This is an optimization exercise on Yosys and OpenROAD, whose aim is small area and a short achievable clock period, not a production implementation.
Where RTL was checked, it was by simulation tests only, not by an equivalence proof against the original.
Some runs may be left out. An edit can pass the tests and still lose a function that they never use.
No functional check of the RTL was part of runs 2 to 6 and 11.
Power and IR drop assume default switching activity.

$ cat run.sh
#!/bin/bash
# synth_recipe.tcl (not shown) runs the flow's synth.tcl, then flattens the netlist and writes it again
# the make line also repeats each setting of config.mk as NAME=value (left out here)
make -C /OpenROAD-flow-scripts/flow DESIGN_CONFIG=/design/flow/config.mk WORK_HOME=/design/flow/orfs CLKGATE_MAP_FILE= SYNTH_SCRIPT=/design/flow/synth_recipe.tcl finish
$ cat config.mk
export PLATFORM = sky130hd
export DESIGN_NAME = computation_module
export DESIGN_NICKNAME = computation_module
export VERILOG_FILES = /design/flow/design.v
export SDC_FILE = /design/flow/constraint.sdc
export NUM_CORES = 4
export LEC_CHECK = 0
export CAP_MARGIN = 20
export CORE_MARGIN = 2
export CORE_UTILIZATION = 40
export SLEW_MARGIN = 20
$ cat constraint.sdc
create_clock -name core_clock -period 11.0 [get_ports {clk}]
set_input_delay 2.2000 -clock core_clock [delete_from_list [all_inputs] [get_ports {clk}]]
set_output_delay 2.2000 -clock core_clock [all_outputs]
set_load 0.01 [all_outputs]
$ cat design.v
module and_gate(a,b,out);
    input a,b;
    output out;
    assign out = a&&b;
endmodule
module not_gate (a, out); 
	input a;
	output out;
	assign out = !a;
endmodule
module or_gate (a, b, out); 
	input a, b;
	output out;
	assign out = a || b;	
endmodule
module full_adder(a,b,cin,sum,cout);
    input a, b, cin;
    output sum, cout;
    assign cout = a&b | b&cin | cin&a;
    assign sum = a^b^cin;
endmodule
module eight_bit_adder(a,b,cin,sum,cout);
    input [7:0] a, b;
	input cin;
	output [7:0] sum;
	output cout;
	wire cout1, cout2, cout3, cout4, cout5, cout6, cout7;
	full_adder fa0 (.a(a[0]), .b(b[0]), .cin(cin), .sum(sum[0]), .cout(cout1));
	full_adder fa1 (.a(a[1]), .b(b[1]), .cin(cout1), .sum(sum[1]), .cout(cout2));
	full_adder fa2 (.a(a[2]), .b(b[2]), .cin(cout2), .sum(sum[2]), .cout(cout3));
	full_adder fa3 (.a(a[3]), .b(b[3]), .cin(cout3), .sum(sum[3]), .cout(cout4));
	full_adder fa4 (.a(a[4]), .b(b[4]), .cin(cout4), .sum(sum[4]), .cout(cout5));
	full_adder fa5 (.a(a[5]), .b(b[5]), .cin(cout5), .sum(sum[5]), .cout(cout6));
	full_adder fa6 (.a(a[6]), .b(b[6]), .cin(cout6), .sum(sum[6]), .cout(cout7));
	full_adder fa7 (.a(a[7]), .b(b[7]), .cin(cout7), .sum(sum[7]), .cout(cout));
endmodule
module multiplier(a, b , product);
	input [7:0] a, b;
	output [7:0] product;
	wire  cout1,cout2,cout3,cout4,cout5,cout6,cout7;
	wire [7:0] AND_0,AND_1,AND_2,AND_3,AND_4,AND_5,AND_6,AND_7;
	wire [7:0] ADD_0,ADD_1,ADD_2,ADD_3,ADD_4,ADD_5,ADD_6;
	      and_gate a0_0(a[0], b[0], AND_0[0]);
	      and_gate a0_1(a[0], b[1], AND_0[1]);
	      and_gate a0_2(a[0], b[2], AND_0[2]);
	      and_gate a0_3(a[0], b[3], AND_0[3]);
	      and_gate a0_4(a[0], b[4], AND_0[4]);
	      and_gate a0_5(a[0], b[5], AND_0[5]);
	      and_gate a0_6(a[0], b[6], AND_0[6]);
	      and_gate a0_7(a[0], b[7], AND_0[7]);
	      and_gate a1_0(a[1], b[0], AND_1[0]);
	      and_gate a1_1(a[1], b[1], AND_1[1]);
	      and_gate a1_2(a[1], b[2], AND_1[2]);
	      and_gate a1_3(a[1], b[3], AND_1[3]);
	      and_gate a1_4(a[1], b[4], AND_1[4]);
	      and_gate a1_5(a[1], b[5], AND_1[5]);
	      and_gate a1_6(a[1], b[6], AND_1[6]);
	      and_gate a1_7(a[1], b[7], AND_1[7]);
	      and_gate a2_0(a[2], b[0], AND_2[0]);
	      and_gate a2_1(a[2], b[1], AND_2[1]);
	      and_gate a2_2(a[2], b[2], AND_2[2]);
	      and_gate a2_3(a[2], b[3], AND_2[3]);
	      and_gate a2_4(a[2], b[4], AND_2[4]);
	      and_gate a2_5(a[2], b[5], AND_2[5]);
    	  and_gate a2_6(a[2], b[6], AND_2[6]);
	      and_gate a2_7(a[2], b[7], AND_2[7]);
	      and_gate a3_0(a[3], b[0], AND_3[0]);
          and_gate a3_1(a[3], b[1], AND_3[1]);
          and_gate a3_2(a[3], b[2], AND_3[2]);
          and_gate a3_3(a[3], b[3], AND_3[3]);
          and_gate a3_4(a[3], b[4], AND_3[4]);
          and_gate a3_5(a[3], b[5], AND_3[5]);
          and_gate a3_6(a[3], b[6], AND_3[6]);
          and_gate a3_7(a[3], b[7], AND_3[7]);
          and_gate a4_0(a[4], b[0], AND_4[0]);
          and_gate a4_1(a[4], b[1], AND_4[1]);
          and_gate a4_2(a[4], b[2], AND_4[2]);
          and_gate a4_3(a[4], b[3], AND_4[3]);
          and_gate a4_4(a[4], b[4], AND_4[4]);
          and_gate a4_5(a[4], b[5], AND_4[5]);
          and_gate a4_6(a[4], b[6], AND_4[6]);
          and_gate a4_7(a[4], b[7], AND_4[7]);
	      and_gate a5_0(a[5], b[0], AND_5[0]);
          and_gate a5_1(a[5], b[1], AND_5[1]);
          and_gate a5_2(a[5], b[2], AND_5[2]);
          and_gate a5_3(a[5], b[3], AND_5[3]);
          and_gate a5_4(a[5], b[4], AND_5[4]);
          and_gate a5_5(a[5], b[5], AND_5[5]);
          and_gate a5_6(a[5], b[6], AND_5[6]);
          and_gate a5_7(a[5], b[7], AND_5[7]);
	      and_gate a6_0(a[6], b[0], AND_6[0]);
          and_gate a6_1(a[6], b[1], AND_6[1]);
          and_gate a6_2(a[6], b[2], AND_6[2]);
          and_gate a6_3(a[6], b[3], AND_6[3]);
          and_gate a6_4(a[6], b[4], AND_6[4]);
          and_gate a6_5(a[6], b[5], AND_6[5]);
          and_gate a6_6(a[6], b[6], AND_6[6]);
          and_gate a6_7(a[6], b[7], AND_6[7]);
	      and_gate a7_0(a[7], b[0], AND_7[0]);
          and_gate a7_1(a[7], b[1], AND_7[1]);
          and_gate a7_2(a[7], b[2], AND_7[2]);
          and_gate a7_3(a[7], b[3], AND_7[3]);
          and_gate a7_4(a[7], b[4], AND_7[4]);
          and_gate a7_5(a[7], b[5], AND_7[5]);
          and_gate a7_6(a[7], b[6], AND_7[6]);
          and_gate a7_7(a[7], b[7], AND_7[7]);
	eight_bit_adder Add0({1'b0,AND_0[7:1]}, AND_1,1'b0 ,ADD_0, cout1);
	eight_bit_adder Add1({cout1,ADD_0[7:1]}, AND_2, 1'b0, ADD_1, cout2);
	eight_bit_adder Add2({cout2,ADD_1[7:1]}, AND_3, 1'b0, ADD_2, cout3);
	eight_bit_adder Add3({cout3,ADD_2[7:1]}, AND_4, 1'b0, ADD_3, cout4);
	eight_bit_adder Add4({cout4,ADD_3[7:1]}, AND_5, 1'b0, ADD_4, cout5);
	eight_bit_adder Add5({cout5,ADD_4[7:1]}, AND_6, 1'b0, ADD_5, cout6);
	eight_bit_adder Add6({cout6,ADD_5[7:1]}, AND_7, 1'b0, ADD_6, cout7);
	assign product =  {ADD_6[0],ADD_5[0],ADD_4[0],ADD_3[0],ADD_2[0],ADD_1[0],ADD_0[0],AND_0[0]};
endmodule
module singlePE(clk, rst, in_a,in_b,b_en, p_sum,out_a,out_b,out_conv);
    input clk, rst, b_en;
    input [7:0] in_a,in_b, p_sum;
    output reg [7:0] out_a, out_b;
    output [7:0] out_conv;   
    reg [7:0] pre_out;
    wire[7:0]  a_product_b;
    wire cout;
    always @(posedge clk or posedge rst)begin
        if(rst) begin
            out_a <= 8'd0;
            out_b <= 8'd0;   
            pre_out <= 8'd0;
        end
        else begin
            out_a <= in_a;
            pre_out<=p_sum;
            if(b_en==1) begin
             out_b <= in_b;
          end
        end
     end
    multiplier m1(out_a, out_b, a_product_b);
    eight_bit_adder a1(pre_out,a_product_b,1'b0,out_conv,cout);
endmodule
module two_to_one_mux_gatelevel_module (a, b, s, out);
	input a, b;
	input s;	
	output out;
	wire not_1_output;
	wire and_1_output, and_2_output;
	not_gate not_1(.a(s), .out(not_1_output));
	and_gate and_1(.a(a), .b(not_1_output), .out(and_1_output));
	and_gate and_2(.a(b), .b(s), .out(and_2_output));
	or_gate or_1(.a(and_1_output), .b(and_2_output), .out(out));
endmodule
module two_to_one_eight_mux(a, b, s, out);
    input [7:0] a, b;
    input s;
    output [7:0] out;
    two_to_one_mux_gatelevel_module out0(.a(a[0]), .b(b[0]), .s(s), .out(out[0]));
    two_to_one_mux_gatelevel_module out1(.a(a[1]), .b(b[1]), .s(s), .out(out[1]));
    two_to_one_mux_gatelevel_module out2(.a(a[2]), .b(b[2]), .s(s), .out(out[2]));
    two_to_one_mux_gatelevel_module out3(.a(a[3]), .b(b[3]), .s(s), .out(out[3]));
    two_to_one_mux_gatelevel_module out4(.a(a[4]), .b(b[4]), .s(s), .out(out[4]));
    two_to_one_mux_gatelevel_module out5(.a(a[5]), .b(b[5]), .s(s), .out(out[5]));
    two_to_one_mux_gatelevel_module out6(.a(a[6]), .b(b[6]), .s(s), .out(out[6]));
    two_to_one_mux_gatelevel_module out7(.a(a[7]), .b(b[7]), .s(s), .out(out[7]));
endmodule
module four_to_one_mux_behavioral_module (a, b, c, d, s0, s1, out);
	input a, b, c, d;
	input s0, s1;	
	output out;
	reg out;
	always@(a or b or c or d or s0 or s1)
	begin
		case({s1, s0})
			2'b00 : out = a;
			2'b01 : out = b;
			2'b10 : out = c;
			2'b11 : out = d;
		endcase
	end
endmodule
module four_to_one_eight_mux(a, b, c, d, s, out);
    input [7:0] a, b, c, d;
    input [1:0] s;
    output [7:0] out;
    four_to_one_mux_behavioral_module out0(.a(a[0]), .b(b[0]), .c(c[0]), .d(d[0]), .s0(s[0]), .s1(s[1]), .out(out[0]));
    four_to_one_mux_behavioral_module out1(.a(a[1]), .b(b[1]), .c(c[1]), .d(d[1]), .s0(s[0]), .s1(s[1]), .out(out[1]));
    four_to_one_mux_behavioral_module out2(.a(a[2]), .b(b[2]), .c(c[2]), .d(d[2]), .s0(s[0]), .s1(s[1]), .out(out[2]));
    four_to_one_mux_behavioral_module out3(.a(a[3]), .b(b[3]), .c(c[3]), .d(d[3]), .s0(s[0]), .s1(s[1]), .out(out[3]));
    four_to_one_mux_behavioral_module out4(.a(a[4]), .b(b[4]), .c(c[4]), .d(d[4]), .s0(s[0]), .s1(s[1]), .out(out[4]));
    four_to_one_mux_behavioral_module out5(.a(a[5]), .b(b[5]), .c(c[5]), .d(d[5]), .s0(s[0]), .s1(s[1]), .out(out[5]));
    four_to_one_mux_behavioral_module out6(.a(a[6]), .b(b[6]), .c(c[6]), .d(d[6]), .s0(s[0]), .s1(s[1]), .out(out[6]));
    four_to_one_mux_behavioral_module out7(.a(a[7]), .b(b[7]), .c(c[7]), .d(d[7]), .s0(s[0]), .s1(s[1]), .out(out[7]));
endmodule
module one_to_four_demux (a, s0, s1, out1, out2, out3, out4);
	input a;
	input s0, s1;	
	output out1, out2, out3, out4;
	reg out1, out2, out3, out4;
	always@(a or s1 or s0)
	begin
		case({s1, s0})
			2'b00 : {out1, out2, out3, out4} = {a, 3'b000};
			2'b01 : {out1, out2, out3, out4} = {1'b0, a, 2'b00};
			2'b10 : {out1, out2, out3, out4} = {2'b00, a, 1'b0};
			2'b11 : {out1, out2, out3, out4} = {3'b000, a};
		endcase
	end
endmodule
module one_to_four_eight_demux(a, s, out1, out2, out3, out4);
    input [7:0] a;
    input [1:0] s;
    output [7:0] out1, out2, out3, out4;
    one_to_four_demux OUT0(.a(a[0]), .s0(s[0]), .s1(s[1]), .out1(out1[0]), .out2(out2[0]), .out3(out3[0]), .out4(out4[0]));
    one_to_four_demux OUT1(.a(a[1]), .s0(s[0]), .s1(s[1]), .out1(out1[1]), .out2(out2[1]), .out3(out3[1]), .out4(out4[1]));
    one_to_four_demux OUT2(.a(a[2]), .s0(s[0]), .s1(s[1]), .out1(out1[2]), .out2(out2[2]), .out3(out3[2]), .out4(out4[2]));
    one_to_four_demux OUT3(.a(a[3]), .s0(s[0]), .s1(s[1]), .out1(out1[3]), .out2(out2[3]), .out3(out3[3]), .out4(out4[3]));
    one_to_four_demux OUT4(.a(a[4]), .s0(s[0]), .s1(s[1]), .out1(out1[4]), .out2(out2[4]), .out3(out3[4]), .out4(out4[4]));
    one_to_four_demux OUT5(.a(a[5]), .s0(s[0]), .s1(s[1]), .out1(out1[5]), .out2(out2[5]), .out3(out3[5]), .out4(out4[5]));
    one_to_four_demux OUT6(.a(a[6]), .s0(s[0]), .s1(s[1]), .out1(out1[6]), .out2(out2[6]), .out3(out3[6]), .out4(out4[6]));
    one_to_four_demux OUT7(.a(a[7]), .s0(s[0]), .s1(s[1]), .out1(out1[7]), .out2(out2[7]), .out3(out3[7]), .out4(out4[7]));
endmodule
module CM_Serial(a, b, clk, rst, mux_reset, out);
    input clk;
    input rst;   
    input mux_reset;
    input  [7:0] a, b;
    output [7:0] out;
    wire [7:0] mux_out;
    singlePE PE1(.clk(clk), .rst(rst), .in_a(a), .in_b(b), .b_en(1'b1), .p_sum(mux_out), 
	.out_a(), .out_b(), .out_conv(out));
    two_to_one_eight_mux MUX(.a(out), .b(8'd0), .s(mux_reset), .out(mux_out));
endmodule
module SA_3x3(clk, rst, A_in_1, A_in_2, A_in_3, B_in_1, B_in_2, B_in_3, P1_en , C_out);
  input clk, rst, P1_en;
  input [7:0] A_in_1, A_in_2, A_in_3, B_in_1, B_in_2, B_in_3;
  output [7:0] C_out;
  wire[7:0]  a_bridge[5:0], b_bridge[5:0], out_bridge[5:0];  
  wire [7:0] result1, result2, result3, temp;
  singlePE PE11(.clk(clk), .rst(rst), .in_a(A_in_1), .in_b(B_in_1), .b_en(P1_en), .p_sum(8'd0), .out_a(a_bridge[0]), .out_b(b_bridge[0]), .out_conv(out_bridge[0]));
  singlePE PE12(.clk(clk), .rst(rst), .in_a(a_bridge[0]), .in_b(B_in_2), .b_en(P1_en), .p_sum(8'd0), .out_a(a_bridge[1]), .out_b(b_bridge[1]), .out_conv(out_bridge[1]));
  singlePE PE13(.clk(clk), .rst(rst), .in_a(a_bridge[1]), .in_b(B_in_3), .b_en(P1_en), .p_sum(8'd0), .out_a(), .out_b(b_bridge[2]), .out_conv(out_bridge[2]));
  singlePE PE21(.clk(clk), .rst(rst), .in_a(A_in_2), .in_b(b_bridge[0]), .b_en(P1_en), .p_sum(out_bridge[0]), .out_a(a_bridge[2]), .out_b(b_bridge[3]), .out_conv(out_bridge[3]));
  singlePE PE22(.clk(clk), .rst(rst), .in_a(a_bridge[2]), .in_b(b_bridge[1]), .b_en(P1_en), .p_sum(out_bridge[1]), .out_a(a_bridge[3]), .out_b(b_bridge[4]), .out_conv(out_bridge[4]));
  singlePE PE23(.clk(clk), .rst(rst), .in_a(a_bridge[3]), .in_b(b_bridge[2]), .b_en(P1_en), .p_sum(out_bridge[2]), .out_a(), .out_b(b_bridge[5]), .out_conv(out_bridge[5]));
  singlePE PE31(.clk(clk), .rst(rst), .in_a(A_in_3), .in_b(b_bridge[3]), .b_en(P1_en), .p_sum(out_bridge[3]), .out_a(a_bridge[4]), .out_b(), .out_conv(result1));
  singlePE PE32(.clk(clk), .rst(rst), .in_a(a_bridge[4]), .in_b(b_bridge[4]), .b_en(P1_en), .p_sum(out_bridge[4]), .out_a(a_bridge[5]), .out_b(), .out_conv(result2));
  singlePE PE33(.clk(clk), .rst(rst), .in_a(a_bridge[5]), .in_b(b_bridge[5]), .b_en(P1_en), .p_sum(out_bridge[5]), .out_a(), .out_b(), .out_conv(result3));
  eight_bit_adder ADD1(.a(result1), .b(result2), .cin(1'b0), .sum(temp), .cout());
  eight_bit_adder ADD2(.a(temp), .b(result3), .cin(1'b0), .sum(C_out), .cout());
endmodule
module accumulator(clk, rst, ctrl, p_sum,out_conv);
    input clk, rst;
    input [2:0] ctrl;
    input [7:0] p_sum;
    output [7:0] out_conv;
    reg [7:0] temp;   
    reg [7:0] c11, c12, c21, c22;
    always @(posedge clk or posedge rst)begin
        if(rst) begin
	       c11<=8'd0;
	       c12<=8'd0;
	       c21<=8'd0;
	       c22<=8'd0;
	       temp<=8'd0;   
        end
        else begin
	         if (ctrl[2]==1) begin
	           case(ctrl[1:0])
	             2'b00: begin c11<=c11+p_sum; temp<=c11+p_sum; end
	             2'b01: begin c12<=c12+p_sum; temp<=c12+p_sum; end
	             2'b10: begin c21<=c21+p_sum; temp<=c21+p_sum; end             
	             2'b11: begin c22<=c22+p_sum; temp<=c22+p_sum; end
	           endcase
	         end
          	else begin
	           temp<=0; end
	      end
  end
  assign out_conv=temp;
endmodule
module SA_2x2(clk, rst, A_in_1, A_in_2, B_in_1, B_in_2, P2_en, c_sel, SAout);
  input clk, rst;
  input [7:0] A_in_1, A_in_2, B_in_1, B_in_2;
  input [1:0] P2_en;
  input [2:0] c_sel;
  output [7:0] SAout;
  wire[7:0]  a_bridge[1:0], b_bridge[1:0], out_bridge[1:0];  
  wire [7:0] result1, result2, temp; 
  singlePE PE11(.clk(clk), .rst(rst), .in_a(A_in_1), .in_b(B_in_1), .b_en(P2_en[0]), .p_sum(8'd0), .out_a(a_bridge[0]), .out_b(b_bridge[0]), .out_conv(out_bridge[0]));
  singlePE PE12(.clk(clk), .rst(rst), .in_a(a_bridge[0]), .in_b(B_in_2), .b_en(P2_en[0]), .p_sum(8'd0), .out_a(), .out_b(b_bridge[1]), .out_conv(out_bridge[1]));
  singlePE PE21(.clk(clk), .rst(rst), .in_a(A_in_2), .in_b(b_bridge[0]), .b_en(P2_en[1]), .p_sum(out_bridge[0]), .out_a(a_bridge[1]), .out_b(), .out_conv(result1));
  singlePE PE22(.clk(clk), .rst(rst), .in_a(a_bridge[1]), .in_b(b_bridge[1]), .b_en(P2_en[1]), .p_sum(out_bridge[1]), .out_a(), .out_b(), .out_conv(result2));
  eight_bit_adder ADD1(.a(result1), .b(result2), .cin(1'b0), .sum(temp), .cout());
  accumulator acc(.clk(clk), .rst(rst), .ctrl(c_sel), .p_sum(temp), .out_conv(SAout));
endmodule
module computation_module(clk, rst, a_1, a_2, a_3, b_1, b_2, b_3, P1_en, P2_en, mux_reset,c_sel, sel_m, out);
  input clk, rst;
  input[7:0] a_1, a_2, a_3;
  input [7:0] b_1, b_2, b_3;
  input [1:0] sel_m;
  input mux_reset, P1_en;
  input [2:0] c_sel;
  input [1:0] P2_en;
  output [7:0] out;
  wire [7:0] s_a1, p1_a1, p1_a2, p1_a3, p2_a1, p2_a2, s_b1, p1_b1, p1_b2, p1_b3, p2_b1, p2_b2;
  wire [7:0] out_s, out_p1, out_p2;
  one_to_four_eight_demux demux_A1(a_1, sel_m,,s_a1, p1_a1, p2_a1);
  one_to_four_eight_demux demux_A2(a_2, sel_m,,,p1_a2, p2_a2);
  one_to_four_eight_demux demux_A3(a_3, sel_m,,,p1_a3,);
  one_to_four_eight_demux demux_B1(b_1, sel_m,,s_b1, p1_b1, p2_b1);  
  one_to_four_eight_demux demux_B2(b_2, sel_m,,,p1_b2, p2_b2);
  one_to_four_eight_demux demux_B3(b_3, sel_m,,,p1_b3,);
  CM_Serial Serial(.a(s_a1), .b(s_b1), .clk(clk), .rst(rst), .mux_reset(mux_reset), .out(out_s));
  SA_3x3 Parallel1(.clk(clk), .rst(rst), .A_in_1(p1_a1), .A_in_2(p1_a2), .A_in_3(p1_a3), .B_in_1(p1_b1), .B_in_2(p1_b2), .B_in_3(p1_b3), .P1_en(P1_en), .C_out(out_p1));
  SA_2x2 Parallel2(.clk(clk), .rst(rst), .A_in_1(p2_a1), .A_in_2(p2_a2), .B_in_1(p2_b1), .B_in_2(p2_b2), .P2_en(P2_en), .c_sel(c_sel), .SAout(out_p2));
  four_to_one_eight_mux conv_out(.a(8'd0), .b(out_s), .c(out_p1), .d(out_p2), .s(sel_m), .out(out[7:0]));
endmodule
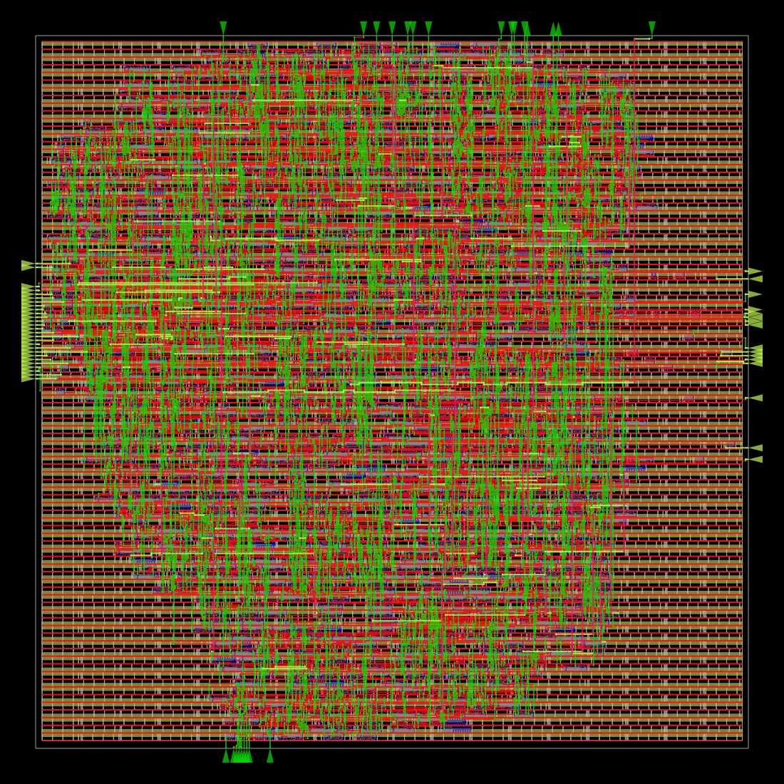
run_1/routing.png
M1 wire length: 27.1 mm
final wirelength: 56.5 mm
via count: 15.6k

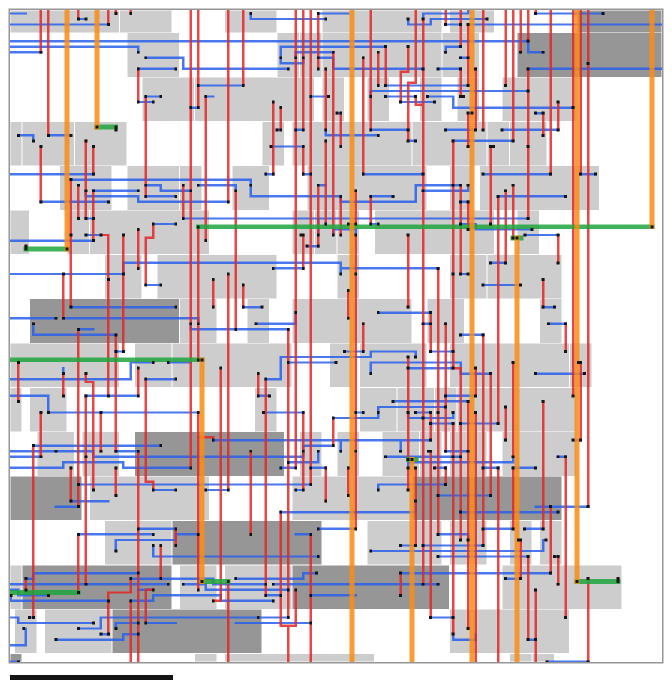
run_1/detail.png
Scale bar: 10 um. Region (169, 43) to (209, 83) um. Cells in grey, sequential cells in the stronger grey; small squares are vias.
colour	layer
red	metal 2
orange	metal 4
green	metal 3
blue	metal 1
netlist names of flops here include	Parallel1.PE33.out_b (5), Parallel1.PE33.out_a (3)
cells with their middle in the window	92
most frequent	fa_1 (19), inv_1 (17), and2_1 (17)
sequential cells in the window	9

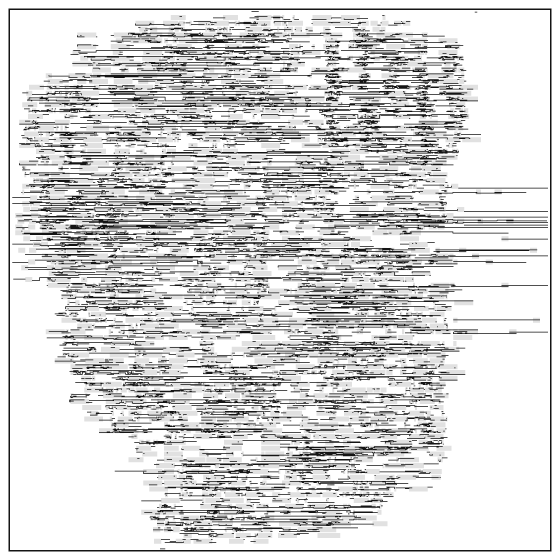
run_1/layer_met1.png
Cells faint in the background.
wire length on this layer	27.1 mm
nets with wire on the layer	2631
longest straight run	69.9 um
share of all routed wire	48%
main direction	horizontal

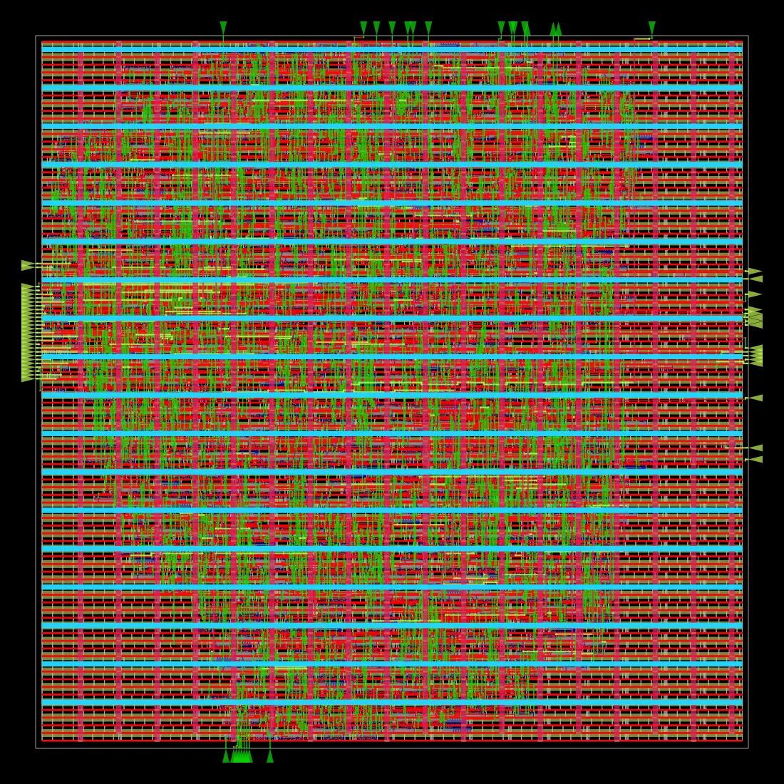
run_1/layout.png
die area: 63700 sq um
IO Count: 67
FP Rows: 91

==> results.yml, run 1 <==
run_status:
  status: "no timing/DRC/antenna violations"
worst_setup_path:
  path_max_fanout: 2
  arrival_ps: 8480
  crit_path_end: "out[7]"
  r2r_cells: 31
  crit_path_max_incr_delay_ps: 570
  start_kind: "flip-flop"
  reg2reg_to: "Parallel2.acc.temp[7]"
  cp_num_buf_inv: 10
  critPathSlowestCell: "fa_2"
  r2r_start: "Parallel2.PE21.out_b[1]"
  timing_worst_setup_path_type: "flip-flop to output port"
  ff2ff_setup_slack_ps: 2460
  cp.depth: 33
  crit_required_ps: 8800
  path_delay_family: "adder cells"
  cpMostUsedCell: "inv_2"
  crit_path_start: "Parallel1.PE32.out_a[0]"
  endpoint_kind: "output port"
synth:
  synth_top_family_by_area: "adder cells"
  async_reset_ff_share_pct: 100
  ys_seq_area_share_pct: 34.1
  ys_types: 42
  yosys.area_share.simple_pct: 14.2
  synth_seq_cells: 336
  yosysMostFrequentCell: "inv_1"
  synth.area.mux_share_pct: 4.06
  synthesis.area_sq_um: 24700
  synth_top_area_cell: "dfrtp_1"
  synth_cells: 2323
  yosysWarnings: 6
  synth-adder-area-share_pct: 29.5
  synth_edf_count: 0
  synth_flop_cell: "dfrtp_1"
  ys_top_cells_by_area: "dfrtp_1 34%, fa_1 23%, and2_1 7.4%"
  yosysTopAreaCellShare_pct: 34.1
  avgSynthCellArea_sq_um: 10.6
  synth_compound_area_share_pct: 2.79
  synth-xor-area-share_pct: 8.44
  yosys-top-cells-count: "395 x inv_1, 336 x dfrtp_1, 317 x nand2_1"
finish:
  buffers_excl_clock: 87
  multi_input_comb_area_sq_um: 14700
  nClkBuffers: 56
  comb.multi_input.count: 1539
  fin_nets: 2868
  layoutNonFillerInstCount: 3220
  final-clk-cell-share_pct: 5.22
  multi_input_area_share_pct: 52.6
  antennaDiodeCount: 0
  n_fill_cell: 5630
  mostFrequentLayoutCell: "inv_1"
  seq_cells: 336
  seq_share_pct: 30.2
  drive_gt1_share_pct: 8.93
  buf_share_pct: 3.06
  num-nonclk-inverters: 396
  fin_util_pct: 45.4
  postLayoutCellArea_sq_um: 27900
  biggestCellCategory: "multi-input gates"
  syn_to_final_growth_pct: 12.9
  seqCellArea_sq_um: 8410
  final_cell_mix: "379 x inv_1, 334 x dfrtp_1, 317 x nand2_1"
clock_tree:
  cts_resized: 7
  post_cts_buffers: 0
  cts_hold_buf: 0
  cts_tree: "built"
  cts-root-buf: "clkbuf_16"
  cts_made_buffers: 39
  cts.sinks: 336
  path_clk_slew_ps: 60
  htreeDepth: 2
  cts_buffer_depth: 3
  clock_latency_ps: 570
route:
  wl_per_cell_um: 17.5
  topRoutingLayerUsed: "met4"
  drc: 0
  ant_nets: 0
  wl_met3_mm: 1.83
  wl_met2_mm: 26.0
  viasPerCell: 4.84
  drt_iter0_markers: 886
  dr.pass1.iters: 6
place:
  place_area_sq_um: 26200
  io_buffers: 66
  place_congestion: 0.886
  dp_hpwl_mm: 44.3
  post-place-cells: 3143
  post-place-ws_ps: 59.2
sta:
  fin_worst_hold_slack_ps: 404
  hold_viol: 0
  setup_tns_ps: 0
  maxSlewHeadroom_pct: 20.5
  final-max-slew-violation-count: 0
  finalCritPeriodShare_pct: 97.1
  skew_ps: 22.5
  rsz0062_at_grt: "yes"
  period_needed_ps: 10680
  worst_slew_pin_slew_ps: 1190
  fin_ws_ps: 318
  fmax_mhz: 93.6
  setup_viol: 0
global_route:
  grt.busiest_layer: "met2"
  grt_use_met3_pct: 2.29
  grt_pass1_wl_mm: 91.8
  grt_pass1_vias: 16800
  gr-usage-met2_pct: 29.1
  grt_max_degree: 182
  antenna_found_initial: 1
  track_usage_pct: 18.5
  grt_overflow: 0
  grtUsageMet1_pct: 26.7
min_path:
  holdPathStages: 0
  hold-path-endpoint: "Parallel2.PE12.out_a[7]"
  hp-class: "flip-flop to flip-flop"
  hp-start: "Parallel2.PE11.out_a[7]"
job:
  drv_cap: 0
pwr:
  combPwrFrac_pct: 25.3
  finalPower_mw: 3.97
  switching_share_pct: 30.7
  power_leader: "registers"
  pg_comb_mw: 1.01
  pwr-share-seq_pct: 37.9
  clkPwrFrac_pct: 36.7
  p_per_area_nw_per_um2: 143
  p_leak_nw: 13.4
  pg_seq_mw: 1.51
  clock_net_power_mw: 1.46
  switchingPower_mw: 1.22
  cellInternalPower_mw: 2.75
  vdd_drop_max_mv: 0.105
floorplan:
  initial_core_util_pct: 40.2
  core-area_sq_um: 61400
  die_w_um: 252
  tapCellCount: 790
  fp.dieH_um: 252
## Run 2: files that changed since run 1, shown whole
==> design.v <==
module computation_module(clk, rst, a_1, a_2, a_3, b_1, b_2, b_3, P1_en, P2_en, mux_reset, c_sel, sel_m, out);
  input clk, rst;
  input [7:0] a_1, a_2, a_3;
  input [7:0] b_1, b_2, b_3;
  input [1:0] sel_m;
  input mux_reset, P1_en;
  input [2:0] c_sel;
  input [1:0] P2_en;
  output reg [7:0] out;
  wire s1 = sel_m == 2'b01, s2 = sel_m == 2'b10, s3 = sel_m == 2'b11;
  reg [7:0] Rs;
  reg [7:0] A11, A12, A13, A21, A22, A23, A31, A32;
  reg [7:0] B11, B12, B13, B21, B22, B23, B31, B32, B33;
  reg [7:0] P21, P22, P23;
  reg [7:0] O3;
  reg [7:0] C11, C12, C21, C22, D11, D12, D21, D22, Q21, Q22;
  reg [7:0] c0, c1, c2, c3, T;
  wire [7:0] Bn31 = P1_en ? B21 : B31;
  wire [7:0] Bn32 = P1_en ? B22 : B32;
  wire [7:0] Bn33 = P1_en ? B23 : B33;
  wire [7:0] a3g = s2 ? a_3 : 8'd0;
  wire [7:0] O3n = P21 + A21*B21 + P22 + A22*B22 + P23 + A23*B23 + a3g*Bn31 + A31*Bn32 + A32*Bn33;
  wire [7:0] a1s = s1 ? a_1 : 8'd0;
  wire [7:0] Rsn = (mux_reset ? 8'd0 : Rs) + a1s*b_1;
  reg [7:0] slot;
  always @(*) case (c_sel[1:0])
    2'd0: slot = c0; 2'd1: slot = c1; 2'd2: slot = c2; default: slot = c3;
  endcase
  wire [7:0] acc = slot + Q21 + C21*D21 + Q22 + C22*D22;
  always @(posedge clk or posedge rst) begin
    if (rst) begin
      Rs <= 0; O3 <= 0;
      A11 <= 0; A12 <= 0; A13 <= 0; A21 <= 0; A22 <= 0; A23 <= 0; A31 <= 0; A32 <= 0;
      B11 <= 0; B12 <= 0; B13 <= 0; B21 <= 0; B22 <= 0; B23 <= 0; B31 <= 0; B32 <= 0; B33 <= 0;
      P21 <= 0; P22 <= 0; P23 <= 0;
      C11 <= 0; C12 <= 0; C21 <= 0; C22 <= 0; D11 <= 0; D12 <= 0; D21 <= 0; D22 <= 0; Q21 <= 0; Q22 <= 0;
      c0 <= 0; c1 <= 0; c2 <= 0; c3 <= 0; T <= 0;
    end else begin
      Rs <= Rsn;
      O3 <= O3n;
      A11 <= s2 ? a_1 : 8'd0; A12 <= A11; A13 <= A12;
      A21 <= s2 ? a_2 : 8'd0; A22 <= A21; A23 <= A22;
      A31 <= a3g; A32 <= A31;
      if (P1_en) begin
        B11 <= s2 ? b_1 : 8'd0; B12 <= s2 ? b_2 : 8'd0; B13 <= s2 ? b_3 : 8'd0;
        B21 <= B11; B22 <= B12; B23 <= B13;
        B31 <= B21; B32 <= B22; B33 <= B23;
      end
      P21 <= A11*B11; P22 <= A12*B12; P23 <= A13*B13;
      C11 <= s3 ? a_1 : 8'd0; C12 <= C11;
      C21 <= s3 ? a_2 : 8'd0; C22 <= C21;
      if (P2_en[0]) begin D11 <= s3 ? b_1 : 8'd0; D12 <= s3 ? b_2 : 8'd0; end
      if (P2_en[1]) begin D21 <= D11; D22 <= D12; end
      Q21 <= C11*D11; Q22 <= C12*D12;
      if (c_sel[2]) begin
        T <= acc;
        case (c_sel[1:0])
          2'd0: c0 <= acc; 2'd1: c1 <= acc; 2'd2: c2 <= acc; default: c3 <= acc;
        endcase
      end else T <= 8'd0;
    end
  end
  always @(*) case (sel_m)
    2'b00: out = 8'd0;
    2'b01: out = Rs;
    2'b10: out = O3;
    default: out = T;
  endcase
endmodule
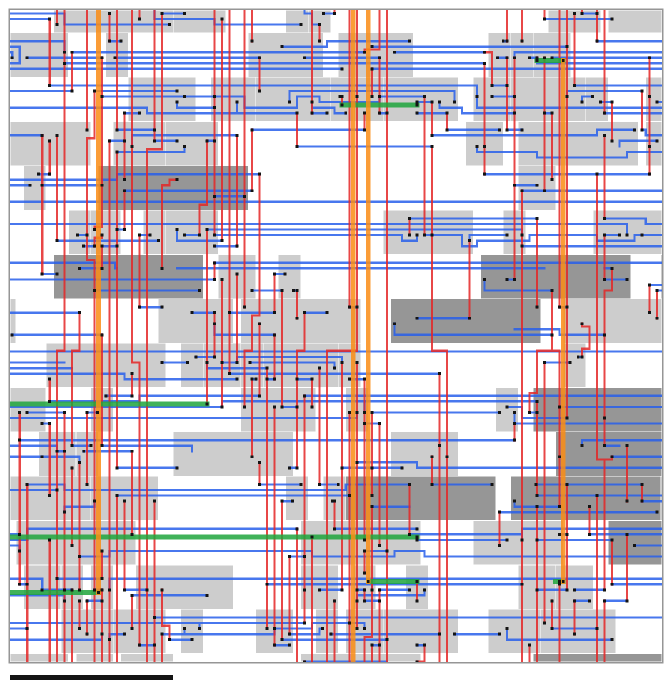
run_2/detail.png
Scale bar: 10 um. Region (168, 43) to (208, 83) um. Cells in grey, sequential cells in the stronger grey; small squares are vias.
colour	layer
green	metal 3
orange	metal 4
red	metal 2
blue	metal 1
most frequent	inv_1 (18), and2_1 (14), nand2_1 (12)
netlist names of flops here include	B33 (3), A32 (2)
sequential cells in the window	8
cells with their middle in the window	91

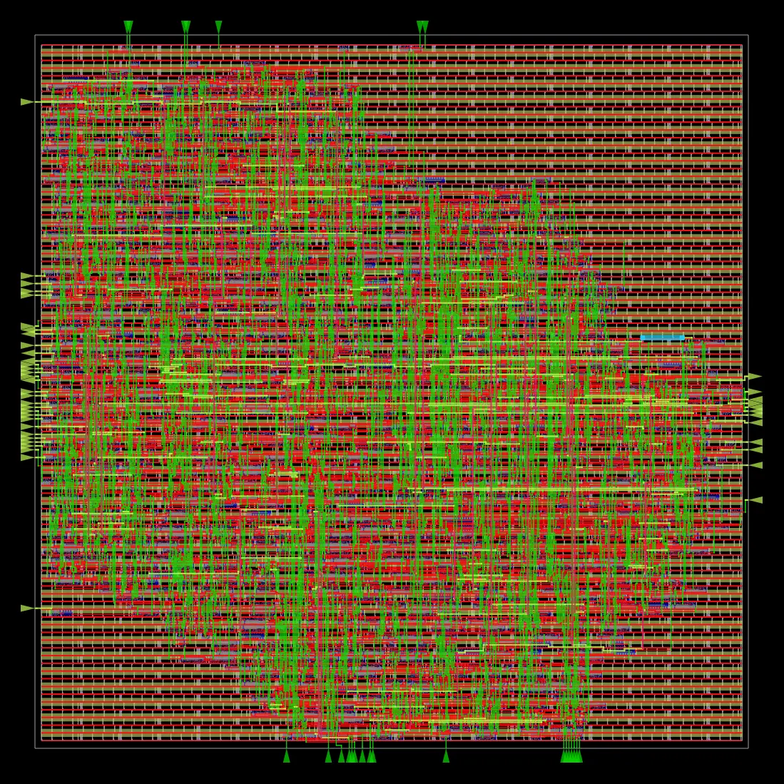
run_2/routing.png
met3 WL post-DR: 3.10 mm
DR top layer: met5
metal2 WL: 29.4 mm

==> run 2 against run 1 <==
  * Still clean
  * Sequential cell count shrank 40
  * Clock power is 14% lower
  * First-iteration DRC count rose by 2.6%
  * Register-to-register slack improved by 900 ps
  * Global-route usage grew 2.1 points
  * Utilization is 0.33 points lower
  * Total power fell by 9.4%
  * Critical path type is now primary input to flip-flop
  * Critical endpoint is now O3[7]
  * Largest cell class unchanged
  * Largest power group unchanged
==> results.yml, run 2 <==
synth:
  async_reset_ff_share_pct: 100
  yosysTopAreaCellShare_pct: 30.3
  synth-xor-area-share_pct: 8.74
  synth.area.mux_share_pct: 5.02
  yosysWarnings: 1
  avgSynthCellArea_sq_um: 10.6
  synth_compound_area_share_pct: 2.36
  ys_types: 39
  yosys.area_share.simple_pct: 13.2
  synth_top_area_cell: "dfrtp_1"
  synth_top_family_by_area: "adder cells"
  synth_seq_cells: 296
  ys_seq_area_share_pct: 30.3
  synthesis.area_sq_um: 24400
sta:
  hold_viol: 0
  worst_slew_pin_slew_ps: 852
  period_needed_ps: 9470
  final-max-slew-violation-count: 0
  rsz0062_at_grt: "no"
  fmax_mhz: 106
  setup_viol: 0
  skew_ps: 22.7
  maxSlewHeadroom_pct: 43.2
finish:
  seq_cells: 296
  buf_share_pct: 2.81
  seqCellArea_sq_um: 7410
  num-nonclk-inverters: 417
  fin_util_pct: 45.1
  buffers_excl_clock: 78
  mostFrequentLayoutCell: "inv_1"
  biggestCellCategory: "multi-input gates"
  seq_share_pct: 27.2
  final-clk-cell-share_pct: 4.63
  syn_to_final_growth_pct: 11.4
  n_fill_cell: 5710
  multi_input_area_share_pct: 55.9
  multi_input_comb_area_sq_um: 15200
worst_setup_path:
  ff2ff_setup_slack_ps: 3360
  start_kind: "primary input"
  crit_path_start: "sel_m[1]"
  crit_path_end: "O3[7]"
  endpoint_kind: "flip-flop"
  path_max_fanout: 12
  timing_worst_setup_path_type: "primary input to flip-flop"
  r2r_start: "B21[3]"
  cpMostUsedCell: "fa_1"
  reg2reg_to: "O3[7]"
min_path:
  hp-class: "flip-flop to flip-flop"
  hold-path-endpoint: "C12[7]"
clock_tree:
  cts-root-buf: "clkbuf_16"
  cts_buffer_depth: 3
  cts_resized: 0
  cts_made_buffers: 37
place:
  io_buffers: 66
  place_congestion: 0.917
  dp_hpwl_mm: 48.9
  place_area_sq_um: 25900
floorplan:
  die_area_sq_um: 63000
  die_w_um: 251
  io_pins: 67
  initial_core_util_pct: 40.4
  row_count: 90
  fp.dieH_um: 251
route:
  routed_wl_mm: 61.8
  drt_iter0_markers: 909
  wl_per_cell_um: 19.4
  dr.pass1.iters: 5
  vias: 15600
  viasPerCell: 4.89
global_route:
  track_usage_pct: 20.6
  grtUsageMet1_pct: 27.7
  grt_pass1_vias: 17300
  grt_pass1_wl_mm: 99.1
  antenna_found_initial: 3
pwr:
  switchingPower_mw: 1.18
  pg_seq_mw: 1.37
  clock_net_power_mw: 1.26
  vdd_drop_max_mv: 0.136
  p_leak_nw: 13.5
  cellInternalPower_mw: 2.42
  clkPwrFrac_pct: 34.9
  pg_comb_uw: 975
job:
  drv_cap: 0
run_status:
  status: "no timing/DRC/antenna violations"
--- run 3 (diff from run 2) ---
==> flow/run.sh (new file) <==
#!/bin/bash
set -euo pipefail
cd "$(dirname "$0")/.."
bash standard.sh ADDER_MAP_FILE= finish > standard_flow.log 2>&1
==> standard.sh (new file) <==
#!/bin/bash
# synth_recipe.tcl (not shown) runs the flow's synth.tcl, then flattens the netlist and writes it again
# the make line also repeats each setting of config.mk as NAME=value (left out here)
make -C /OpenROAD-flow-scripts/flow DESIGN_CONFIG=/design/flow/config.mk WORK_HOME=/design/flow/orfs CLKGATE_MAP_FILE= SYNTH_SCRIPT=/design/flow/synth_recipe.tcl "${@:-finish}"
removed: run.sh
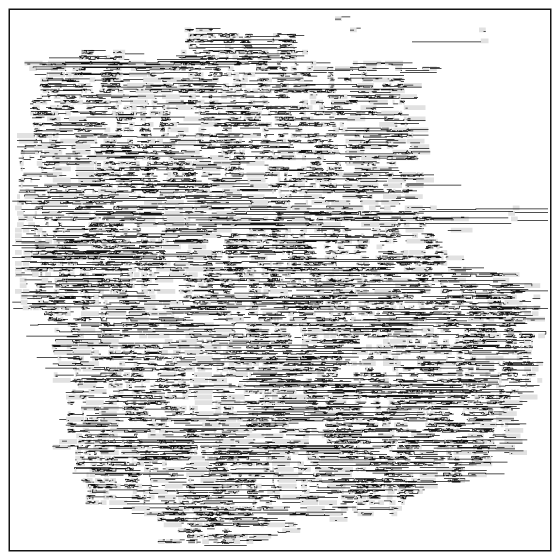
run_3/layer_met1.png
Cells faint in the background.
share of all routed wire	48%
main direction	horizontal
longest straight run	141 um
nets with wire on the layer	3095

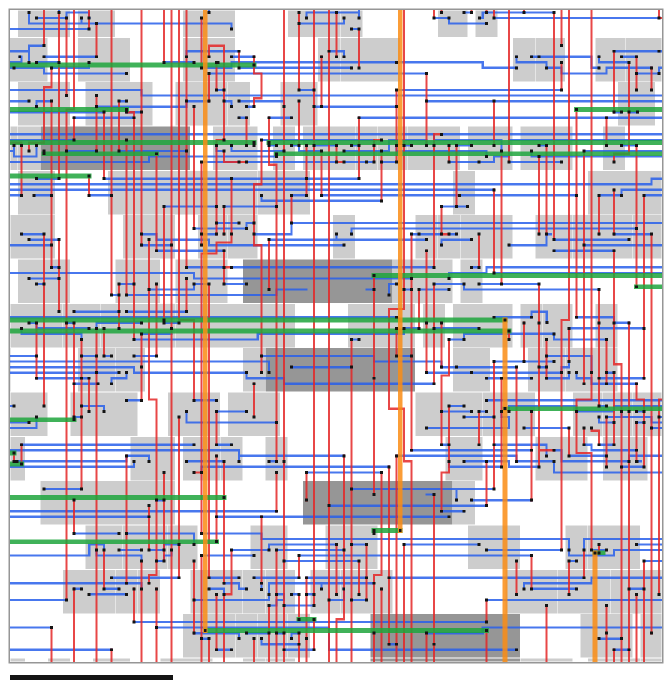
run_3/detail.png
Scale bar: 10 um. Region (178, 46) to (218, 86) um. Cells in grey, sequential cells in the stronger grey; small squares are vias.
colour	layer
blue	metal 1
green	metal 3
red	metal 2
orange	metal 4
netlist names of flops here include	B32 (3), A32 (2)
cells with their middle in the window	115
sequential cells in the window	5
most frequent	nand2_1 (18), xnor2_1 (15), xor2_1 (11)

==> run 3 against run 2 <==
  * Still clean
  * Via count up 44%
  * Non-clock buffer count down 1
  * Register-to-register slack better by 1900 ps
  * Clock skew up 12 ps
  * Combinational power up 25%
  * Sequential power about the same
  * Die area up 11%
  * Synthesized cell count up 42%
  * Wire length up 21%
  * Final area up 8.5%
  * Critical path depth down 8
  * Sequential cell count unchanged
  * Highest routed layer is now met4
==> results.yml, run 3 <==
route:
  wl_met2_mm: 33.1
  vias: 22300
  drt_iter0_markers: 1677
  viasPerCell: 5.39
  wl_met3_mm: 4.29
  routed_wl_mm: 74.9
  wl_met1_mm: 36.0
  dr.pass1.iters: 5
  topRoutingLayerUsed: "met4"
  wl_per_cell_um: 18.1
global_route:
  track_usage_pct: 21.2
  grt.busiest_layer: "met2"
  grt_pass1_wl_mm: 117
  grtUsageMet1_pct: 30.9
  antenna_found_initial: 3
  grt_pass1_vias: 20700
floorplan:
  io_pins: 67
  fp.dieH_um: 264
  initial_core_util_pct: 40.3
  die_w_um: 264
  die_area_sq_um: 69700
  row_count: 95
synth:
  synth_compound_area_share_pct: 12.3
  ys_seq_area_share_pct: 27.4
  yosysMostFrequentCell: "nand2_1"
  synth-xor-area-share_pct: 27.1
  async_reset_ff_share_pct: 100
  synth_seq_cells: 296
  avgSynthCellArea_sq_um: 8.24
  synthesis.area_sq_um: 27000
  synth_top_family_by_area: "XOR/XNOR gates"
  ys_types: 86
  yosysWarnings: 1
  synth_top_area_cell: "dfrtp_1"
  yosysTopAreaCellShare_pct: 27.4
  synth.area.mux_share_pct: 4.68
  yosys.area_share.simple_pct: 19.6
finish:
  buf_share_pct: 2.49
  seq_share_pct: 25.1
  buffers_excl_clock: 77
  n_fill_cell: 6709
  seqCellArea_sq_um: 7410
  mostFrequentLayoutCell: "nand2_1"
  seq_cells: 296
  final-clk-cell-share_pct: 4.20
  syn_to_final_growth_pct: 9.13
  num-nonclk-inverters: 101
  multi_input_area_share_pct: 63.2
  fin_util_pct: 44.0
  biggestCellCategory: "multi-input gates"
  multi_input_comb_area_sq_um: 18600
clock_tree:
  cts_made_buffers: 37
  cts_buffer_depth: 3
  post_cts_buffers: 0
  cts_resized: 0
  cts_tree: "built"
  cts-root-buf: "clkbuf_16"
  cts.sinks: 296
pwr:
  clkPwrFrac_pct: 32.4
  clock_net_power_mw: 1.26
  cellInternalPower_mw: 2.54
  pg_seq_mw: 1.40
  p_leak_nw: 11.1
  vdd_drop_max_mv: 0.108
  switchingPower_mw: 1.34
  switching_share_pct: 34.5
  pg_comb_mw: 1.22
place:
  place_congestion: 0.907
  dp_hpwl_mm: 56.3
  post-place-cells: 4077
  place_area_sq_um: 28300
  io_buffers: 66
sta:
  period_needed_ps: 7700
  final-max-slew-violation-count: 0
  fmax_mhz: 130
  rsz0062_at_grt: "no"
  setup_viol: 0
  hold_viol: 0
  setup_tns_ps: 0
  skew_ps: 34.8
  maxSlewHeadroom_pct: 34.0
  worst_slew_pin_slew_ps: 987
  fin_worst_hold_slack_ps: 370
job:
  drv_cap: 0
worst_setup_path:
  reg2reg_to: "O3[7]"
  r2r_start: "B22[1]"
  arrival_ps: 8110
  start_kind: "primary input"
  path_max_fanout: 86
  cpMostUsedCell: "xnor3_1"
  crit_path_start: "P1_en"
  timing_worst_setup_path_type: "primary input to flip-flop"
  crit_path_end: "O3[7]"
  critPathSlowestCell: "buf_4"
  ff2ff_setup_slack_ps: 5310
  endpoint_kind: "flip-flop"
  cp_num_buf_inv: 3
  worstPathCellList: "buf_4 > buf_4 > mux2i_1 > inv_2 > and2_1 > xnor3_1 > maj3_2 > a211oi_2 > xor2_1 > xnor3_1 > xnor2_2 > xor3_1 > maj3_1 > xor2_1 > xnor2_1 > a311o_1 > a31oi_1 > xnor3_1"
run_status:
  status: "no timing/DRC/antenna violations"
min_path:
  hold-path-endpoint: "C12[7]"
  holdPathStages: 0
  hp-class: "flip-flop to flip-flop"
--- run 4 (diff from run 3) ---
--- a/config.mk
+++ b/config.mk
@@ -8,4 +8,5 @@
 export CAP_MARGIN = 20
 export CORE_MARGIN = 2
 export CORE_UTILIZATION = 40
+export SETUP_SLACK_MARGIN = 5
 export SLEW_MARGIN = 20
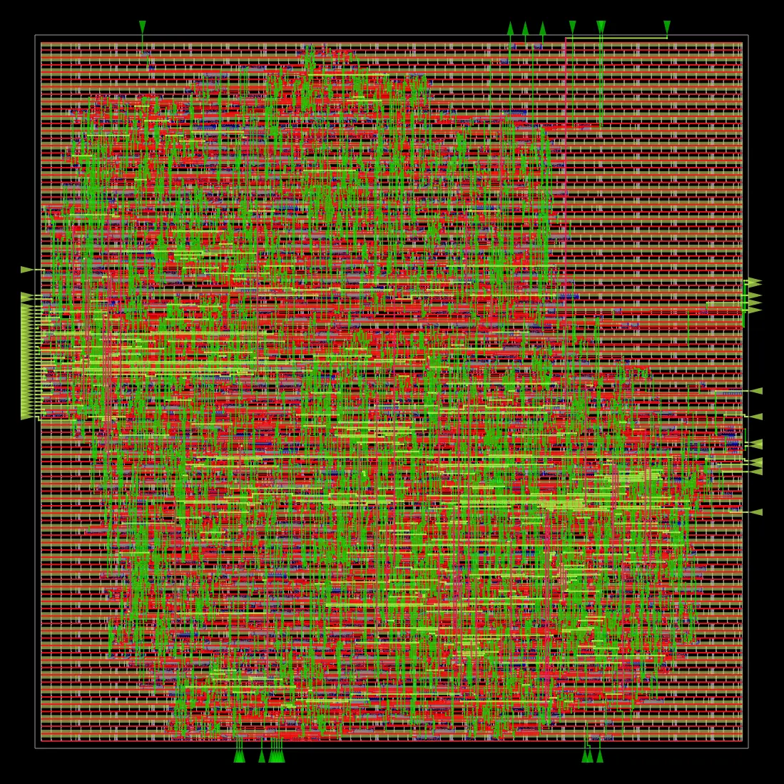
run_4/routing.png
via count: 22.7k
M1 wire length: 36.9 mm
final wirelength: 78.1 mm

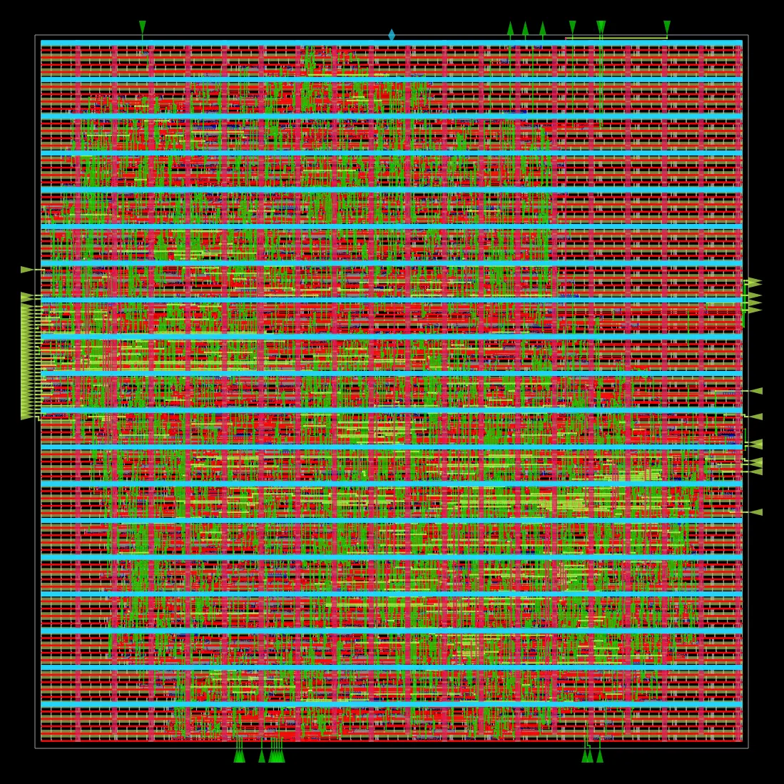
run_4/layout.png
FP Rows: 95
die area: 69700 sq um

==> run 4 against run 3 <==
  * Synthesized area is the same
  * Clock skew grew 6.1 ps
  * Combinational power grew 11%
  * Die area is the same
  * Sequential cell count is the same
  * Final area grew 4.5%
  * Count of clock-buffer cells in the layout is the same
  * Clock power is essentially flat
==> results.yml, run 4 <==
run_status:
  status: "no timing/DRC/antenna violations"
pwr:
  switchingPower_mw: 1.37
  vdd_drop_max_mv: 0.110
  switching_share_pct: 34.3
  combPwrFrac_pct: 34.1
  clkPwrFrac_pct: 30.8
  cellInternalPower_mw: 2.62
  clock_net_power_mw: 1.23
  pg_seq_mw: 1.40
  p_leak_nw: 11.7
  pg_comb_mw: 1.36
route:
  viasPerCell: 5.40
  wl_met3_mm: 4.81
  wl_met2_mm: 34.4
  dr.pass1.iters: 6
  wl_per_cell_um: 18.6
  ant_nets: 0
  topRoutingLayerUsed: "met4"
  drt_iter0_markers: 1639
synth:
  ys_seq_area_share_pct: 27.4
  avgSynthCellArea_sq_um: 8.24
  synth_seq_cells: 296
  ys_types: 86
  synth_top_area_cell: "dfrtp_1"
  synth-adder-area-share_pct: 5.27
  yosys.area_share.simple_pct: 19.6
  synth-xor-area-share_pct: 27.1
  yosysTopAreaCellShare_pct: 27.4
  async_reset_ff_share_pct: 100
  synth_top_family_by_area: "XOR/XNOR gates"
  yosysWarnings: 1
  synthesis.area_sq_um: 27000
  synth_compound_area_share_pct: 12.3
  synth.area.mux_share_pct: 4.68
  yosysMostFrequentCell: "nand2_1"
sta:
  final-max-slew-violation-count: 0
  hold_viol: 0
  maxSlewHeadroom_pct: 25.5
  skew_ps: 41.0
  fmax_mhz: 158
  setup_tns_ps: 0
  period_needed_ps: 6340
  setup_viol: 0
  rsz0062_at_grt: "yes"
  worst_slew_pin_slew_ps: 1110
  fin_worst_hold_slack_ps: 377
finish:
  mostFrequentLayoutCell: "nand2_1"
  multi_input_area_share_pct: 62.1
  num-nonclk-inverters: 101
  n_fill_cell: 6574
  antennaDiodeCount: 0
  seq_share_pct: 24.0
  buffers_excl_clock: 142
  fin_util_pct: 46.0
  fin_nets: 3367
  final-clk-cell-share_pct: 3.97
  buf_share_pct: 5.08
  seqCellArea_sq_um: 7410
  biggestCellCategory: "multi-input gates"
  syn_to_final_growth_pct: 14.1
  multi_input_comb_area_sq_um: 19200
  seq_cells: 296
floorplan:
  fp.dieH_um: 264
  die_w_um: 264
  io_pins: 67
  initial_core_util_pct: 40.3
  core-area_sq_um: 67000
job:
  drv_cap: 0
global_route:
  antenna_found_initial: 0
  grt.busiest_layer: "met2"
  track_usage_pct: 22.0
  grt_pass1_wl_mm: 121
  grtUsageMet1_pct: 31.7
  grt_pass1_vias: 21100
place:
  dp_hpwl_mm: 56.7
  post-place-cells: 4076
  place_congestion: 0.893
  place_area_sq_um: 28400
  post-place-ws_ps: 2870
  io_buffers: 66
worst_setup_path:
  crit_path_start: "P1_en"
  cpMostUsedCell: "xor2_2"
  worstPathCellList: "buf_16 > buf_16 > mux2_4 > buf_6 > or3_1 > a31o_1 > and3_4 > o21ai_2 > xor2_2 > xor2_2 > xnor3_2 > xnor2_2 > xor3_2 > maj3_2 > xor2_2 > xnor2_2 > a211o_1 > a31oi_1 > xnor3_1"
  start_kind: "primary input"
  critPathSlowestCell: "xnor3_2"
  cp_num_buf_inv: 3
  timing_worst_setup_path_type: "primary input to flip-flop"
  crit_path_end: "O3[7]"
  reg2reg_to: "O3[7]"
  cp.depth: 19
  endpoint_kind: "flip-flop"
  path_max_fanout: 8
  arrival_ps: 6750
  ff2ff_setup_slack_ps: 5640
  r2r_start: "B22[1]"
clock_tree:
  cts_buffer_depth: 3
  post_cts_buffers: 38
  cts.sinks: 296
  cts_resized: 72
  cts-root-buf: "clkbuf_16"
  cts_made_buffers: 37
  cts_tree: "built"
min_path:
  holdPathStages: 0
  hold-path-endpoint: "A23[7]"
  hp-class: "flip-flop to flip-flop"
--- run 5 (diff from run 4) ---
==> design.v (replaced) <==
module computation_module(clk, rst, a_1, a_2, a_3, b_1, b_2, b_3, P1_en, P2_en, mux_reset, c_sel, sel_m, out);
  input clk, rst;
  input [7:0] a_1, a_2, a_3;
  input [7:0] b_1, b_2, b_3;
  input [1:0] sel_m;
  input mux_reset, P1_en;
  input [2:0] c_sel;
  input [1:0] P2_en;
  output reg [7:0] out;
  wire e_s = sel_m == 2'b01, e_3 = sel_m == 2'b10, e_2 = sel_m == 2'b11;
  reg [1:0] sd1, sd2, sd3;
  reg [7:0] X11, X12, X13, X21, X22, X23, X31, X32;
  reg [7:0] B11, B12, B13, B21, B22, B23, B31, B32, B33;
  reg [7:0] D11, D12, D21, D22;
  reg [7:0] PP21, PP22, PP23;
  reg [7:0] Rs, Q, V;
  reg [7:0] c0, c1, c2, c3, T;
  wire g3_1 = sd1 == 2'b10, g2_1 = sd1 == 2'b11;
  wire g3_2 = sd2 == 2'b10, g2_2 = sd2 == 2'b11;
  wire g3_3 = sd3 == 2'b10;
  wire [7:0] BB11 = g3_1 ? B11 : g2_1 ? D11 : 8'd0;
  wire [7:0] BB12 = g3_2 ? B12 : g2_2 ? D12 : 8'd0;
  wire [7:0] BB13 = g3_3 ? B13 : 8'd0;
  wire [7:0] BB21 = g3_1 ? B21 : g2_1 ? D21 : 8'd0;
  wire [7:0] BB22 = g3_2 ? B22 : g2_2 ? D22 : 8'd0;
  wire [7:0] BB23 = g3_3 ? B23 : 8'd0;
  wire [7:0] M11 = X11 * BB11, M12 = X12 * BB12, M13 = X13 * BB13;
  wire [7:0] M21 = X21 * BB21, M22 = X22 * BB22, M23 = X23 * BB23;
  wire [7:0] P3_21 = sd2[0] ? 8'd0 : PP21, P2_21 = sd2[0] ? PP21 : 8'd0;
  wire [7:0] P3_22 = sd3[0] ? 8'd0 : PP22, P2_22 = sd3[0] ? PP22 : 8'd0;
  wire [7:0] M3_21 = sd1[0] ? 8'd0 : M21, M2_21 = sd1[0] ? M21 : 8'd0;
  wire [7:0] M3_22 = sd2[0] ? 8'd0 : M22, M2_22 = sd2[0] ? M22 : 8'd0;
  wire [7:0] Qn = P3_21 + M3_21 + P3_22 + M3_22 + PP23 + M23;
  wire [7:0] S = P2_21 + M2_21 + P2_22 + M2_22;
  wire [7:0] Bn31 = P1_en ? B21 : B31;
  wire [7:0] Bn32 = P1_en ? B22 : B32;
  wire [7:0] Bn33 = P1_en ? B23 : B33;
  wire [7:0] a3g = e_3 ? a_3 : 8'd0;
  wire [7:0] X31g = g3_1 ? X31 : 8'd0;
  wire [7:0] X32g = g3_2 ? X32 : 8'd0;
  wire [7:0] Vn = a3g * Bn31 + X31g * Bn32 + X32g * Bn33;
  wire [7:0] a1s = e_s ? a_1 : 8'd0;
  wire [7:0] Rsn = (mux_reset ? 8'd0 : Rs) + a1s * b_1;
  reg [7:0] slot;
  always @(*) case (c_sel[1:0])
    2'd0: slot = c0; 2'd1: slot = c1; 2'd2: slot = c2; default: slot = c3;
  endcase
  wire [7:0] acc = slot + S;
  always @(posedge clk or posedge rst) begin
    if (rst) begin
      sd1 <= 0; sd2 <= 0; sd3 <= 0;
      X11 <= 0; X12 <= 0; X13 <= 0; X21 <= 0; X22 <= 0; X23 <= 0; X31 <= 0; X32 <= 0;
      B11 <= 0; B12 <= 0; B13 <= 0; B21 <= 0; B22 <= 0; B23 <= 0; B31 <= 0; B32 <= 0; B33 <= 0;
      D11 <= 0; D12 <= 0; D21 <= 0; D22 <= 0;
      PP21 <= 0; PP22 <= 0; PP23 <= 0;
      Rs <= 0; Q <= 0; V <= 0;
      c0 <= 0; c1 <= 0; c2 <= 0; c3 <= 0; T <= 0;
    end else begin
      sd1 <= sel_m; sd2 <= sd1; sd3 <= sd2;
      X11 <= a_1; X12 <= X11; X13 <= X12;
      X21 <= a_2; X22 <= X21; X23 <= X22;
      X31 <= a_3; X32 <= X31;
      if (P1_en) begin
        B11 <= e_3 ? b_1 : 8'd0; B12 <= e_3 ? b_2 : 8'd0; B13 <= e_3 ? b_3 : 8'd0;
        B21 <= B11; B22 <= B12; B23 <= B13;
      end
      B31 <= Bn31; B32 <= Bn32; B33 <= Bn33;
      if (P2_en[0]) begin D11 <= e_2 ? b_1 : 8'd0; D12 <= e_2 ? b_2 : 8'd0; end
      if (P2_en[1]) begin D21 <= D11; D22 <= D12; end
      PP21 <= M11; PP22 <= M12; PP23 <= M13;
      Rs <= Rsn; Q <= Qn; V <= Vn;
      if (c_sel[2]) begin
        T <= acc;
        case (c_sel[1:0])
          2'd0: c0 <= acc; 2'd1: c1 <= acc; 2'd2: c2 <= acc; default: c3 <= acc;
        endcase
      end else T <= 8'd0;
    end
  end
  wire [7:0] o3 = Q + V;
  always @(*) case (sel_m)
    2'b00: out = 8'd0;
    2'b01: out = Rs;
    2'b10: out = o3;
    default: out = T;
  endcase
endmodule
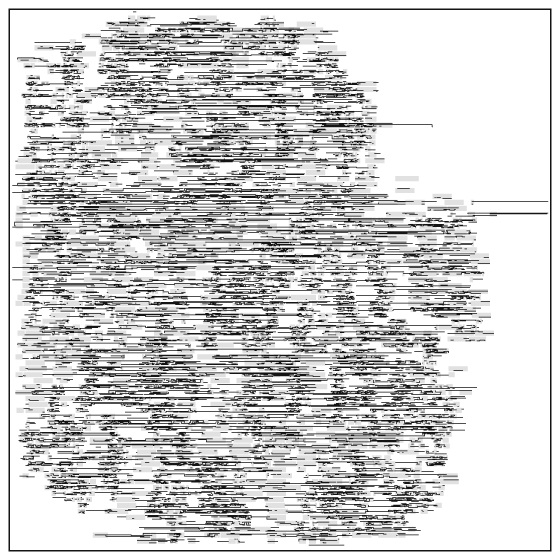
run_5/layer_met1.png
Cells faint in the background.
wire length on this layer	31.8 mm
share of all routed wire	46%
main direction	horizontal

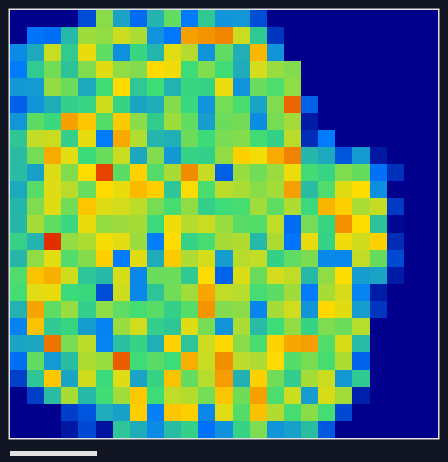
run_5/cell_density.png
Scale bar: 50 um. 25 x 25 tiles, from dark blue (low) to red (high), 0 to 100% covered.
fullest tile	95%
mean over tiles	42%
nearly empty tiles	21%
tiles over 75% full	9.3%

==> run 5 against run 4 <==
  * Wire length decreased by 11%
  * Critical endpoint is now V[7]
  * Combinational power decreased by 8%
  * Largest power group unchanged
  * Non-clock buffer count shrank 43
  * Clock power shrank 4%
  * Register-to-register slack worse by 300 ps
  * Utilization fell by 0.71 points
  * Die area decreased by 12%
  * Via count fell by 11%
  * Setup slack better by 360 ps
==> results.yml, run 5 <==
floorplan:
  initial_core_util_pct: 40.3
  fp.dieH_um: 247
  die_w_um: 247
  io_pins: 67
  die_area_sq_um: 61100
route:
  routed_wl_mm: 69.5
  viasPerCell: 5.52
  wl_per_cell_um: 19.0
  wl_met1_mm: 31.8
  wl_met2_mm: 32.4
  drt_iter0_markers: 1482
  wl_met3_mm: 2.89
  dr.pass1.iters: 6
  vias: 20200
  ant_nets: 0
clock_tree:
  cts_tree: "built"
  cts-root-buf: "clkbuf_16"
  cts.sinks: 262
  cts_buffer_depth: 3
  cts_made_buffers: 31
finish:
  multi_input_comb_area_sq_um: 16400
  final-clk-cell-share_pct: 4.40
  fin_nets: 2916
  multi_input_area_share_pct: 61.6
  biggestCellCategory: "multi-input gates"
  n_fill_cell: 5699
  mostFrequentLayoutCell: "nand2_1"
  buffers_excl_clock: 99
  antennaDiodeCount: 0
  num-nonclk-inverters: 120
  syn_to_final_growth_pct: 12.4
  seq_cells: 262
  seq_share_pct: 24.7
worst_setup_path:
  start_kind: "primary input"
  crit_path_start: "P1_en"
  path_max_fanout: 13
  critPathSlowestCell: "xor3_1"
  r2r_start: "sd1[0]"
  endpoint_kind: "flip-flop"
  worstPathCellList: "buf_16 > buf_16 > mux2_4 > a211o_1 > a21oi_1 > xor2_1 > nor2_1 > xor3_1 > xnor3_1 > xor2_1 > xnor3_1 > xnor2_1 > maj3_2 > maj3_2 > nor2b_1 > o21ai_2 > o211ai_1 > xnor2_1"
  cp.depth: 18
  crit_path_end: "V[7]"
  cp_num_buf_inv: 2
  reg2reg_to: "Q[7]"
  arrival_ps: 6440
min_path:
  holdPathStages: 0
  hp-class: "flip-flop to flip-flop"
  hold-path-endpoint: "X12[7]"
place:
  post-place-cells: 3577
  place_congestion: 0.912
  place_area_sq_um: 25000
  dp_hpwl_mm: 52.6
  post-place-ws_ps: 3490
synth:
  yosysTopAreaCellShare_pct: 27.7
  yosysMostFrequentCell: "nand2_1"
  synth_seq_cells: 262
  yosysWarnings: 1
  synth_top_area_cell: "dfrtp_1"
  synth_top_family_by_area: "XOR/XNOR gates"
  ys_seq_area_share_pct: 27.7
  synth.area.mux_share_pct: 6.38
  synth-xor-area-share_pct: 24.6
  async_reset_ff_share_pct: 100
  yosys.area_share.simple_pct: 19.4
  synth_compound_area_share_pct: 12.9
  ys_types: 89
pwr:
  cellInternalPower_mw: 2.37
  p_leak_nw: 10.1
  pg_seq_mw: 1.25
  switching_share_pct: 35.5
  pg_comb_mw: 1.25
  combPwrFrac_pct: 34.0
  clock_net_power_mw: 1.18
global_route:
  grt_pass1_wl_mm: 108
  grt_pass1_vias: 19400
  track_usage_pct: 22.4
  grt.busiest_layer: "met2"
  grtUsageMet1_pct: 30.4
sta:
  final-max-slew-violation-count: 0
  setup_viol: 0
  rsz0062_at_grt: "yes"
  fmax_mhz: 167
  fin_worst_hold_slack_ps: 388
  worst_slew_pin_slew_ps: 847
  skew_ps: 12.6
run_status:
  status: "no timing/DRC/antenna violations"
job:
  drv_cap: 0
--- run 6 (diff from run 5) ---
--- a/config.mk
+++ b/config.mk
@@ -8,5 +8,4 @@
 export CAP_MARGIN = 20
 export CORE_MARGIN = 2
 export CORE_UTILIZATION = 40
-export SETUP_SLACK_MARGIN = 5
 export SLEW_MARGIN = 20
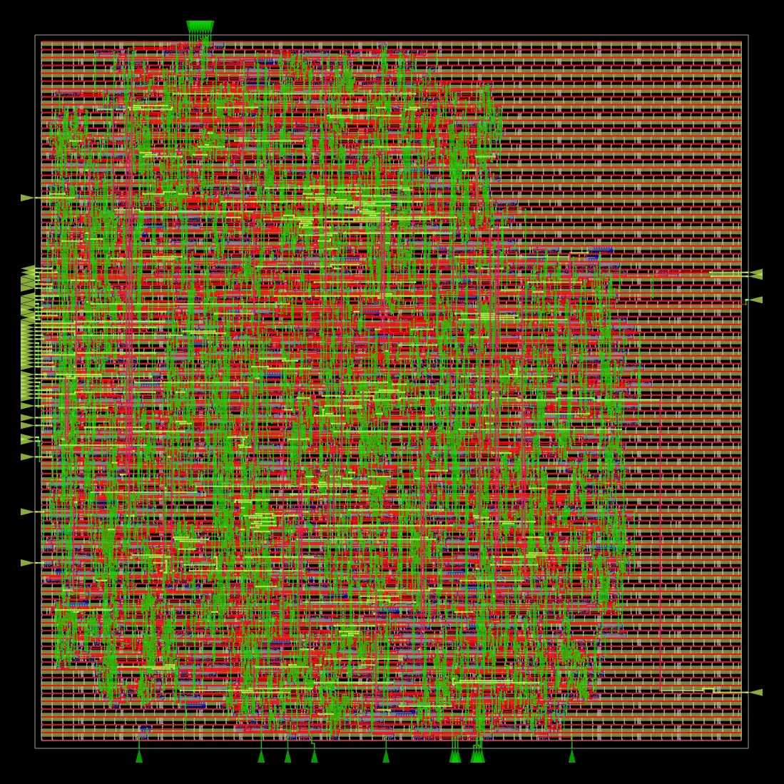
run_6/routing.png
via count: 20.1k
metal2 WL: 31.4 mm

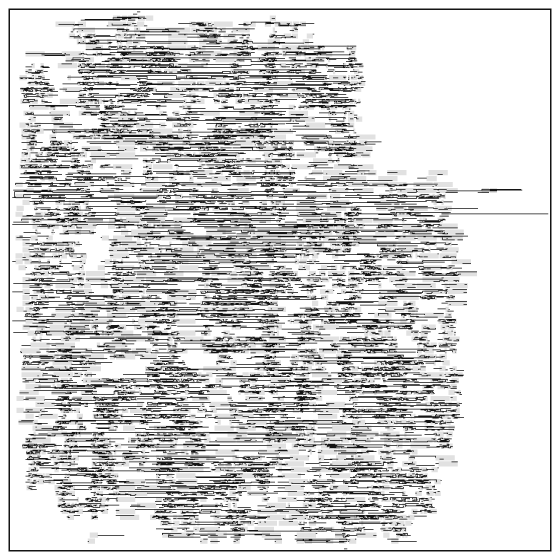
run_6/layer_met1.png
Cells faint in the background.
final wirelength: 67.3 mm
met1 Use GR: 29.4%

==> run 6 against run 5 <==
  * Still clean on timing, DRC and antenna
  * Final area decreased by 2.2%
  * Wire length shrank 3.2%
  * Total power shrank 3.5%
  * Utilization shrank 1.0 points
  * Via count fell by 0.30%
  * Non-clock buffer count decreased by 22
  * Critical path type unchanged
  * Largest power group unchanged
  * Highest routed layer unchanged
==> results.yml, run 6 <==
run_status:
  status: "no timing/DRC/antenna violations"
clock_tree:
  cts-root-buf: "clkbuf_16"
  cts_tree: "built"
  clock_latency_ps: 600
  path_clk_slew_ps: 70
  cts_made_buffers: 31
  cts.sinks: 262
  cts_buffer_depth: 3
  cts_resized: 0
  htreeDepth: 1
  cts_hold_buf: 0
  post_cts_buffers: 0
finish:
  biggestCellCategory: "multi-input gates"
  postLayoutCellArea_sq_um: 26000
  drive_gt1_share_pct: 7.03
  comb.multi_input.count: 2343
  syn_to_final_growth_pct: 9.87
  final_cell_mix: "478 x nand2_1, 386 x xnor2_1, 260 x dfrtp_1"
  final-clk-cell-share_pct: 4.16
  n_fill_cell: 5697
  seq_cells: 262
  mostFrequentLayoutCell: "nand2_1"
  multi_input_area_share_pct: 62.2
  buf_share_pct: 2.90
  layoutNonFillerInstCount: 3633
  num-nonclk-inverters: 120
  fin_nets: 2894
  multi_input_comb_area_sq_um: 16200
  antennaDiodeCount: 0
  seqCellArea_sq_um: 6560
  fin_util_pct: 44.3
  nClkBuffers: 41
  seq_share_pct: 25.2
  buffers_excl_clock: 77
synth:
  synth-adder-area-share_pct: 5.07
  synth_compound_area_share_pct: 12.9
  synthesis.area_sq_um: 23700
  synth_top_area_cell: "dfrtp_1"
  synth_seq_cells: 262
  ys_types: 89
  synth_top_family_by_area: "XOR/XNOR gates"
  ys_top_cells_by_area: "dfrtp_1 28%, xnor2_1 14%, nand2_1 7.6%"
  yosys-top-cells-count: "478 x nand2_1, 386 x xnor2_1, 262 x dfrtp_1"
  async_reset_ff_share_pct: 100
  yosysMostFrequentCell: "nand2_1"
  synth_cells: 2841
  synth-xor-area-share_pct: 24.6
  synth.area.mux_share_pct: 6.38
  avgSynthCellArea_sq_um: 8.33
  yosysWarnings: 1
  yosysTopAreaCellShare_pct: 27.7
  ys_seq_area_share_pct: 27.7
  synth_edf_count: 0
  synth_flop_cell: "dfrtp_1"
  yosys.area_share.simple_pct: 19.4
floorplan:
  die_area_sq_um: 61100
  core-area_sq_um: 58700
  initial_core_util_pct: 40.3
  die_w_um: 247
  io_pins: 67
  tapCellCount: 773
  row_count: 89
  fp.dieH_um: 247
pwr:
  vdd_drop_max_mv: 0.133
  switching_share_pct: 35.9
  pg_seq_mw: 1.27
  power_leader: "registers"
  combPwrFrac_pct: 33.5
  cellInternalPower_mw: 2.28
  clock_net_power_mw: 1.09
  p_per_area_nw_per_um2: 137
  pg_comb_mw: 1.19
  pwr-share-seq_pct: 35.6
  finalPower_mw: 3.55
  p_leak_nw: 9.76
  switchingPower_mw: 1.27
  clkPwrFrac_pct: 30.8
global_route:
  gr-usage-met2_pct: 36.6
  grt_use_met3_pct: 2.59
  grt.busiest_layer: "met2"
  track_usage_pct: 21.9
  grt_pass1_vias: 19400
  grt_overflow: 0
  grt_max_degree: 158
  grt_pass1_wl_mm: 107
  antenna_found_initial: 2
min_path:
  hp-start: "X12[7]"
  hold-path-endpoint: "X13[7]"
  holdPathStages: 0
  hp-class: "flip-flop to flip-flop"
sta:
  final-max-slew-violation-count: 0
  fin_worst_hold_slack_ps: 447
  fmax_mhz: 137
  setup_viol: 0
  finalCritPeriodShare_pct: 66.2
  setup_tns_ps: 0
  period_needed_ps: 7280
  skew_ps: 30.2
  fin_ws_ps: 3720
  hold_viol: 0
  worst_slew_pin_slew_ps: 982
  rsz0062_at_grt: "no"
  maxSlewHeadroom_pct: 34.4
route:
  drc: 0
  ant_nets: 0
  dr.pass1.iters: 6
  wl_met3_mm: 3.41
  wl_met1_mm: 30.2
  topRoutingLayerUsed: "met4"
  viasPerCell: 5.53
  wl_per_cell_um: 18.5
  drt_iter0_markers: 1329
worst_setup_path:
  start_kind: "primary input"
  r2r_cells: 17
  cp_num_buf_inv: 2
  worstPathCellList: "buf_4 > buf_4 > mux2_2 > nand2_1 > xor3_1 > nand2b_1 > xnor3_1 > xnor3_1 > xnor2_1 > xnor2_2 > xnor3_1 > xnor3_1 > xnor2_2 > maj3_2 > nor2b_1 > o21ai_2 > o211ai_1 > xnor2_1"
  timing_worst_setup_path_type: "primary input to flip-flop"
  reg2reg_to: "c1[7]"
  crit_path_end: "V[7]"
  endpoint_kind: "flip-flop"
  arrival_ps: 7740
  cpMostUsedCell: "xnor3_1"
  r2r_start: "sd1[0]"
  crit_path_max_incr_delay_ps: 620
  ff2ff_setup_slack_ps: 5120
  cp.depth: 18
  crit_path_start: "P1_en"
  path_max_fanout: 55
  crit_required_ps: 11450
  path_delay_family: "XOR/XNOR gates"
  critPathSlowestCell: "buf_4"
place:
  post-place-cells: 3575
  dp_hpwl_mm: 51.5
  place_area_sq_um: 24900
  io_buffers: 66
  post-place-ws_ps: 3130
  place_congestion: 0.922
job:
  drv_cap: 0
--- run 7 (diff from run 6) ---
--- a/design.v
+++ b/design.v
@@ -13,7 +13,7 @@
   reg [7:0] B11, B12, B13, B21, B22, B23, B31, B32, B33;
   reg [7:0] D11, D12, D21, D22;
   reg [7:0] PP21, PP22, PP23;
-  reg [7:0] Rs, Q, V;
+  reg [7:0] Rs, Q, Vs, Vc;
   reg [7:0] c0, c1, c2, c3, T;
   wire g3_1 = sd1 == 2'b10, g2_1 = sd1 == 2'b11;
   wire g3_2 = sd2 == 2'b10, g2_2 = sd2 == 2'b11;
@@ -38,7 +38,43 @@
   wire [7:0] a3g = e_3 ? a_3 : 8'd0;
   wire [7:0] X31g = g3_1 ? X31 : 8'd0;
   wire [7:0] X32g = g3_2 ? X32 : 8'd0;
-  wire [7:0] Vn = a3g * Bn31 + X31g * Bn32 + X32g * Bn33;
+  function [15:0] csa;   
+    input [7:0] x, y, z;
+    csa = {x ^ y ^ z, ((x & y) | (x & z) | (y & z)) << 1};
+  endfunction
+  wire [7:0] r [0:23];
+  genvar gi;
+  generate for (gi = 0; gi < 8; gi = gi + 1) begin: pp
+    assign r[gi]      = (a3g  & {8{Bn31[gi]}}) << gi;
+    assign r[gi + 8]  = (X31g & {8{Bn32[gi]}}) << gi;
+    assign r[gi + 16] = (X32g & {8{Bn33[gi]}}) << gi;
+  end endgenerate
+  wire [7:0] l1 [0:15];
+  generate for (gi = 0; gi < 8; gi = gi + 1) begin: L1
+    assign {l1[2*gi], l1[2*gi+1]} = csa(r[3*gi], r[3*gi+1], r[3*gi+2]);
+  end endgenerate
+  wire [7:0] l2 [0:10];
+  generate for (gi = 0; gi < 5; gi = gi + 1) begin: L2
+    assign {l2[2*gi], l2[2*gi+1]} = csa(l1[3*gi], l1[3*gi+1], l1[3*gi+2]);
+  end endgenerate
+  assign l2[10] = l1[15];
+  wire [7:0] l3 [0:7];
+  generate for (gi = 0; gi < 3; gi = gi + 1) begin: L3
+    assign {l3[2*gi], l3[2*gi+1]} = csa(l2[3*gi], l2[3*gi+1], l2[3*gi+2]);
+  end endgenerate
+  assign l3[6] = l2[9]; assign l3[7] = l2[10];
+  wire [7:0] l4 [0:5];
+  generate for (gi = 0; gi < 2; gi = gi + 1) begin: L4
+    assign {l4[2*gi], l4[2*gi+1]} = csa(l3[3*gi], l3[3*gi+1], l3[3*gi+2]);
+  end endgenerate
+  assign l4[4] = l3[6]; assign l4[5] = l3[7];
+  wire [7:0] l5 [0:3];
+  generate for (gi = 0; gi < 2; gi = gi + 1) begin: L5
+    assign {l5[2*gi], l5[2*gi+1]} = csa(l4[3*gi], l4[3*gi+1], l4[3*gi+2]);
+  end endgenerate
+  wire [7:0] l6a, l6b, Vsn, Vcn;
+  assign {l6a, l6b} = csa(l5[0], l5[1], l5[2]);
+  assign {Vsn, Vcn} = csa(l6a, l6b, l5[3]);
   wire [7:0] a1s = e_s ? a_1 : 8'd0;
   wire [7:0] Rsn = (mux_reset ? 8'd0 : Rs) + a1s * b_1;
   reg [7:0] slot;
@@ -53,7 +89,7 @@
       B11 <= 0; B12 <= 0; B13 <= 0; B21 <= 0; B22 <= 0; B23 <= 0; B31 <= 0; B32 <= 0; B33 <= 0;
       D11 <= 0; D12 <= 0; D21 <= 0; D22 <= 0;
       PP21 <= 0; PP22 <= 0; PP23 <= 0;
-      Rs <= 0; Q <= 0; V <= 0;
+      Rs <= 0; Q <= 0; Vs <= 0; Vc <= 0;
       c0 <= 0; c1 <= 0; c2 <= 0; c3 <= 0; T <= 0;
     end else begin
       sd1 <= sel_m; sd2 <= sd1; sd3 <= sd2;
@@ -68,7 +104,7 @@
       if (P2_en[0]) begin D11 <= e_2 ? b_1 : 8'd0; D12 <= e_2 ? b_2 : 8'd0; end
       if (P2_en[1]) begin D21 <= D11; D22 <= D12; end
       PP21 <= M11; PP22 <= M12; PP23 <= M13;
-      Rs <= Rsn; Q <= Qn; V <= Vn;
+      Rs <= Rsn; Q <= Qn; Vs <= Vsn; Vc <= Vcn;
       if (c_sel[2]) begin
         T <= acc;
         case (c_sel[1:0])
@@ -77,7 +113,7 @@
       end else T <= 8'd0;
     end
   end
-  wire [7:0] o3 = Q + V;
+  wire [7:0] o3 = Q + Vs + Vc;
   always @(*) case (sel_m)
     2'b00: out = 8'd0;
     2'b01: out = Rs;
==> flow/run.sh (replaced) <==
#!/bin/bash
set -euo pipefail
cd "$(dirname "$0")/.."
bash standard.sh ADDER_MAP_FILE= SETUP_SLACK_MARGIN=5.7 finish > standard_flow.log 2>&1
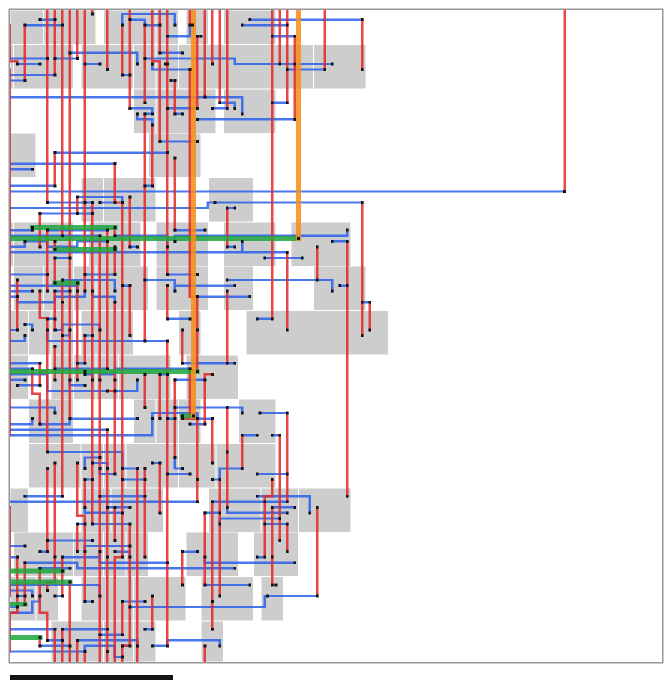
run_7/detail.png
Scale bar: 10 um. Region (164, 41) to (204, 81) um. Cells in grey, sequential cells in the stronger grey; small squares are vias.
colour	layer
orange	metal 4
blue	metal 1
red	metal 2
green	metal 3
most frequent	xnor2_1 (19), nand2_1 (14), xor2_1 (9)
sequential cells in the window	0
cells with their middle in the window	75

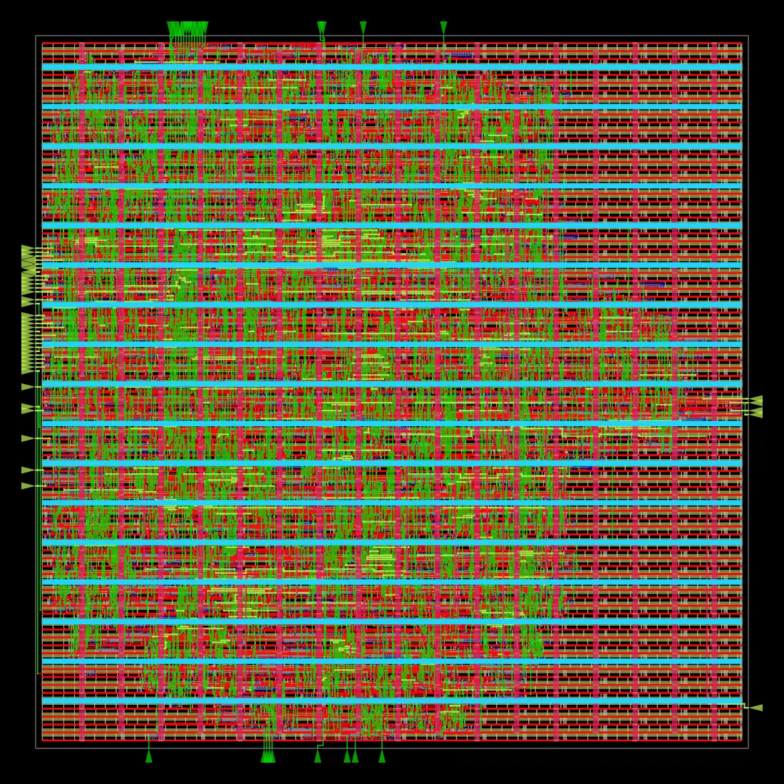
run_7/layout.png
Final Core Density: 46.7%
FP Rows: 88
Finished Layout Cells: 3625
Die H: 245 um

==> run 7 against run 6 <==
  * Still clean
  * Final cell count down 0.22%
  * Wire length up 1.3%
  * Hold slack got worse by 54 ps
  * Via count fell by 1.1%
  * Setup slack gained 1200 ps
  * Sequential share of layout area is 0.30 points lower
  * Utilization is 2.4 points higher
  * Clock skew shrank 2.5 ps
  * Sequential cell count increased by 5
==> results.yml, run 7 <==
synth:
  async_reset_ff_share_pct: 100
  ys_seq_area_share_pct: 28.8
  yosysWarnings: 1
  synthesis.area_sq_um: 23200
  yosys.area_share.simple_pct: 19.1
  synth_compound_area_share_pct: 11.5
  synth_cells: 2800
  yosysTopAreaCellShare_pct: 28.8
  synth_top_area_cell: "dfrtp_1"
  synth_seq_cells: 267
  ys_top_cells_by_area: "dfrtp_1 29%, xnor2_1 16%, nand2_1 7.7%"
  synth_top_family_by_area: "XOR/XNOR gates"
place:
  post-place-ws_ps: 4310
  place_congestion: 0.873
  io_buffers: 66
pwr:
  p_leak_nw: 9.99
  p_per_area_nw_per_um2: 144
  pg_comb_mw: 1.41
  pg_seq_mw: 1.28
  vdd_drop_max_mv: 0.0998
  combPwrFrac_pct: 36.3
  clkPwrFrac_pct: 30.6
  finalPower_mw: 3.87
sta:
  fmax_mhz: 164
  period_needed_ps: 6080
  rsz0062_at_grt: "yes"
  fin_ws_ps: 4920
  setup_tns_ps: 0
  fin_worst_hold_slack_ps: 393
  hold_viol: 0
clock_tree:
  cts_tree: "built"
  cts-root-buf: "clkbuf_16"
  htreeDepth: 2
  cts_hold_buf: 0
  cts_buffer_depth: 3
  clock_latency_ps: 570
  cts.sinks: 267
worst_setup_path:
  worstPathCellList: "a31oi_1 > nor2_1 > maj3_2 > nor2b_4 > and2_4 > buf_4 > a22o_1 > a21oi_2 > a21oi_4 > a21o_1 > a22o_1 > a21oi_2 > xnor2_2 > mux2_4 > a22o_1 > buf_2"
  path_max_fanout: 5
  crit_path_end: "out[6]"
  crit_required_ps: 8800
  ff2ff_setup_slack_ps: 5900
  start_kind: "flip-flop"
  crit_path_max_incr_delay_ps: 400
  arrival_ps: 3880
  cp_num_buf_inv: 2
route:
  dr.pass1.iters: 6
  drt_iter0_markers: 1636
  routed_wl_mm: 68.2
  drc: 0
  wl_per_cell_um: 18.8
  topRoutingLayerUsed: "met4"
  ant_nets: 0
  wl_met1_mm: 30.5
  viasPerCell: 5.49
  vias: 19900
global_route:
  grt_overflow: 0
  grt_pass1_vias: 19300
  grt.busiest_layer: "met2"
  grt_pass1_wl_mm: 107
floorplan:
  initial_core_util_pct: 40.3
  die_w_um: 245
  io_pins: 67
  die_area_sq_um: 59900
  tapCellCount: 765
finish:
  seq_share_pct: 24.9
  biggestCellCategory: "multi-input gates"
  n_fill_cell: 5534
  mostFrequentLayoutCell: "nand2_1"
  multi_input_area_share_pct: 60.6
  final_cell_mix: "470 x nand2_1, 396 x xnor2_1, 262 x dfrtp_1"
  seqCellArea_sq_um: 6690
  num-nonclk-inverters: 94
  buf_share_pct: 5.09
  postLayoutCellArea_sq_um: 26800
  seq_cells: 267
  fin_nets: 2895
  final-clk-cell-share_pct: 4.43
run_status:
  status: "no timing/DRC/antenna violations"
min_path:
  holdPathStages: 0
  hp-class: "flip-flop to flip-flop"
job:
  drv_cap: 0
--- run 8 (diff from run 7) ---
==> flow/run.sh (replaced) <==
#!/bin/bash
set -euo pipefail
cd "$(dirname "$0")/.."
bash standard.sh ADDER_MAP_FILE= finish > standard_flow.log 2>&1
--- a/config.mk
+++ b/config.mk
@@ -8,4 +8,5 @@
 export CAP_MARGIN = 20
 export CORE_MARGIN = 2
 export CORE_UTILIZATION = 40
+export SETUP_SLACK_MARGIN = 5
 export SLEW_MARGIN = 20
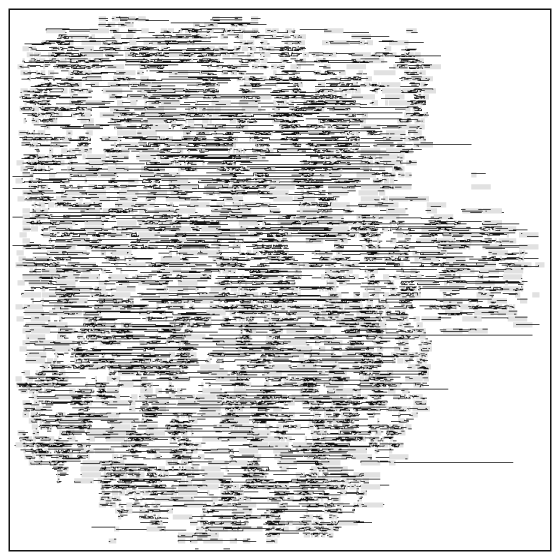
run_8/layer_met1.png
Cells faint in the background.
met1 Use GR: 29.8%
final wirelength: 65.7 mm

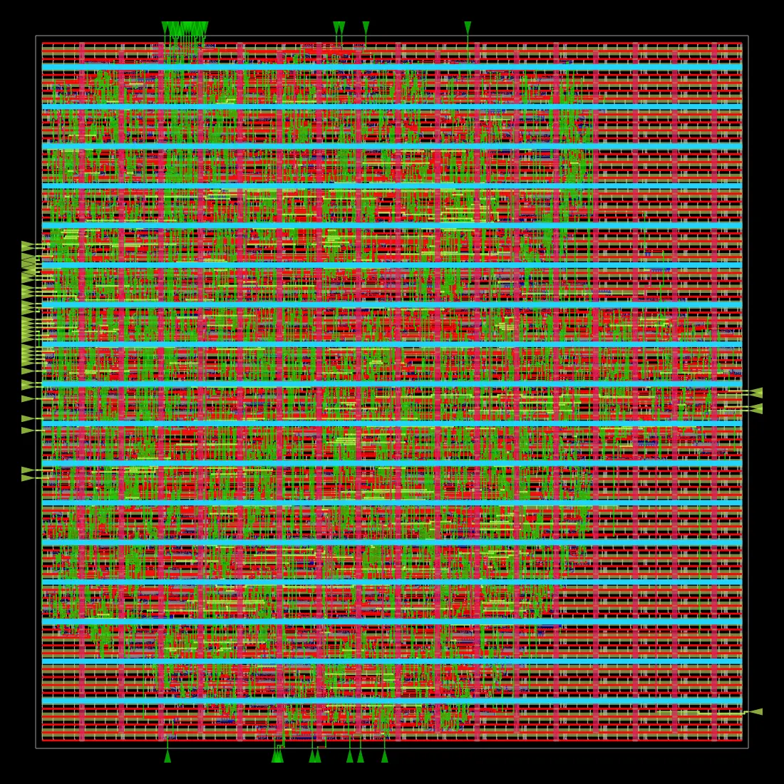
run_8/layout.png
die width: 245 um
die area: 59900 sq um
Finished Layout Cells: 3586
Final Cell Area: 25800 sq um
Final Core Density: 44.9%

==> run 8 against run 7 <==
  * Still clean
  * Synthesized cell count unchanged
  * Sequential power about the same
  * Non-clock buffer count is 41 lower
  * Register-to-register slack got worse by 720 ps
  * Combinational power down 3%
  * Maximum frequency fell by 0.31%
  * Critical path type unchanged
  * Highest routed layer unchanged
==> results.yml, run 8 <==
run_status:
  status: "no timing/DRC/antenna violations"
worst_setup_path:
  start_kind: "flip-flop"
  crit_path_start: "Q[1]"
  reg2reg_to: "Q[7]"
  path_max_fanout: 6
  path_delay_family: "compound AO/OA/AOI/OAI gates"
  crit_path_max_incr_delay_ps: 410
  r2r_start: "sd1[0]"
  arrival_ps: 3900
  ff2ff_setup_slack_ps: 5180
  endpoint_kind: "output port"
  cp.depth: 17
  worstPathCellList: "a31oi_2 > nor2_2 > maj3_2 > nor2b_4 > and2_4 > nor2_4 > nor2_2 > a22o_1 > a21oi_2 > a21oi_4 > a21o_1 > a22o_1 > a21oi_4 > xnor2_4 > mux2_4 > a22o_1 > buf_2"
  critPathSlowestCell: "dfrtp_1"
  timing_worst_setup_path_type: "flip-flop to output port"
  cp_num_buf_inv: 1
  r2r_cells: 17
  crit_path_end: "out[6]"
  crit_required_ps: 8800
  cpMostUsedCell: "a22o_1"
route:
  topRoutingLayerUsed: "met4"
  drc: 0
  vias: 19400
  wl_per_cell_um: 18.3
  dr.pass1.iters: 6
  wl_met1_mm: 29.7
  ant_nets: 0
  wl_met3_mm: 3.13
  viasPerCell: 5.42
  drt_iter0_markers: 1281
  wl_met2_mm: 31.3
floorplan:
  core-area_sq_um: 57500
  tapCellCount: 765
  row_count: 88
  io_pins: 67
  initial_core_util_pct: 40.3
place:
  dp_hpwl_mm: 49.7
  post-place-ws_ps: 4020
  post-place-cells: 3516
  place_area_sq_um: 24400
  io_buffers: 66
  place_congestion: 0.896
min_path:
  hp-class: "flip-flop to flip-flop"
  holdPathStages: 0
  hold-path-endpoint: "X23[3]"
  hp-start: "X22[3]"
finish:
  seq_share_pct: 25.9
  antennaDiodeCount: 0
  n_fill_cell: 5614
  fin_nets: 2854
  nClkBuffers: 48
  multi_input_area_share_pct: 61.4
  mostFrequentLayoutCell: "nand2_1"
  num-nonclk-inverters: 94
  comb.multi_input.count: 2309
  multi_input_comb_area_sq_um: 15800
  biggestCellCategory: "multi-input gates"
  seqCellArea_sq_um: 6680
  buffers_excl_clock: 89
  final_cell_mix: "476 x nand2_1, 416 x xnor2_1, 265 x dfrtp_1"
  drive_gt1_share_pct: 8.40
  seq_cells: 267
  final-clk-cell-share_pct: 4.30
  buf_share_pct: 3.37
  syn_to_final_growth_pct: 11.4
pwr:
  p_leak_nw: 9.48
  power_leader: "combinational logic"
  clock_net_power_mw: 1.12
  pg_seq_mw: 1.29
  clkPwrFrac_pct: 29.7
  p_per_area_nw_per_um2: 146
  switchingPower_mw: 1.40
  finalPower_mw: 3.78
  pg_comb_mw: 1.37
  switching_share_pct: 37.2
  cellInternalPower_mw: 2.37
  pwr-share-seq_pct: 34.1
  vdd_drop_max_mv: 0.0869
  combPwrFrac_pct: 36.2
synth:
  async_reset_ff_share_pct: 100
  yosysWarnings: 1
  yosysMostFrequentCell: "nand2_1"
  avgSynthCellArea_sq_um: 8.28
  synth_top_family_by_area: "XOR/XNOR gates"
  ys_top_cells_by_area: "dfrtp_1 29%, xnor2_1 16%, nand2_1 7.7%"
  synth_seq_cells: 267
  synth-xor-area-share_pct: 24.8
  synth_top_area_cell: "dfrtp_1"
  yosys-top-cells-count: "476 x nand2_1, 423 x xnor2_1, 267 x dfrtp_1"
  synth.area.mux_share_pct: 6.49
  synth-adder-area-share_pct: 5.58
  yosysTopAreaCellShare_pct: 28.8
  synthesis.area_sq_um: 23200
  synth_edf_count: 0
  synth_flop_cell: "dfrtp_1"
  synth_cells: 2800
  ys_seq_area_share_pct: 28.8
  yosys.area_share.simple_pct: 19.1
  ys_types: 80
  synth_compound_area_share_pct: 11.5
job:
  drv_cap: 0
sta:
  fin_ws_ps: 4900
  fin_worst_hold_slack_ps: 418
  rsz0062_at_grt: "yes"
  finalCritPeriodShare_pct: 55.4
  setup_viol: 0
  worst_slew_pin_slew_ps: 939
  final-max-slew-violation-count: 0
  skew_ps: 13.7
  maxSlewHeadroom_pct: 37.2
  hold_viol: 0
  fmax_mhz: 164
  setup_tns_ps: 0
  period_needed_ps: 6100
clock_tree:
  cts_hold_buf: 0
  path_clk_slew_ps: 60
  clock_latency_ps: 560
  cts_made_buffers: 34
  cts-root-buf: "clkbuf_16"
  cts_buffer_depth: 3
  cts_resized: 39
  post_cts_buffers: 6
  cts.sinks: 267
  cts_tree: "built"
  htreeDepth: 2
global_route:
  grt_max_degree: 141
  gr-usage-met2_pct: 36.8
  grt_pass1_wl_mm: 104
  grt_use_met3_pct: 2.53
  track_usage_pct: 21.9
  grt_overflow: 0
  grt_pass1_vias: 18900
  grt.busiest_layer: "met2"
  antenna_found_initial: 0
--- run 9 (diff from run 8) ---
==> flow/run.sh (replaced) <==
#!/bin/bash
set -euo pipefail
cd "$(dirname "$0")/.."
bash standard.sh ADDER_MAP_FILE= "BUFFER_PORTS_ARGS=-buffer_cell sky130_fd_sc_hd__buf_4" finish > standard_flow.log 2>&1
--- a/config.mk
+++ b/config.mk
@@ -7,6 +7,6 @@
 export LEC_CHECK = 0
 export CAP_MARGIN = 20
 export CORE_MARGIN = 2
-export CORE_UTILIZATION = 40
+export CORE_UTILIZATION = 60
 export SETUP_SLACK_MARGIN = 5
 export SLEW_MARGIN = 20
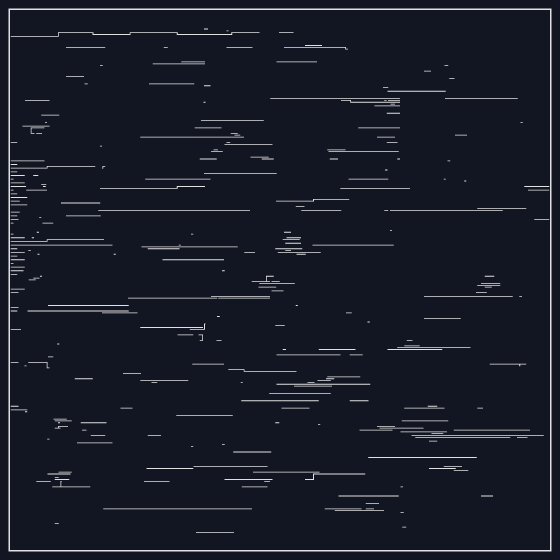
run_9/layer_met3.png
share of all routed wire	4.3%
main direction	horizontal
wire length on this layer	2640 um
longest straight run	56.1 um

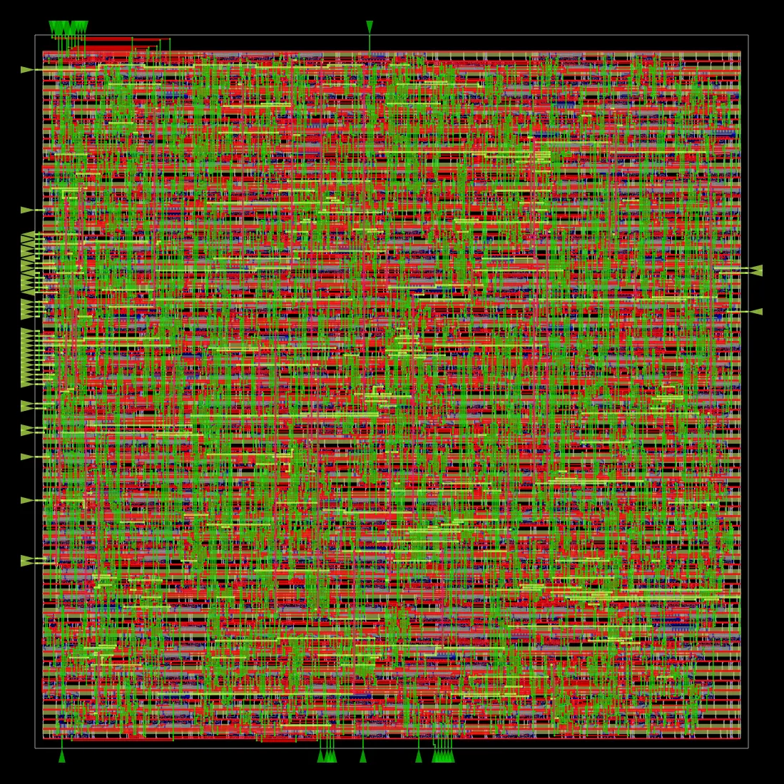
run_9/routing.png
DR top layer: met4
Total GRT Usage: 30.0%
M1 wire length: 27.8 mm
via count: 19.4k
metal2 WL: 29.0 mm

==> run 9 against run 8 <==
  * Still clean
  * Die area down 33%
  * Setup slack improved by 52 ps
  * Register-to-register slack better by 150 ps
  * Hold slack better by 2.8 ps
  * Synthesized area unchanged
  * Sequential cell count stayed put
  * Clock skew grew 0.80 ps
  * Non-clock buffer count grew 1
  * Global-route usage is 8.1 points higher
==> results.yml, run 9 <==
route:
  viasPerCell: 5.84
  drt_iter0_markers: 1283
  ant_nets: 0
  dr.pass1.iters: 5
  wl_met3_mm: 2.64
  drc: 0
  routed_wl_mm: 60.9
worst_setup_path:
  crit_path_end: "out[7]"
  endpoint_kind: "output port"
  critPathSlowestCell: "dfrtp_1"
  crit_required_ps: 8800
  cpMostUsedCell: "a21oi_2"
  path_max_fanout: 5
  r2r_cells: 17
  arrival_ps: 3850
  worstPathCellList: "a21oi_2 > nor2_2 > maj3_2 > nor2b_4 > and2_4 > nor2_4 > nor2_2 > a22o_1 > a21oi_2 > a21oi_2 > a21oi_1 > maj3_1 > o21ai_2 > xnor2_1 > mux2_4 > a22o_1 > buf_4"
  crit_path_max_incr_delay_ps: 440
  reg2reg_to: "Q[7]"
  start_kind: "flip-flop"
  cp.depth: 17
  ff2ff_setup_slack_ps: 5330
  r2r_start: "sd2[0]"
  crit_path_start: "Q[0]"
finish:
  postLayoutCellArea_sq_um: 25200
  biggestCellCategory: "multi-input gates"
  mostFrequentLayoutCell: "nand2_1"
  num-nonclk-inverters: 94
  seqCellArea_sq_um: 6690
  buffers_excl_clock: 90
  multi_input_area_share_pct: 62.6
  layoutNonFillerInstCount: 3327
  final_cell_mix: "476 x nand2_1, 418 x xnor2_1, 262 x dfrtp_1"
  fin_util_pct: 66.6
  buf_share_pct: 2.79
  n_fill_cell: 3248
  seq_share_pct: 26.5
  multi_input_comb_area_sq_um: 15800
  seq_cells: 267
  nClkBuffers: 39
  drive_gt1_share_pct: 10.3
  final-clk-cell-share_pct: 4.15
  fin_nets: 2852
  syn_to_final_growth_pct: 8.72
clock_tree:
  cts_tree: "built"
  clock_latency_ps: 580
  cts-root-buf: "clkbuf_16"
  cts_resized: 13
  cts_made_buffers: 31
  path_clk_slew_ps: 70
  htreeDepth: 1
  cts.sinks: 267
  cts_buffer_depth: 3
floorplan:
  die_w_um: 201
  die_area_sq_um: 40200
  tapCellCount: 511
  row_count: 71
  core-area_sq_um: 37800
  io_pins: 67
sta:
  rsz0062_at_grt: "yes"
  maxSlewHeadroom_pct: 23.9
  setup_tns_ps: 0
  worst_slew_pin_slew_ps: 1130
  hold_viol: 0
  fin_worst_hold_slack_ps: 421
  fin_ws_ps: 4950
  setup_viol: 0
  finalCritPeriodShare_pct: 55.0
  skew_ps: 14.5
  fmax_mhz: 165
global_route:
  grt_pass1_wl_mm: 98.4
  grtUsageMet1_pct: 40.6
  gr-usage-met2_pct: 51.4
  grt_overflow: 0
  grt_use_met3_pct: 2.84
  grt.busiest_layer: "met2"
  antenna_found_initial: 3
  grt_max_degree: 97
place:
  post-place-cells: 3262
  post-place-ws_ps: 4350
  place_area_sq_um: 23900
  io_buffers: 66
  dp_hpwl_mm: 46.2
run_status:
  status: "no timing/DRC/antenna violations"
synth:
  yosys.area_share.simple_pct: 19.1
  synth_top_area_cell: "dfrtp_1"
  synth_flop_cell: "dfrtp_1"
  avgSynthCellArea_sq_um: 8.28
  yosysTopAreaCellShare_pct: 28.8
  synth.area.mux_share_pct: 6.49
  synth_seq_cells: 267
  synth_compound_area_share_pct: 11.5
  synth_cells: 2800
  synth_edf_count: 0
  synth-adder-area-share_pct: 5.58
  async_reset_ff_share_pct: 100
  yosysMostFrequentCell: "nand2_1"
  ys_seq_area_share_pct: 28.8
  synthesis.area_sq_um: 23200
  ys_types: 80
min_path:
  holdPathStages: 0
  hp-start: "X22[3]"
job:
  drv_cap: 0
pwr:
  vdd_drop_max_mv: 0.113
  pg_comb_mw: 1.29
  p_per_area_nw_per_um2: 143
  switchingPower_mw: 1.30
  p_leak_nw: 9.46
  pwr-share-seq_pct: 34.9
  cellInternalPower_mw: 2.32
  power_leader: "combinational logic"
  combPwrFrac_pct: 35.6
  switching_share_pct: 35.9
--- run 10 (diff from run 9) ---
==> flow/run.sh (replaced) <==
#!/bin/bash
set -euo pipefail
cd "$(dirname "$0")/.."
bash standard.sh ADDER_MAP_FILE= SETUP_SLACK_MARGIN=5.5 "BUFFER_PORTS_ARGS=-buffer_cell sky130_fd_sc_hd__buf_4" finish > standard_flow.log 2>&1
--- a/config.mk
+++ b/config.mk
@@ -8,5 +8,4 @@
 export CAP_MARGIN = 20
 export CORE_MARGIN = 2
 export CORE_UTILIZATION = 60
-export SETUP_SLACK_MARGIN = 5
 export SLEW_MARGIN = 20
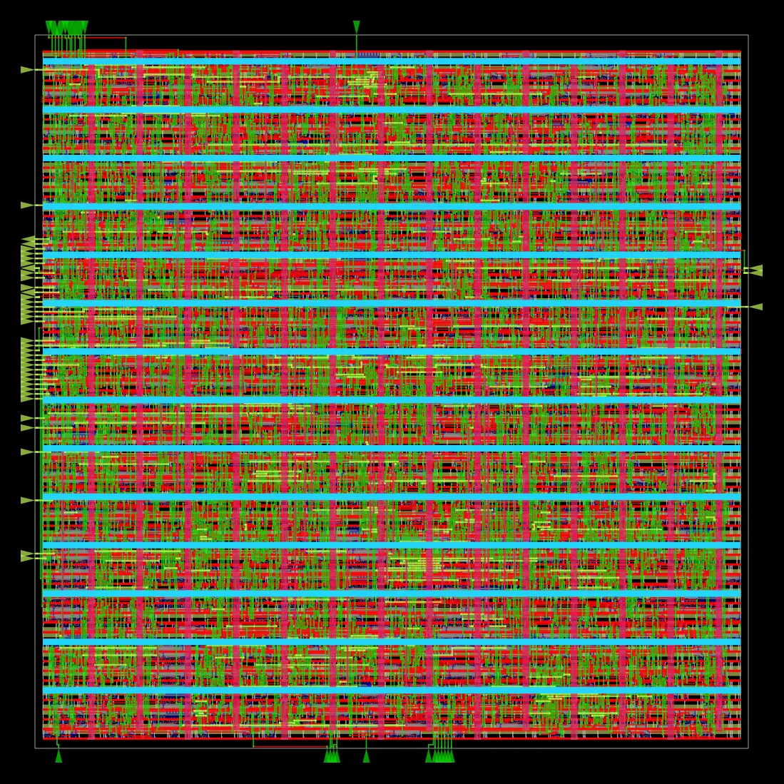
run_10/layout.png
Finished Layout Cells: 3333
FP Rows: 71
die area: 40200 sq um
final wirelength: 62.0 mm

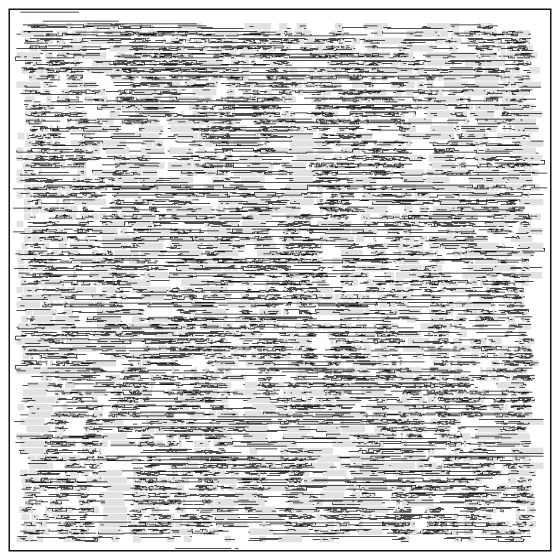
run_10/layer_met1.png
Cells faint in the background.
main direction	horizontal
wire length on this layer	28.1 mm

==> run 10 against run 9 <==
  * Hold slack got worse by 12 ps
  * Still clean on timing, DRC and antenna
  * Critical path depth unchanged
  * Sequential cell count unchanged
  * Final cell count increased by 0.18%
  * Setup slack got worse by 9.8 ps
  * Critical endpoint is now out[6]
==> results.yml, run 10 <==
route:
  drc: 0
  topRoutingLayerUsed: "met4"
  dr.pass1.iters: 6
  wl_met2_mm: 29.2
  wl_met1_mm: 28.1
  drt_iter0_markers: 1543
  wl_met3_mm: 3.12
  vias: 19600
synth:
  synth_edf_count: 0
  ys_seq_area_share_pct: 28.8
  synth_flop_cell: "dfrtp_1"
  yosysTopAreaCellShare_pct: 28.8
  ys_types: 80
  async_reset_ff_share_pct: 100
  synthesis.area_sq_um: 23200
  yosysMostFrequentCell: "nand2_1"
  avgSynthCellArea_sq_um: 8.28
  synth.area.mux_share_pct: 6.49
  synth_top_area_cell: "dfrtp_1"
  yosys.area_share.simple_pct: 19.1
  synth_cells: 2800
  synth_compound_area_share_pct: 11.5
run_status:
  status: "no timing/DRC/antenna violations"
finish:
  syn_to_final_growth_pct: 10.6
  mostFrequentLayoutCell: "nand2_1"
  seqCellArea_sq_um: 6690
  postLayoutCellArea_sq_um: 25600
  final-clk-cell-share_pct: 4.01
  buf_share_pct: 3.49
  buffers_excl_clock: 97
  seq_share_pct: 26.1
  biggestCellCategory: "multi-input gates"
  drive_gt1_share_pct: 11.7
  seq_cells: 267
  num-nonclk-inverters: 94
  multi_input_area_share_pct: 62.5
  fin_util_pct: 67.7
  final_cell_mix: "474 x nand2_1, 406 x xnor2_1, 264 x dfrtp_1"
  n_fill_cell: 3232
  multi_input_comb_area_sq_um: 16000
  nClkBuffers: 43
sta:
  fin_worst_hold_slack_ps: 408
  hold_viol: 0
  skew_ps: 23.6
  fin_ws_ps: 4940
  setup_tns_ps: 0
  rsz0062_at_grt: "yes"
  maxSlewHeadroom_pct: 34.9
  worst_slew_pin_slew_ps: 976
  setup_viol: 0
  fmax_mhz: 165
worst_setup_path:
  cp.depth: 17
  crit_path_end: "out[6]"
  arrival_ps: 3860
  crit_path_start: "Vs[0]"
  critPathSlowestCell: "dfrtp_1"
  crit_required_ps: 8800
  r2r_start: "sd2[0]"
  crit_path_max_incr_delay_ps: 400
  worstPathCellList: "a31oi_1 > nor2_1 > maj3_2 > nor2b_4 > and2_4 > nor2_4 > nor2_2 > a22o_1 > a21oi_2 > a21oi_4 > a21o_1 > a22o_1 > a21oi_2 > xnor2_2 > mux2_4 > a22o_1 > buf_6"
  r2r_cells: 17
  start_kind: "flip-flop"
  ff2ff_setup_slack_ps: 5700
  reg2reg_to: "Q[7]"
clock_tree:
  path_clk_slew_ps: 60
  clock_latency_ps: 590
  cts_made_buffers: 30
  htreeDepth: 1
  cts_resized: 47
  cts_buffer_depth: 3
  cts-root-buf: "clkbuf_16"
  cts.sinks: 267
global_route:
  grtUsageMet1_pct: 41.8
  gr-usage-met2_pct: 50.7
  grt_use_met3_pct: 3.51
  track_usage_pct: 30.1
  antenna_found_initial: 0
  grt_max_degree: 170
  grt.busiest_layer: "met2"
min_path:
  hp-start: "X11[7]"
  holdPathStages: 0
  hp-class: "flip-flop to flip-flop"
floorplan:
  core-area_sq_um: 37800
  die_w_um: 201
pwr:
  switchingPower_mw: 1.30
  pg_comb_mw: 1.33
  p_per_area_nw_per_um2: 141
  combPwrFrac_pct: 36.6
  pwr-share-seq_pct: 34.9
  power_leader: "combinational logic"
  cellInternalPower_mw: 2.32
  vdd_drop_max_mv: 0.144
job:
  drv_cap: 0
place:
  io_buffers: 66
  place_area_sq_um: 23900
  dp_hpwl_mm: 45.9
  post-place-ws_ps: 4300
--- run 11 (diff from run 10) ---
--- a/design.v
+++ b/design.v
@@ -13,7 +13,7 @@
   reg [7:0] B11, B12, B13, B21, B22, B23, B31, B32, B33;
   reg [7:0] D11, D12, D21, D22;
   reg [7:0] PP21, PP22, PP23;
-  reg [7:0] Rs, Q, Vs, Vc;
+  reg [7:0] Rss, Rsc, Os, Oc;
   reg [7:0] c0, c1, c2, c3, T;
   wire g3_1 = sd1 == 2'b10, g2_1 = sd1 == 2'b11;
   wire g3_2 = sd2 == 2'b10, g2_2 = sd2 == 2'b11;
@@ -30,7 +30,6 @@
   wire [7:0] P3_22 = sd3[0] ? 8'd0 : PP22, P2_22 = sd3[0] ? PP22 : 8'd0;
   wire [7:0] M3_21 = sd1[0] ? 8'd0 : M21, M2_21 = sd1[0] ? M21 : 8'd0;
   wire [7:0] M3_22 = sd2[0] ? 8'd0 : M22, M2_22 = sd2[0] ? M22 : 8'd0;
-  wire [7:0] Qn = P3_21 + M3_21 + P3_22 + M3_22 + PP23 + M23;
   wire [7:0] S = P2_21 + M2_21 + P2_22 + M2_22;
   wire [7:0] Bn31 = P1_en ? B21 : B31;
   wire [7:0] Bn32 = P1_en ? B22 : B32;
@@ -75,8 +74,30 @@
   wire [7:0] l6a, l6b, Vsn, Vcn;
   assign {l6a, l6b} = csa(l5[0], l5[1], l5[2]);
   assign {Vsn, Vcn} = csa(l6a, l6b, l5[3]);
+  wire [7:0] q1a, q1b, q1c, q1d, q2a, q2b, Qs, Qc;
+  assign {q1a, q1b} = csa(P3_21, M3_21, P3_22);
+  assign {q1c, q1d} = csa(M3_22, PP23, M23);
+  assign {q2a, q2b} = csa(q1a, q1b, q1c);
+  assign {Qs, Qc} = csa(q2a, q2b, q1d);
+  wire [7:0] o1a, o1b, Osn, Ocn;
+  assign {o1a, o1b} = csa(Qs, Qc, Vsn);
+  assign {Osn, Ocn} = csa(o1a, o1b, Vcn);
   wire [7:0] a1s = e_s ? a_1 : 8'd0;
-  wire [7:0] Rsn = (mux_reset ? 8'd0 : Rs) + a1s * b_1;
+  wire [7:0] sr [0:9];
+  generate for (gi = 0; gi < 8; gi = gi + 1) begin: spp
+    assign sr[gi] = (a1s & {8{b_1[gi]}}) << gi;
+  end endgenerate
+  assign sr[8] = mux_reset ? 8'd0 : Rss;
+  assign sr[9] = mux_reset ? 8'd0 : Rsc;
+  wire [7:0] t1a, t1b, t1c, t1d, t1e, t1f, t2a, t2b, t2c, t2d, t3a, t3b, t4a, t4b, Rssn, Rscn;
+  assign {t1a, t1b} = csa(sr[0], sr[1], sr[2]);
+  assign {t1c, t1d} = csa(sr[3], sr[4], sr[5]);
+  assign {t1e, t1f} = csa(sr[6], sr[7], sr[8]);
+  assign {t2a, t2b} = csa(t1a, t1b, t1c);
+  assign {t2c, t2d} = csa(t1d, t1e, t1f);
+  assign {t3a, t3b} = csa(t2a, t2b, t2c);
+  assign {t4a, t4b} = csa(t2d, sr[9], t3a);
+  assign {Rssn, Rscn} = csa(t4a, t4b, t3b);
   reg [7:0] slot;
   always @(*) case (c_sel[1:0])
     2'd0: slot = c0; 2'd1: slot = c1; 2'd2: slot = c2; default: slot = c3;
@@ -89,7 +110,7 @@
       B11 <= 0; B12 <= 0; B13 <= 0; B21 <= 0; B22 <= 0; B23 <= 0; B31 <= 0; B32 <= 0; B33 <= 0;
       D11 <= 0; D12 <= 0; D21 <= 0; D22 <= 0;
       PP21 <= 0; PP22 <= 0; PP23 <= 0;
-      Rs <= 0; Q <= 0; Vs <= 0; Vc <= 0;
+      Rss <= 0; Rsc <= 0; Os <= 0; Oc <= 0;
       c0 <= 0; c1 <= 0; c2 <= 0; c3 <= 0; T <= 0;
     end else begin
       sd1 <= sel_m; sd2 <= sd1; sd3 <= sd2;
@@ -104,7 +125,7 @@
       if (P2_en[0]) begin D11 <= e_2 ? b_1 : 8'd0; D12 <= e_2 ? b_2 : 8'd0; end
       if (P2_en[1]) begin D21 <= D11; D22 <= D12; end
       PP21 <= M11; PP22 <= M12; PP23 <= M13;
-      Rs <= Rsn; Q <= Qn; Vs <= Vsn; Vc <= Vcn;
+      Rss <= Rssn; Rsc <= Rscn; Os <= Osn; Oc <= Ocn;
       if (c_sel[2]) begin
         T <= acc;
         case (c_sel[1:0])
@@ -113,7 +134,8 @@
       end else T <= 8'd0;
     end
   end
-  wire [7:0] o3 = Q + Vs + Vc;
+  wire [7:0] o3 = Os + Oc;
+  wire [7:0] Rs = Rss + Rsc;
   always @(*) case (sel_m)
     2'b00: out = 8'd0;
     2'b01: out = Rs;
==> flow/run.sh (replaced) <==
#!/bin/bash
set -euo pipefail
cd "$(dirname "$0")/.."
bash standard.sh ADDER_MAP_FILE= finish > standard_flow.log 2>&1
--- a/config.mk
+++ b/config.mk
@@ -7,5 +7,6 @@
 export LEC_CHECK = 0
 export CAP_MARGIN = 20
 export CORE_MARGIN = 2
-export CORE_UTILIZATION = 60
+export CORE_UTILIZATION = 40
+export SETUP_SLACK_MARGIN = 5
 export SLEW_MARGIN = 20
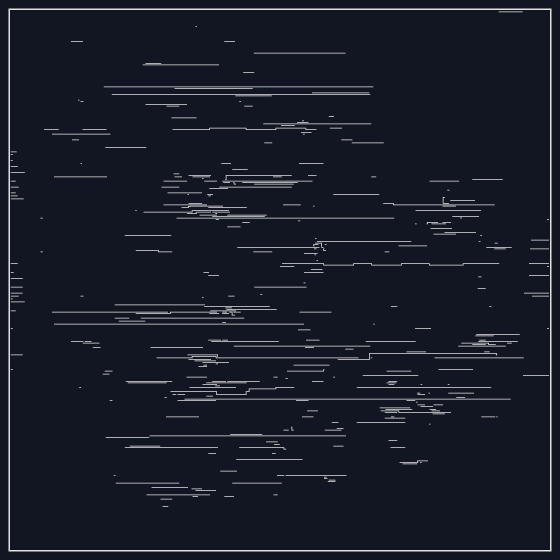
run_11/layer_met3.png
nets with wire on the layer	230
longest straight run	150 um
main direction	horizontal
share of all routed wire	5.9%
wire length on this layer	4130 um

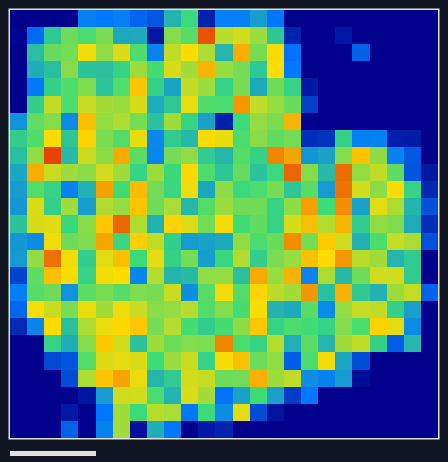
run_11/cell_density.png
Scale bar: 50 um. 25 x 25 tiles, from dark blue (low) to red (high), 0 to 100% covered.
fullest tile	92%
nearly empty tiles	20%
tiles over 75% full	9.0%
mean over tiles	42%
emptiest ninth of the die	upper right

==> run 11 against run 10 <==
  * Die area rose by 55%
  * Critical path depth rose by 2
  * Sequential share of layout area fell by 1.5 points
  * Highest routed layer unchanged
  * Hold slack improved by 27 ps
  * Clock skew fell by 4.0 ps
  * Non-clock buffer count rose by 13
  * Setup slack improved by 130 ps
  * Still clean on timing, DRC and antenna
==> results.yml, run 11 <==
sta:
  setup_viol: 0
  worst_slew_pin_slew_ps: 1000
  finalCritPeriodShare_pct: 53.9
  fmax_mhz: 169
  rsz0062_at_grt: "no"
  fin_worst_hold_slack_ps: 435
  hold_viol: 0
  maxSlewHeadroom_pct: 33.0
  fin_ws_ps: 5070
  setup_tns_ps: 0
  final-max-slew-violation-count: 0
  period_needed_ps: 5930
  skew_ps: 19.5
synth:
  synth_top_area_cell: "dfrtp_1"
  synth_seq_cells: 266
  synth_cells: 2847
  ys_seq_area_share_pct: 27.6
  yosysMostFrequentCell: "nand2_1"
  async_reset_ff_share_pct: 100
  avgSynthCellArea_sq_um: 8.46
  synthesis.area_sq_um: 24100
  synth_flop_cell: "dfrtp_1"
  yosys.area_share.simple_pct: 18.7
  synth-xor-area-share_pct: 23.4
  synth-adder-area-share_pct: 5.45
  synth_top_family_by_area: "XOR/XNOR gates"
  ys_types: 94
  synth_compound_area_share_pct: 14.2
  yosys-top-cells-count: "453 x nand2_1, 339 x xnor2_1, 266 x dfrtp_1"
  synth_edf_count: 0
  yosysWarnings: 1
  ys_top_cells_by_area: "dfrtp_1 28%, xnor2_1 12%, nand2_1 7.1%"
  synth.area.mux_share_pct: 6.38
  yosysTopAreaCellShare_pct: 27.6
route:
  wl_per_cell_um: 19.1
  drc: 0
  wl_met3_mm: 4.13
  vias: 20700
  routed_wl_mm: 70.0
  drt_iter0_markers: 1812
  topRoutingLayerUsed: "met4"
  wl_met2_mm: 32.9
  viasPerCell: 5.64
  dr.pass1.iters: 6
  ant_nets: 0
  wl_met1_mm: 31.0
worst_setup_path:
  cp.depth: 19
  timing_worst_setup_path_type: "primary input to flip-flop"
  endpoint_kind: "flip-flop"
  crit_required_ps: 11470
  r2r_cells: 16
  crit_path_max_incr_delay_ps: 460
  reg2reg_to: "c2[7]"
  cp_num_buf_inv: 4
  worstPathCellList: "buf_16 > mux2i_4 > inv_4 > buf_4 > nand4_1 > a2111o_1 > a21oi_2 > xnor2_2 > buf_4 > maj3_2 > xor3_1 > xor3_2 > maj3_2 > a221oi_4 > xnor2_2 > o211ai_1 > o41ai_2 > a211oi_2 > xnor2_1"
  crit_path_end: "Os[7]"
  path_max_fanout: 8
  arrival_ps: 6400
  ff2ff_setup_slack_ps: 5340
  path_delay_family: "compound AO/OA/AOI/OAI gates"
  critPathSlowestCell: "a2111o_1"
  r2r_start: "sd2[0]"
  crit_path_start: "P1_en"
  start_kind: "primary input"
clock_tree:
  cts_buffer_depth: 3
  cts-root-buf: "clkbuf_16"
  htreeDepth: 2
  post_cts_buffers: 10
  cts_made_buffers: 36
  cts_tree: "built"
  path_clk_slew_ps: 60
  cts_hold_buf: 0
  cts_resized: 49
  clock_latency_ps: 550
  cts.sinks: 266
pwr:
  finalPower_mw: 3.74
  vdd_drop_max_mv: 0.0993
  pwr-share-seq_pct: 33.5
  p_leak_nw: 10.5
  pg_seq_mw: 1.25
  clkPwrFrac_pct: 32.7
  clock_net_power_mw: 1.22
  cellInternalPower_mw: 2.43
  switchingPower_mw: 1.30
  pg_comb_mw: 1.26
  switching_share_pct: 34.8
  combPwrFrac_pct: 33.8
  p_per_area_nw_per_um2: 138
  power_leader: "combinational logic"
global_route:
  gr-usage-met2_pct: 36.1
  grt_overflow: 0
  antenna_found_initial: 2
  grtUsageMet1_pct: 29.1
  grt_max_degree: 146
  grt_pass1_vias: 19800
  grt.busiest_layer: "met2"
  track_usage_pct: 21.8
  grt_pass1_wl_mm: 109
  grt_use_met3_pct: 3.69
finish:
  biggestCellCategory: "multi-input gates"
  seqCellArea_sq_um: 6660
  final-clk-cell-share_pct: 4.55
  multi_input_comb_area_sq_um: 16700
  buffers_excl_clock: 110
  antennaDiodeCount: 1
  layoutNonFillerInstCount: 3666
  final_cell_mix: "453 x nand2_1, 334 x xnor2_1, 264 x dfrtp_1"
  mostFrequentLayoutCell: "nand2_1"
  drive_gt1_share_pct: 9.85
  n_fill_cell: 5656
  num-nonclk-inverters: 116
  seq_cells: 266
  syn_to_final_growth_pct: 12.3
  nClkBuffers: 48
  comb.multi_input.count: 2335
  fin_nets: 2924
  seq_share_pct: 24.6
  fin_util_pct: 45.7
  postLayoutCellArea_sq_um: 27100
  buf_share_pct: 4.05
  multi_input_area_share_pct: 61.5
place:
  dp_hpwl_mm: 51.4
  place_congestion: 0.902
  io_buffers: 66
  post-place-ws_ps: 3170
  post-place-cells: 3570
  place_area_sq_um: 25300
job:
  drv_cap: 0
floorplan:
  initial_core_util_pct: 40.7
  fp.dieH_um: 249
  die_area_sq_um: 62200
  io_pins: 67
  tapCellCount: 773
  die_w_um: 249
  core-area_sq_um: 59200
  row_count: 89
min_path:
  hp-class: "flip-flop to flip-flop"
  holdPathStages: 0
  hp-start: "X11[7]"
  hold-path-endpoint: "X12[7]"
run_status:
  status: "no timing/DRC/antenna violations"
## Run 12: large edit since run 11, in outline
design.v: 145 -> 214 lines; modules unchanged: 0
  mul8: new, 5 lines
  mul8cs: new, 23 lines
  vlate: new, 41 lines
  sernext: new, 5 lines
  add3: new, 11 lines
  sum9: new, 17 lines
  red6: new, 13 lines
  computation_module: edited, 145 -> 99 lines
==> module sum9 as of run 12 <==
module sum9(v0, v1, v2, v3, v4, v5, v6, v7, v8, o);
  input [7:0] v0, v1, v2, v3, v4, v5, v6, v7, v8;
  output [7:0] o;
  function [15:0] csa;   
    input [7:0] x, y, z;
    csa = {x ^ y ^ z, ((x & y) | (x & z) | (y & z)) << 1};
  endfunction
  wire [7:0] s1, c1, s2, c2, s3, c3, s4, c4, s5, c5, s6, c6, s7, c7;
  assign {s1, c1} = csa(v0, v1, v2);
  assign {s2, c2} = csa(v3, v4, v5);
  assign {s3, c3} = csa(v6, v7, v8);
  assign {s4, c4} = csa(s1, c1, s2);
  assign {s5, c5} = csa(c2, s3, c3);
  assign {s6, c6} = csa(s4, c4, s5);
  assign {s7, c7} = csa(s6, c6, c5);
  assign o = s7 + c7;
endmodule
==> module add3 as of run 12 <==
module add3(x, y, z, o);
  input [7:0] x, y, z;
  output [7:0] o;
  function [15:0] csa;   
    input [7:0] x, y, z;
    csa = {x ^ y ^ z, ((x & y) | (x & z) | (y & z)) << 1};
  endfunction
  wire [7:0] s, c;
  assign {s, c} = csa(x, y, z);
  assign o = s + c;
endmodule
==> module red6 as of run 12 <==
module red6(v0, v1, v2, v3, v4, v5, s, c);
  input [7:0] v0, v1, v2, v3, v4, v5;
  output [7:0] s, c;
  function [15:0] csa;   
    input [7:0] x, y, z;
    csa = {x ^ y ^ z, ((x & y) | (x & z) | (y & z)) << 1};
  endfunction
  wire [7:0] s1, c1, s2, c2, s3, c3;
  assign {s1, c1} = csa(v0, v1, v2);
  assign {s2, c2} = csa(v3, v4, v5);
  assign {s3, c3} = csa(s1, c1, s2);
  assign {s, c} = csa(s3, c3, c2);
endmodule
==> module sernext as of run 12 <==
module sernext(p, a, b, y);
  input [7:0] p, a, b;
  output [7:0] y;
  assign y = p + a * b;
endmodule
==> module mul8 as of run 12 <==
module mul8(a, b, p);
  input [7:0] a, b;
  output [7:0] p;
  assign p = a * b;
endmodule
--- a/flow/run.sh
+++ b/flow/run.sh
@@ -1,3 +1,4 @@
 #!/bin/bash
+
 set -euo pipefail
 cd "$(dirname "$0")/.."
--- a/config.mk
+++ b/config.mk
@@ -11,2 +11,3 @@
 export SETUP_SLACK_MARGIN = 5
 export SLEW_MARGIN = 20
+export SYNTH_HIERARCHICAL = 1
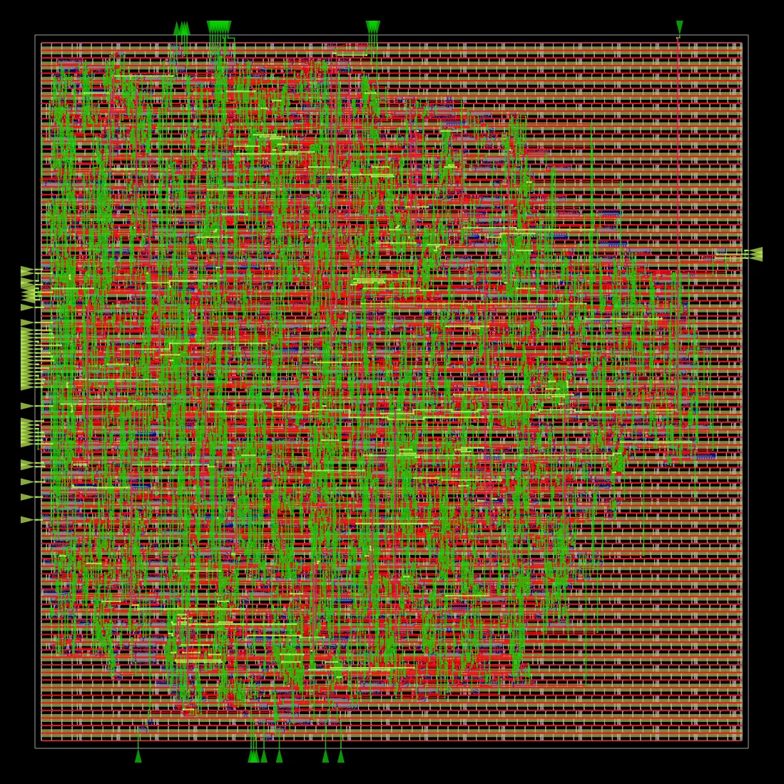
run_12/routing.png
Total GRT Usage: 19.8%
final wirelength: 65.9 mm
via count: 18.9k

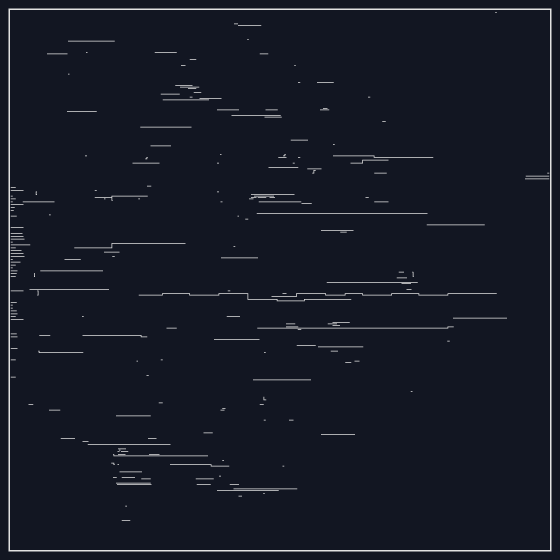
run_12/layer_met3.png
met3 Usage GRT: 1.95%

==> run 12 against run 11 <==
  * Global-route usage shrank 2.0 points
  * Clock skew shrank 7.5 ps
  * Setup slack worse by 44 ps
  * Utilization is 1.5 points lower
  * Non-clock buffer count decreased by 23
  * Highest routed layer unchanged
  * Maximum frequency fell by 0.73%
  * Largest power group unchanged
  * Synthesized area increased by 5.2%
  * Sequential share of layout area fell by 0.23 points
  * Final area is 2.5% higher
  * Sequential cell count is 4 higher
  * First-iteration DRC count shrank 52%
==> results.yml, run 12 <==
finish:
  final-clk-cell-share_pct: 4.07
  postLayoutCellArea_sq_um: 27700
  num-nonclk-inverters: 64
  seq_cells: 270
  n_fill_cell: 6090
  seqCellArea_sq_um: 6760
  comb.multi_input.count: 2255
  biggestCellCategory: "multi-input gates"
  layoutNonFillerInstCount: 3583
  buffers_excl_clock: 87
  buf_share_pct: 3.04
clock_tree:
  cts_made_buffers: 35
  cts_resized: 33
  path_clk_slew_ps: 50
  cts_tree: "built"
  htreeDepth: 2
  cts_buffer_depth: 3
synth:
  yosysMostFrequentCell: "nand2_1"
  synthesis.area_sq_um: 25400
  yosys-top-cells-count: "411 x nand2_1, 378 x xnor2_1, 270 x dfrtp_1"
  ys_top_cells_by_area: "dfrtp_1 27%, xnor2_1 13%, nand2_1 6.1%"
  synth-adder-area-share_pct: 6.77
  avgSynthCellArea_sq_um: 9.35
  yosys.area_share.simple_pct: 18.7
  synth_compound_area_share_pct: 9.66
  synth_edf_count: 0
  synth_top_area_cell: "dfrtp_1"
sta:
  maxSlewHeadroom_pct: 33.3
  fin_ws_ps: 5030
  worst_slew_pin_slew_ps: 1000
  hold_viol: 0
  setup_tns_ps: 0
  rsz0062_at_grt: "yes"
  fmax_mhz: 167
pwr:
  vdd_drop_max_mv: 0.135
  pg_comb_mw: 1.69
  combPwrFrac_pct: 41.2
  p_leak_nw: 10.6
  clock_net_power_mw: 1.14
  pwr-share-seq_pct: 31.2
route:
  drt_iter0_markers: 877
  wl_met2_mm: 32.9
  dr.pass1.iters: 5
  wl_per_cell_um: 18.4
  topRoutingLayerUsed: "met4"
worst_setup_path:
  ff2ff_setup_slack_ps: 5210
  path_max_fanout: 12
  path_delay_family: "buffers and inverters"
  endpoint_kind: "output port"
  crit_path_start: "sel_m[0]"
  critPathSlowestCell: "clkdlybuf4s50_1"
  crit_path_max_incr_delay_ps: 480
  start_kind: "primary input"
  worstPathCellList: "buf_2 > mux2_2 > a22o_1 > clkdlybuf4s50_1"
  crit_required_ps: 8800
global_route:
  grt_pass1_vias: 18900
  grt_max_degree: 79
  gr-usage-met2_pct: 34.8
  grt_pass1_wl_mm: 104
  grt_overflow: 0
  grt.busiest_layer: "met2"
run_status:
  status: "no timing/DRC/antenna violations"
min_path:
  hp-start: "X31[5]"
  hold-path-endpoint: "X32[5]"
  holdPathStages: 0
job:
  drv_cap: 0
floorplan:
  die_area_sq_um: 65400
  fp.dieH_um: 256
  die_w_um: 256
  core-area_sq_um: 62900
  io_pins: 67
place:
  post-place-cells: 3512
  post-place-ws_ps: 3720
  place_congestion: 0.864
  io_buffers: 66

## port drivers added, routing unchanged
Ports are ideal in the flow. The routed layouts listed here were re-timed in OpenROAD.
Step 1 assumes that a clkbuf_16 drives the clock port and a buf_2 every other input.
Step 2 moves the port delays by t, midway between the first and last clock arrival at a register: inputs arrive t later, outputs are due t later. That takes back most of the time a late clock gives input paths.
a / b / c = no drivers / after step 1 / after step 2; a / b = the first two.
| run | t (ns) | setup WS [ns] | hold WS [ns] | worst setup path at the end | cell pins on the clock port's net |
|---|---|---|---|---|---|
| run 1 | 0.617 | 0.318 / 0.259 / 0.876 | 0.404 / 0.404 / 0.404 | register to output | 1 |
| run 2 | 0.623 | 1.529 / 1.561 / 0.937 | 0.368 / 0.368 / 0.368 | input to register | 1 |
| run 3 | 0.609 | 3.299 / 3.329 / 2.721 | 0.370 / 0.370 / 0.370 | input to register | 1 |
| run 4 | 0.601 | 4.655 / 4.442 / 3.841 | 0.377 / 0.377 / 0.377 | input to register | 1 |
| run 5 | 0.634 | 5.018 / 4.846 / 4.212 | 0.388 / 0.388 / 0.388 | input to register | 1 |
| run 6 | 0.641 | 3.718 / 3.752 / 3.111 | 0.447 / 0.447 / 0.447 | input to register | 1 |
| run 7 | 0.611 | 4.920 / 4.864 / 4.998 | 0.393 / 0.393 / 0.393 | input to register | 1 |
| run 8 | 0.610 | 4.901 / 4.842 / 4.671 | 0.418 / 0.418 / 0.418 | input to register | 1 |
| run 9 | 0.630 | 4.953 / 4.894 / 4.703 | 0.421 / 0.421 / 0.421 | input to register | 1 |
| run 10 | 0.630 | 4.943 / 4.888 / 5.021 | 0.408 / 0.408 / 0.408 | input to register | 1 |
| run 11 | 0.602 | 5.071 / 4.930 / 4.328 | 0.435 / 0.435 / 0.435 | input to register | 1 |
| run 12 | 0.608 | 5.027 / 5.004 / 4.670 | 0.369 / 0.369 / 0.369 | input to register | 1 |
After both steps every run listed still meets setup and hold. For run 4, which loses most, drivers alone change the setup slack by -0.213 ns; drivers and shift together by -0.814 ns.
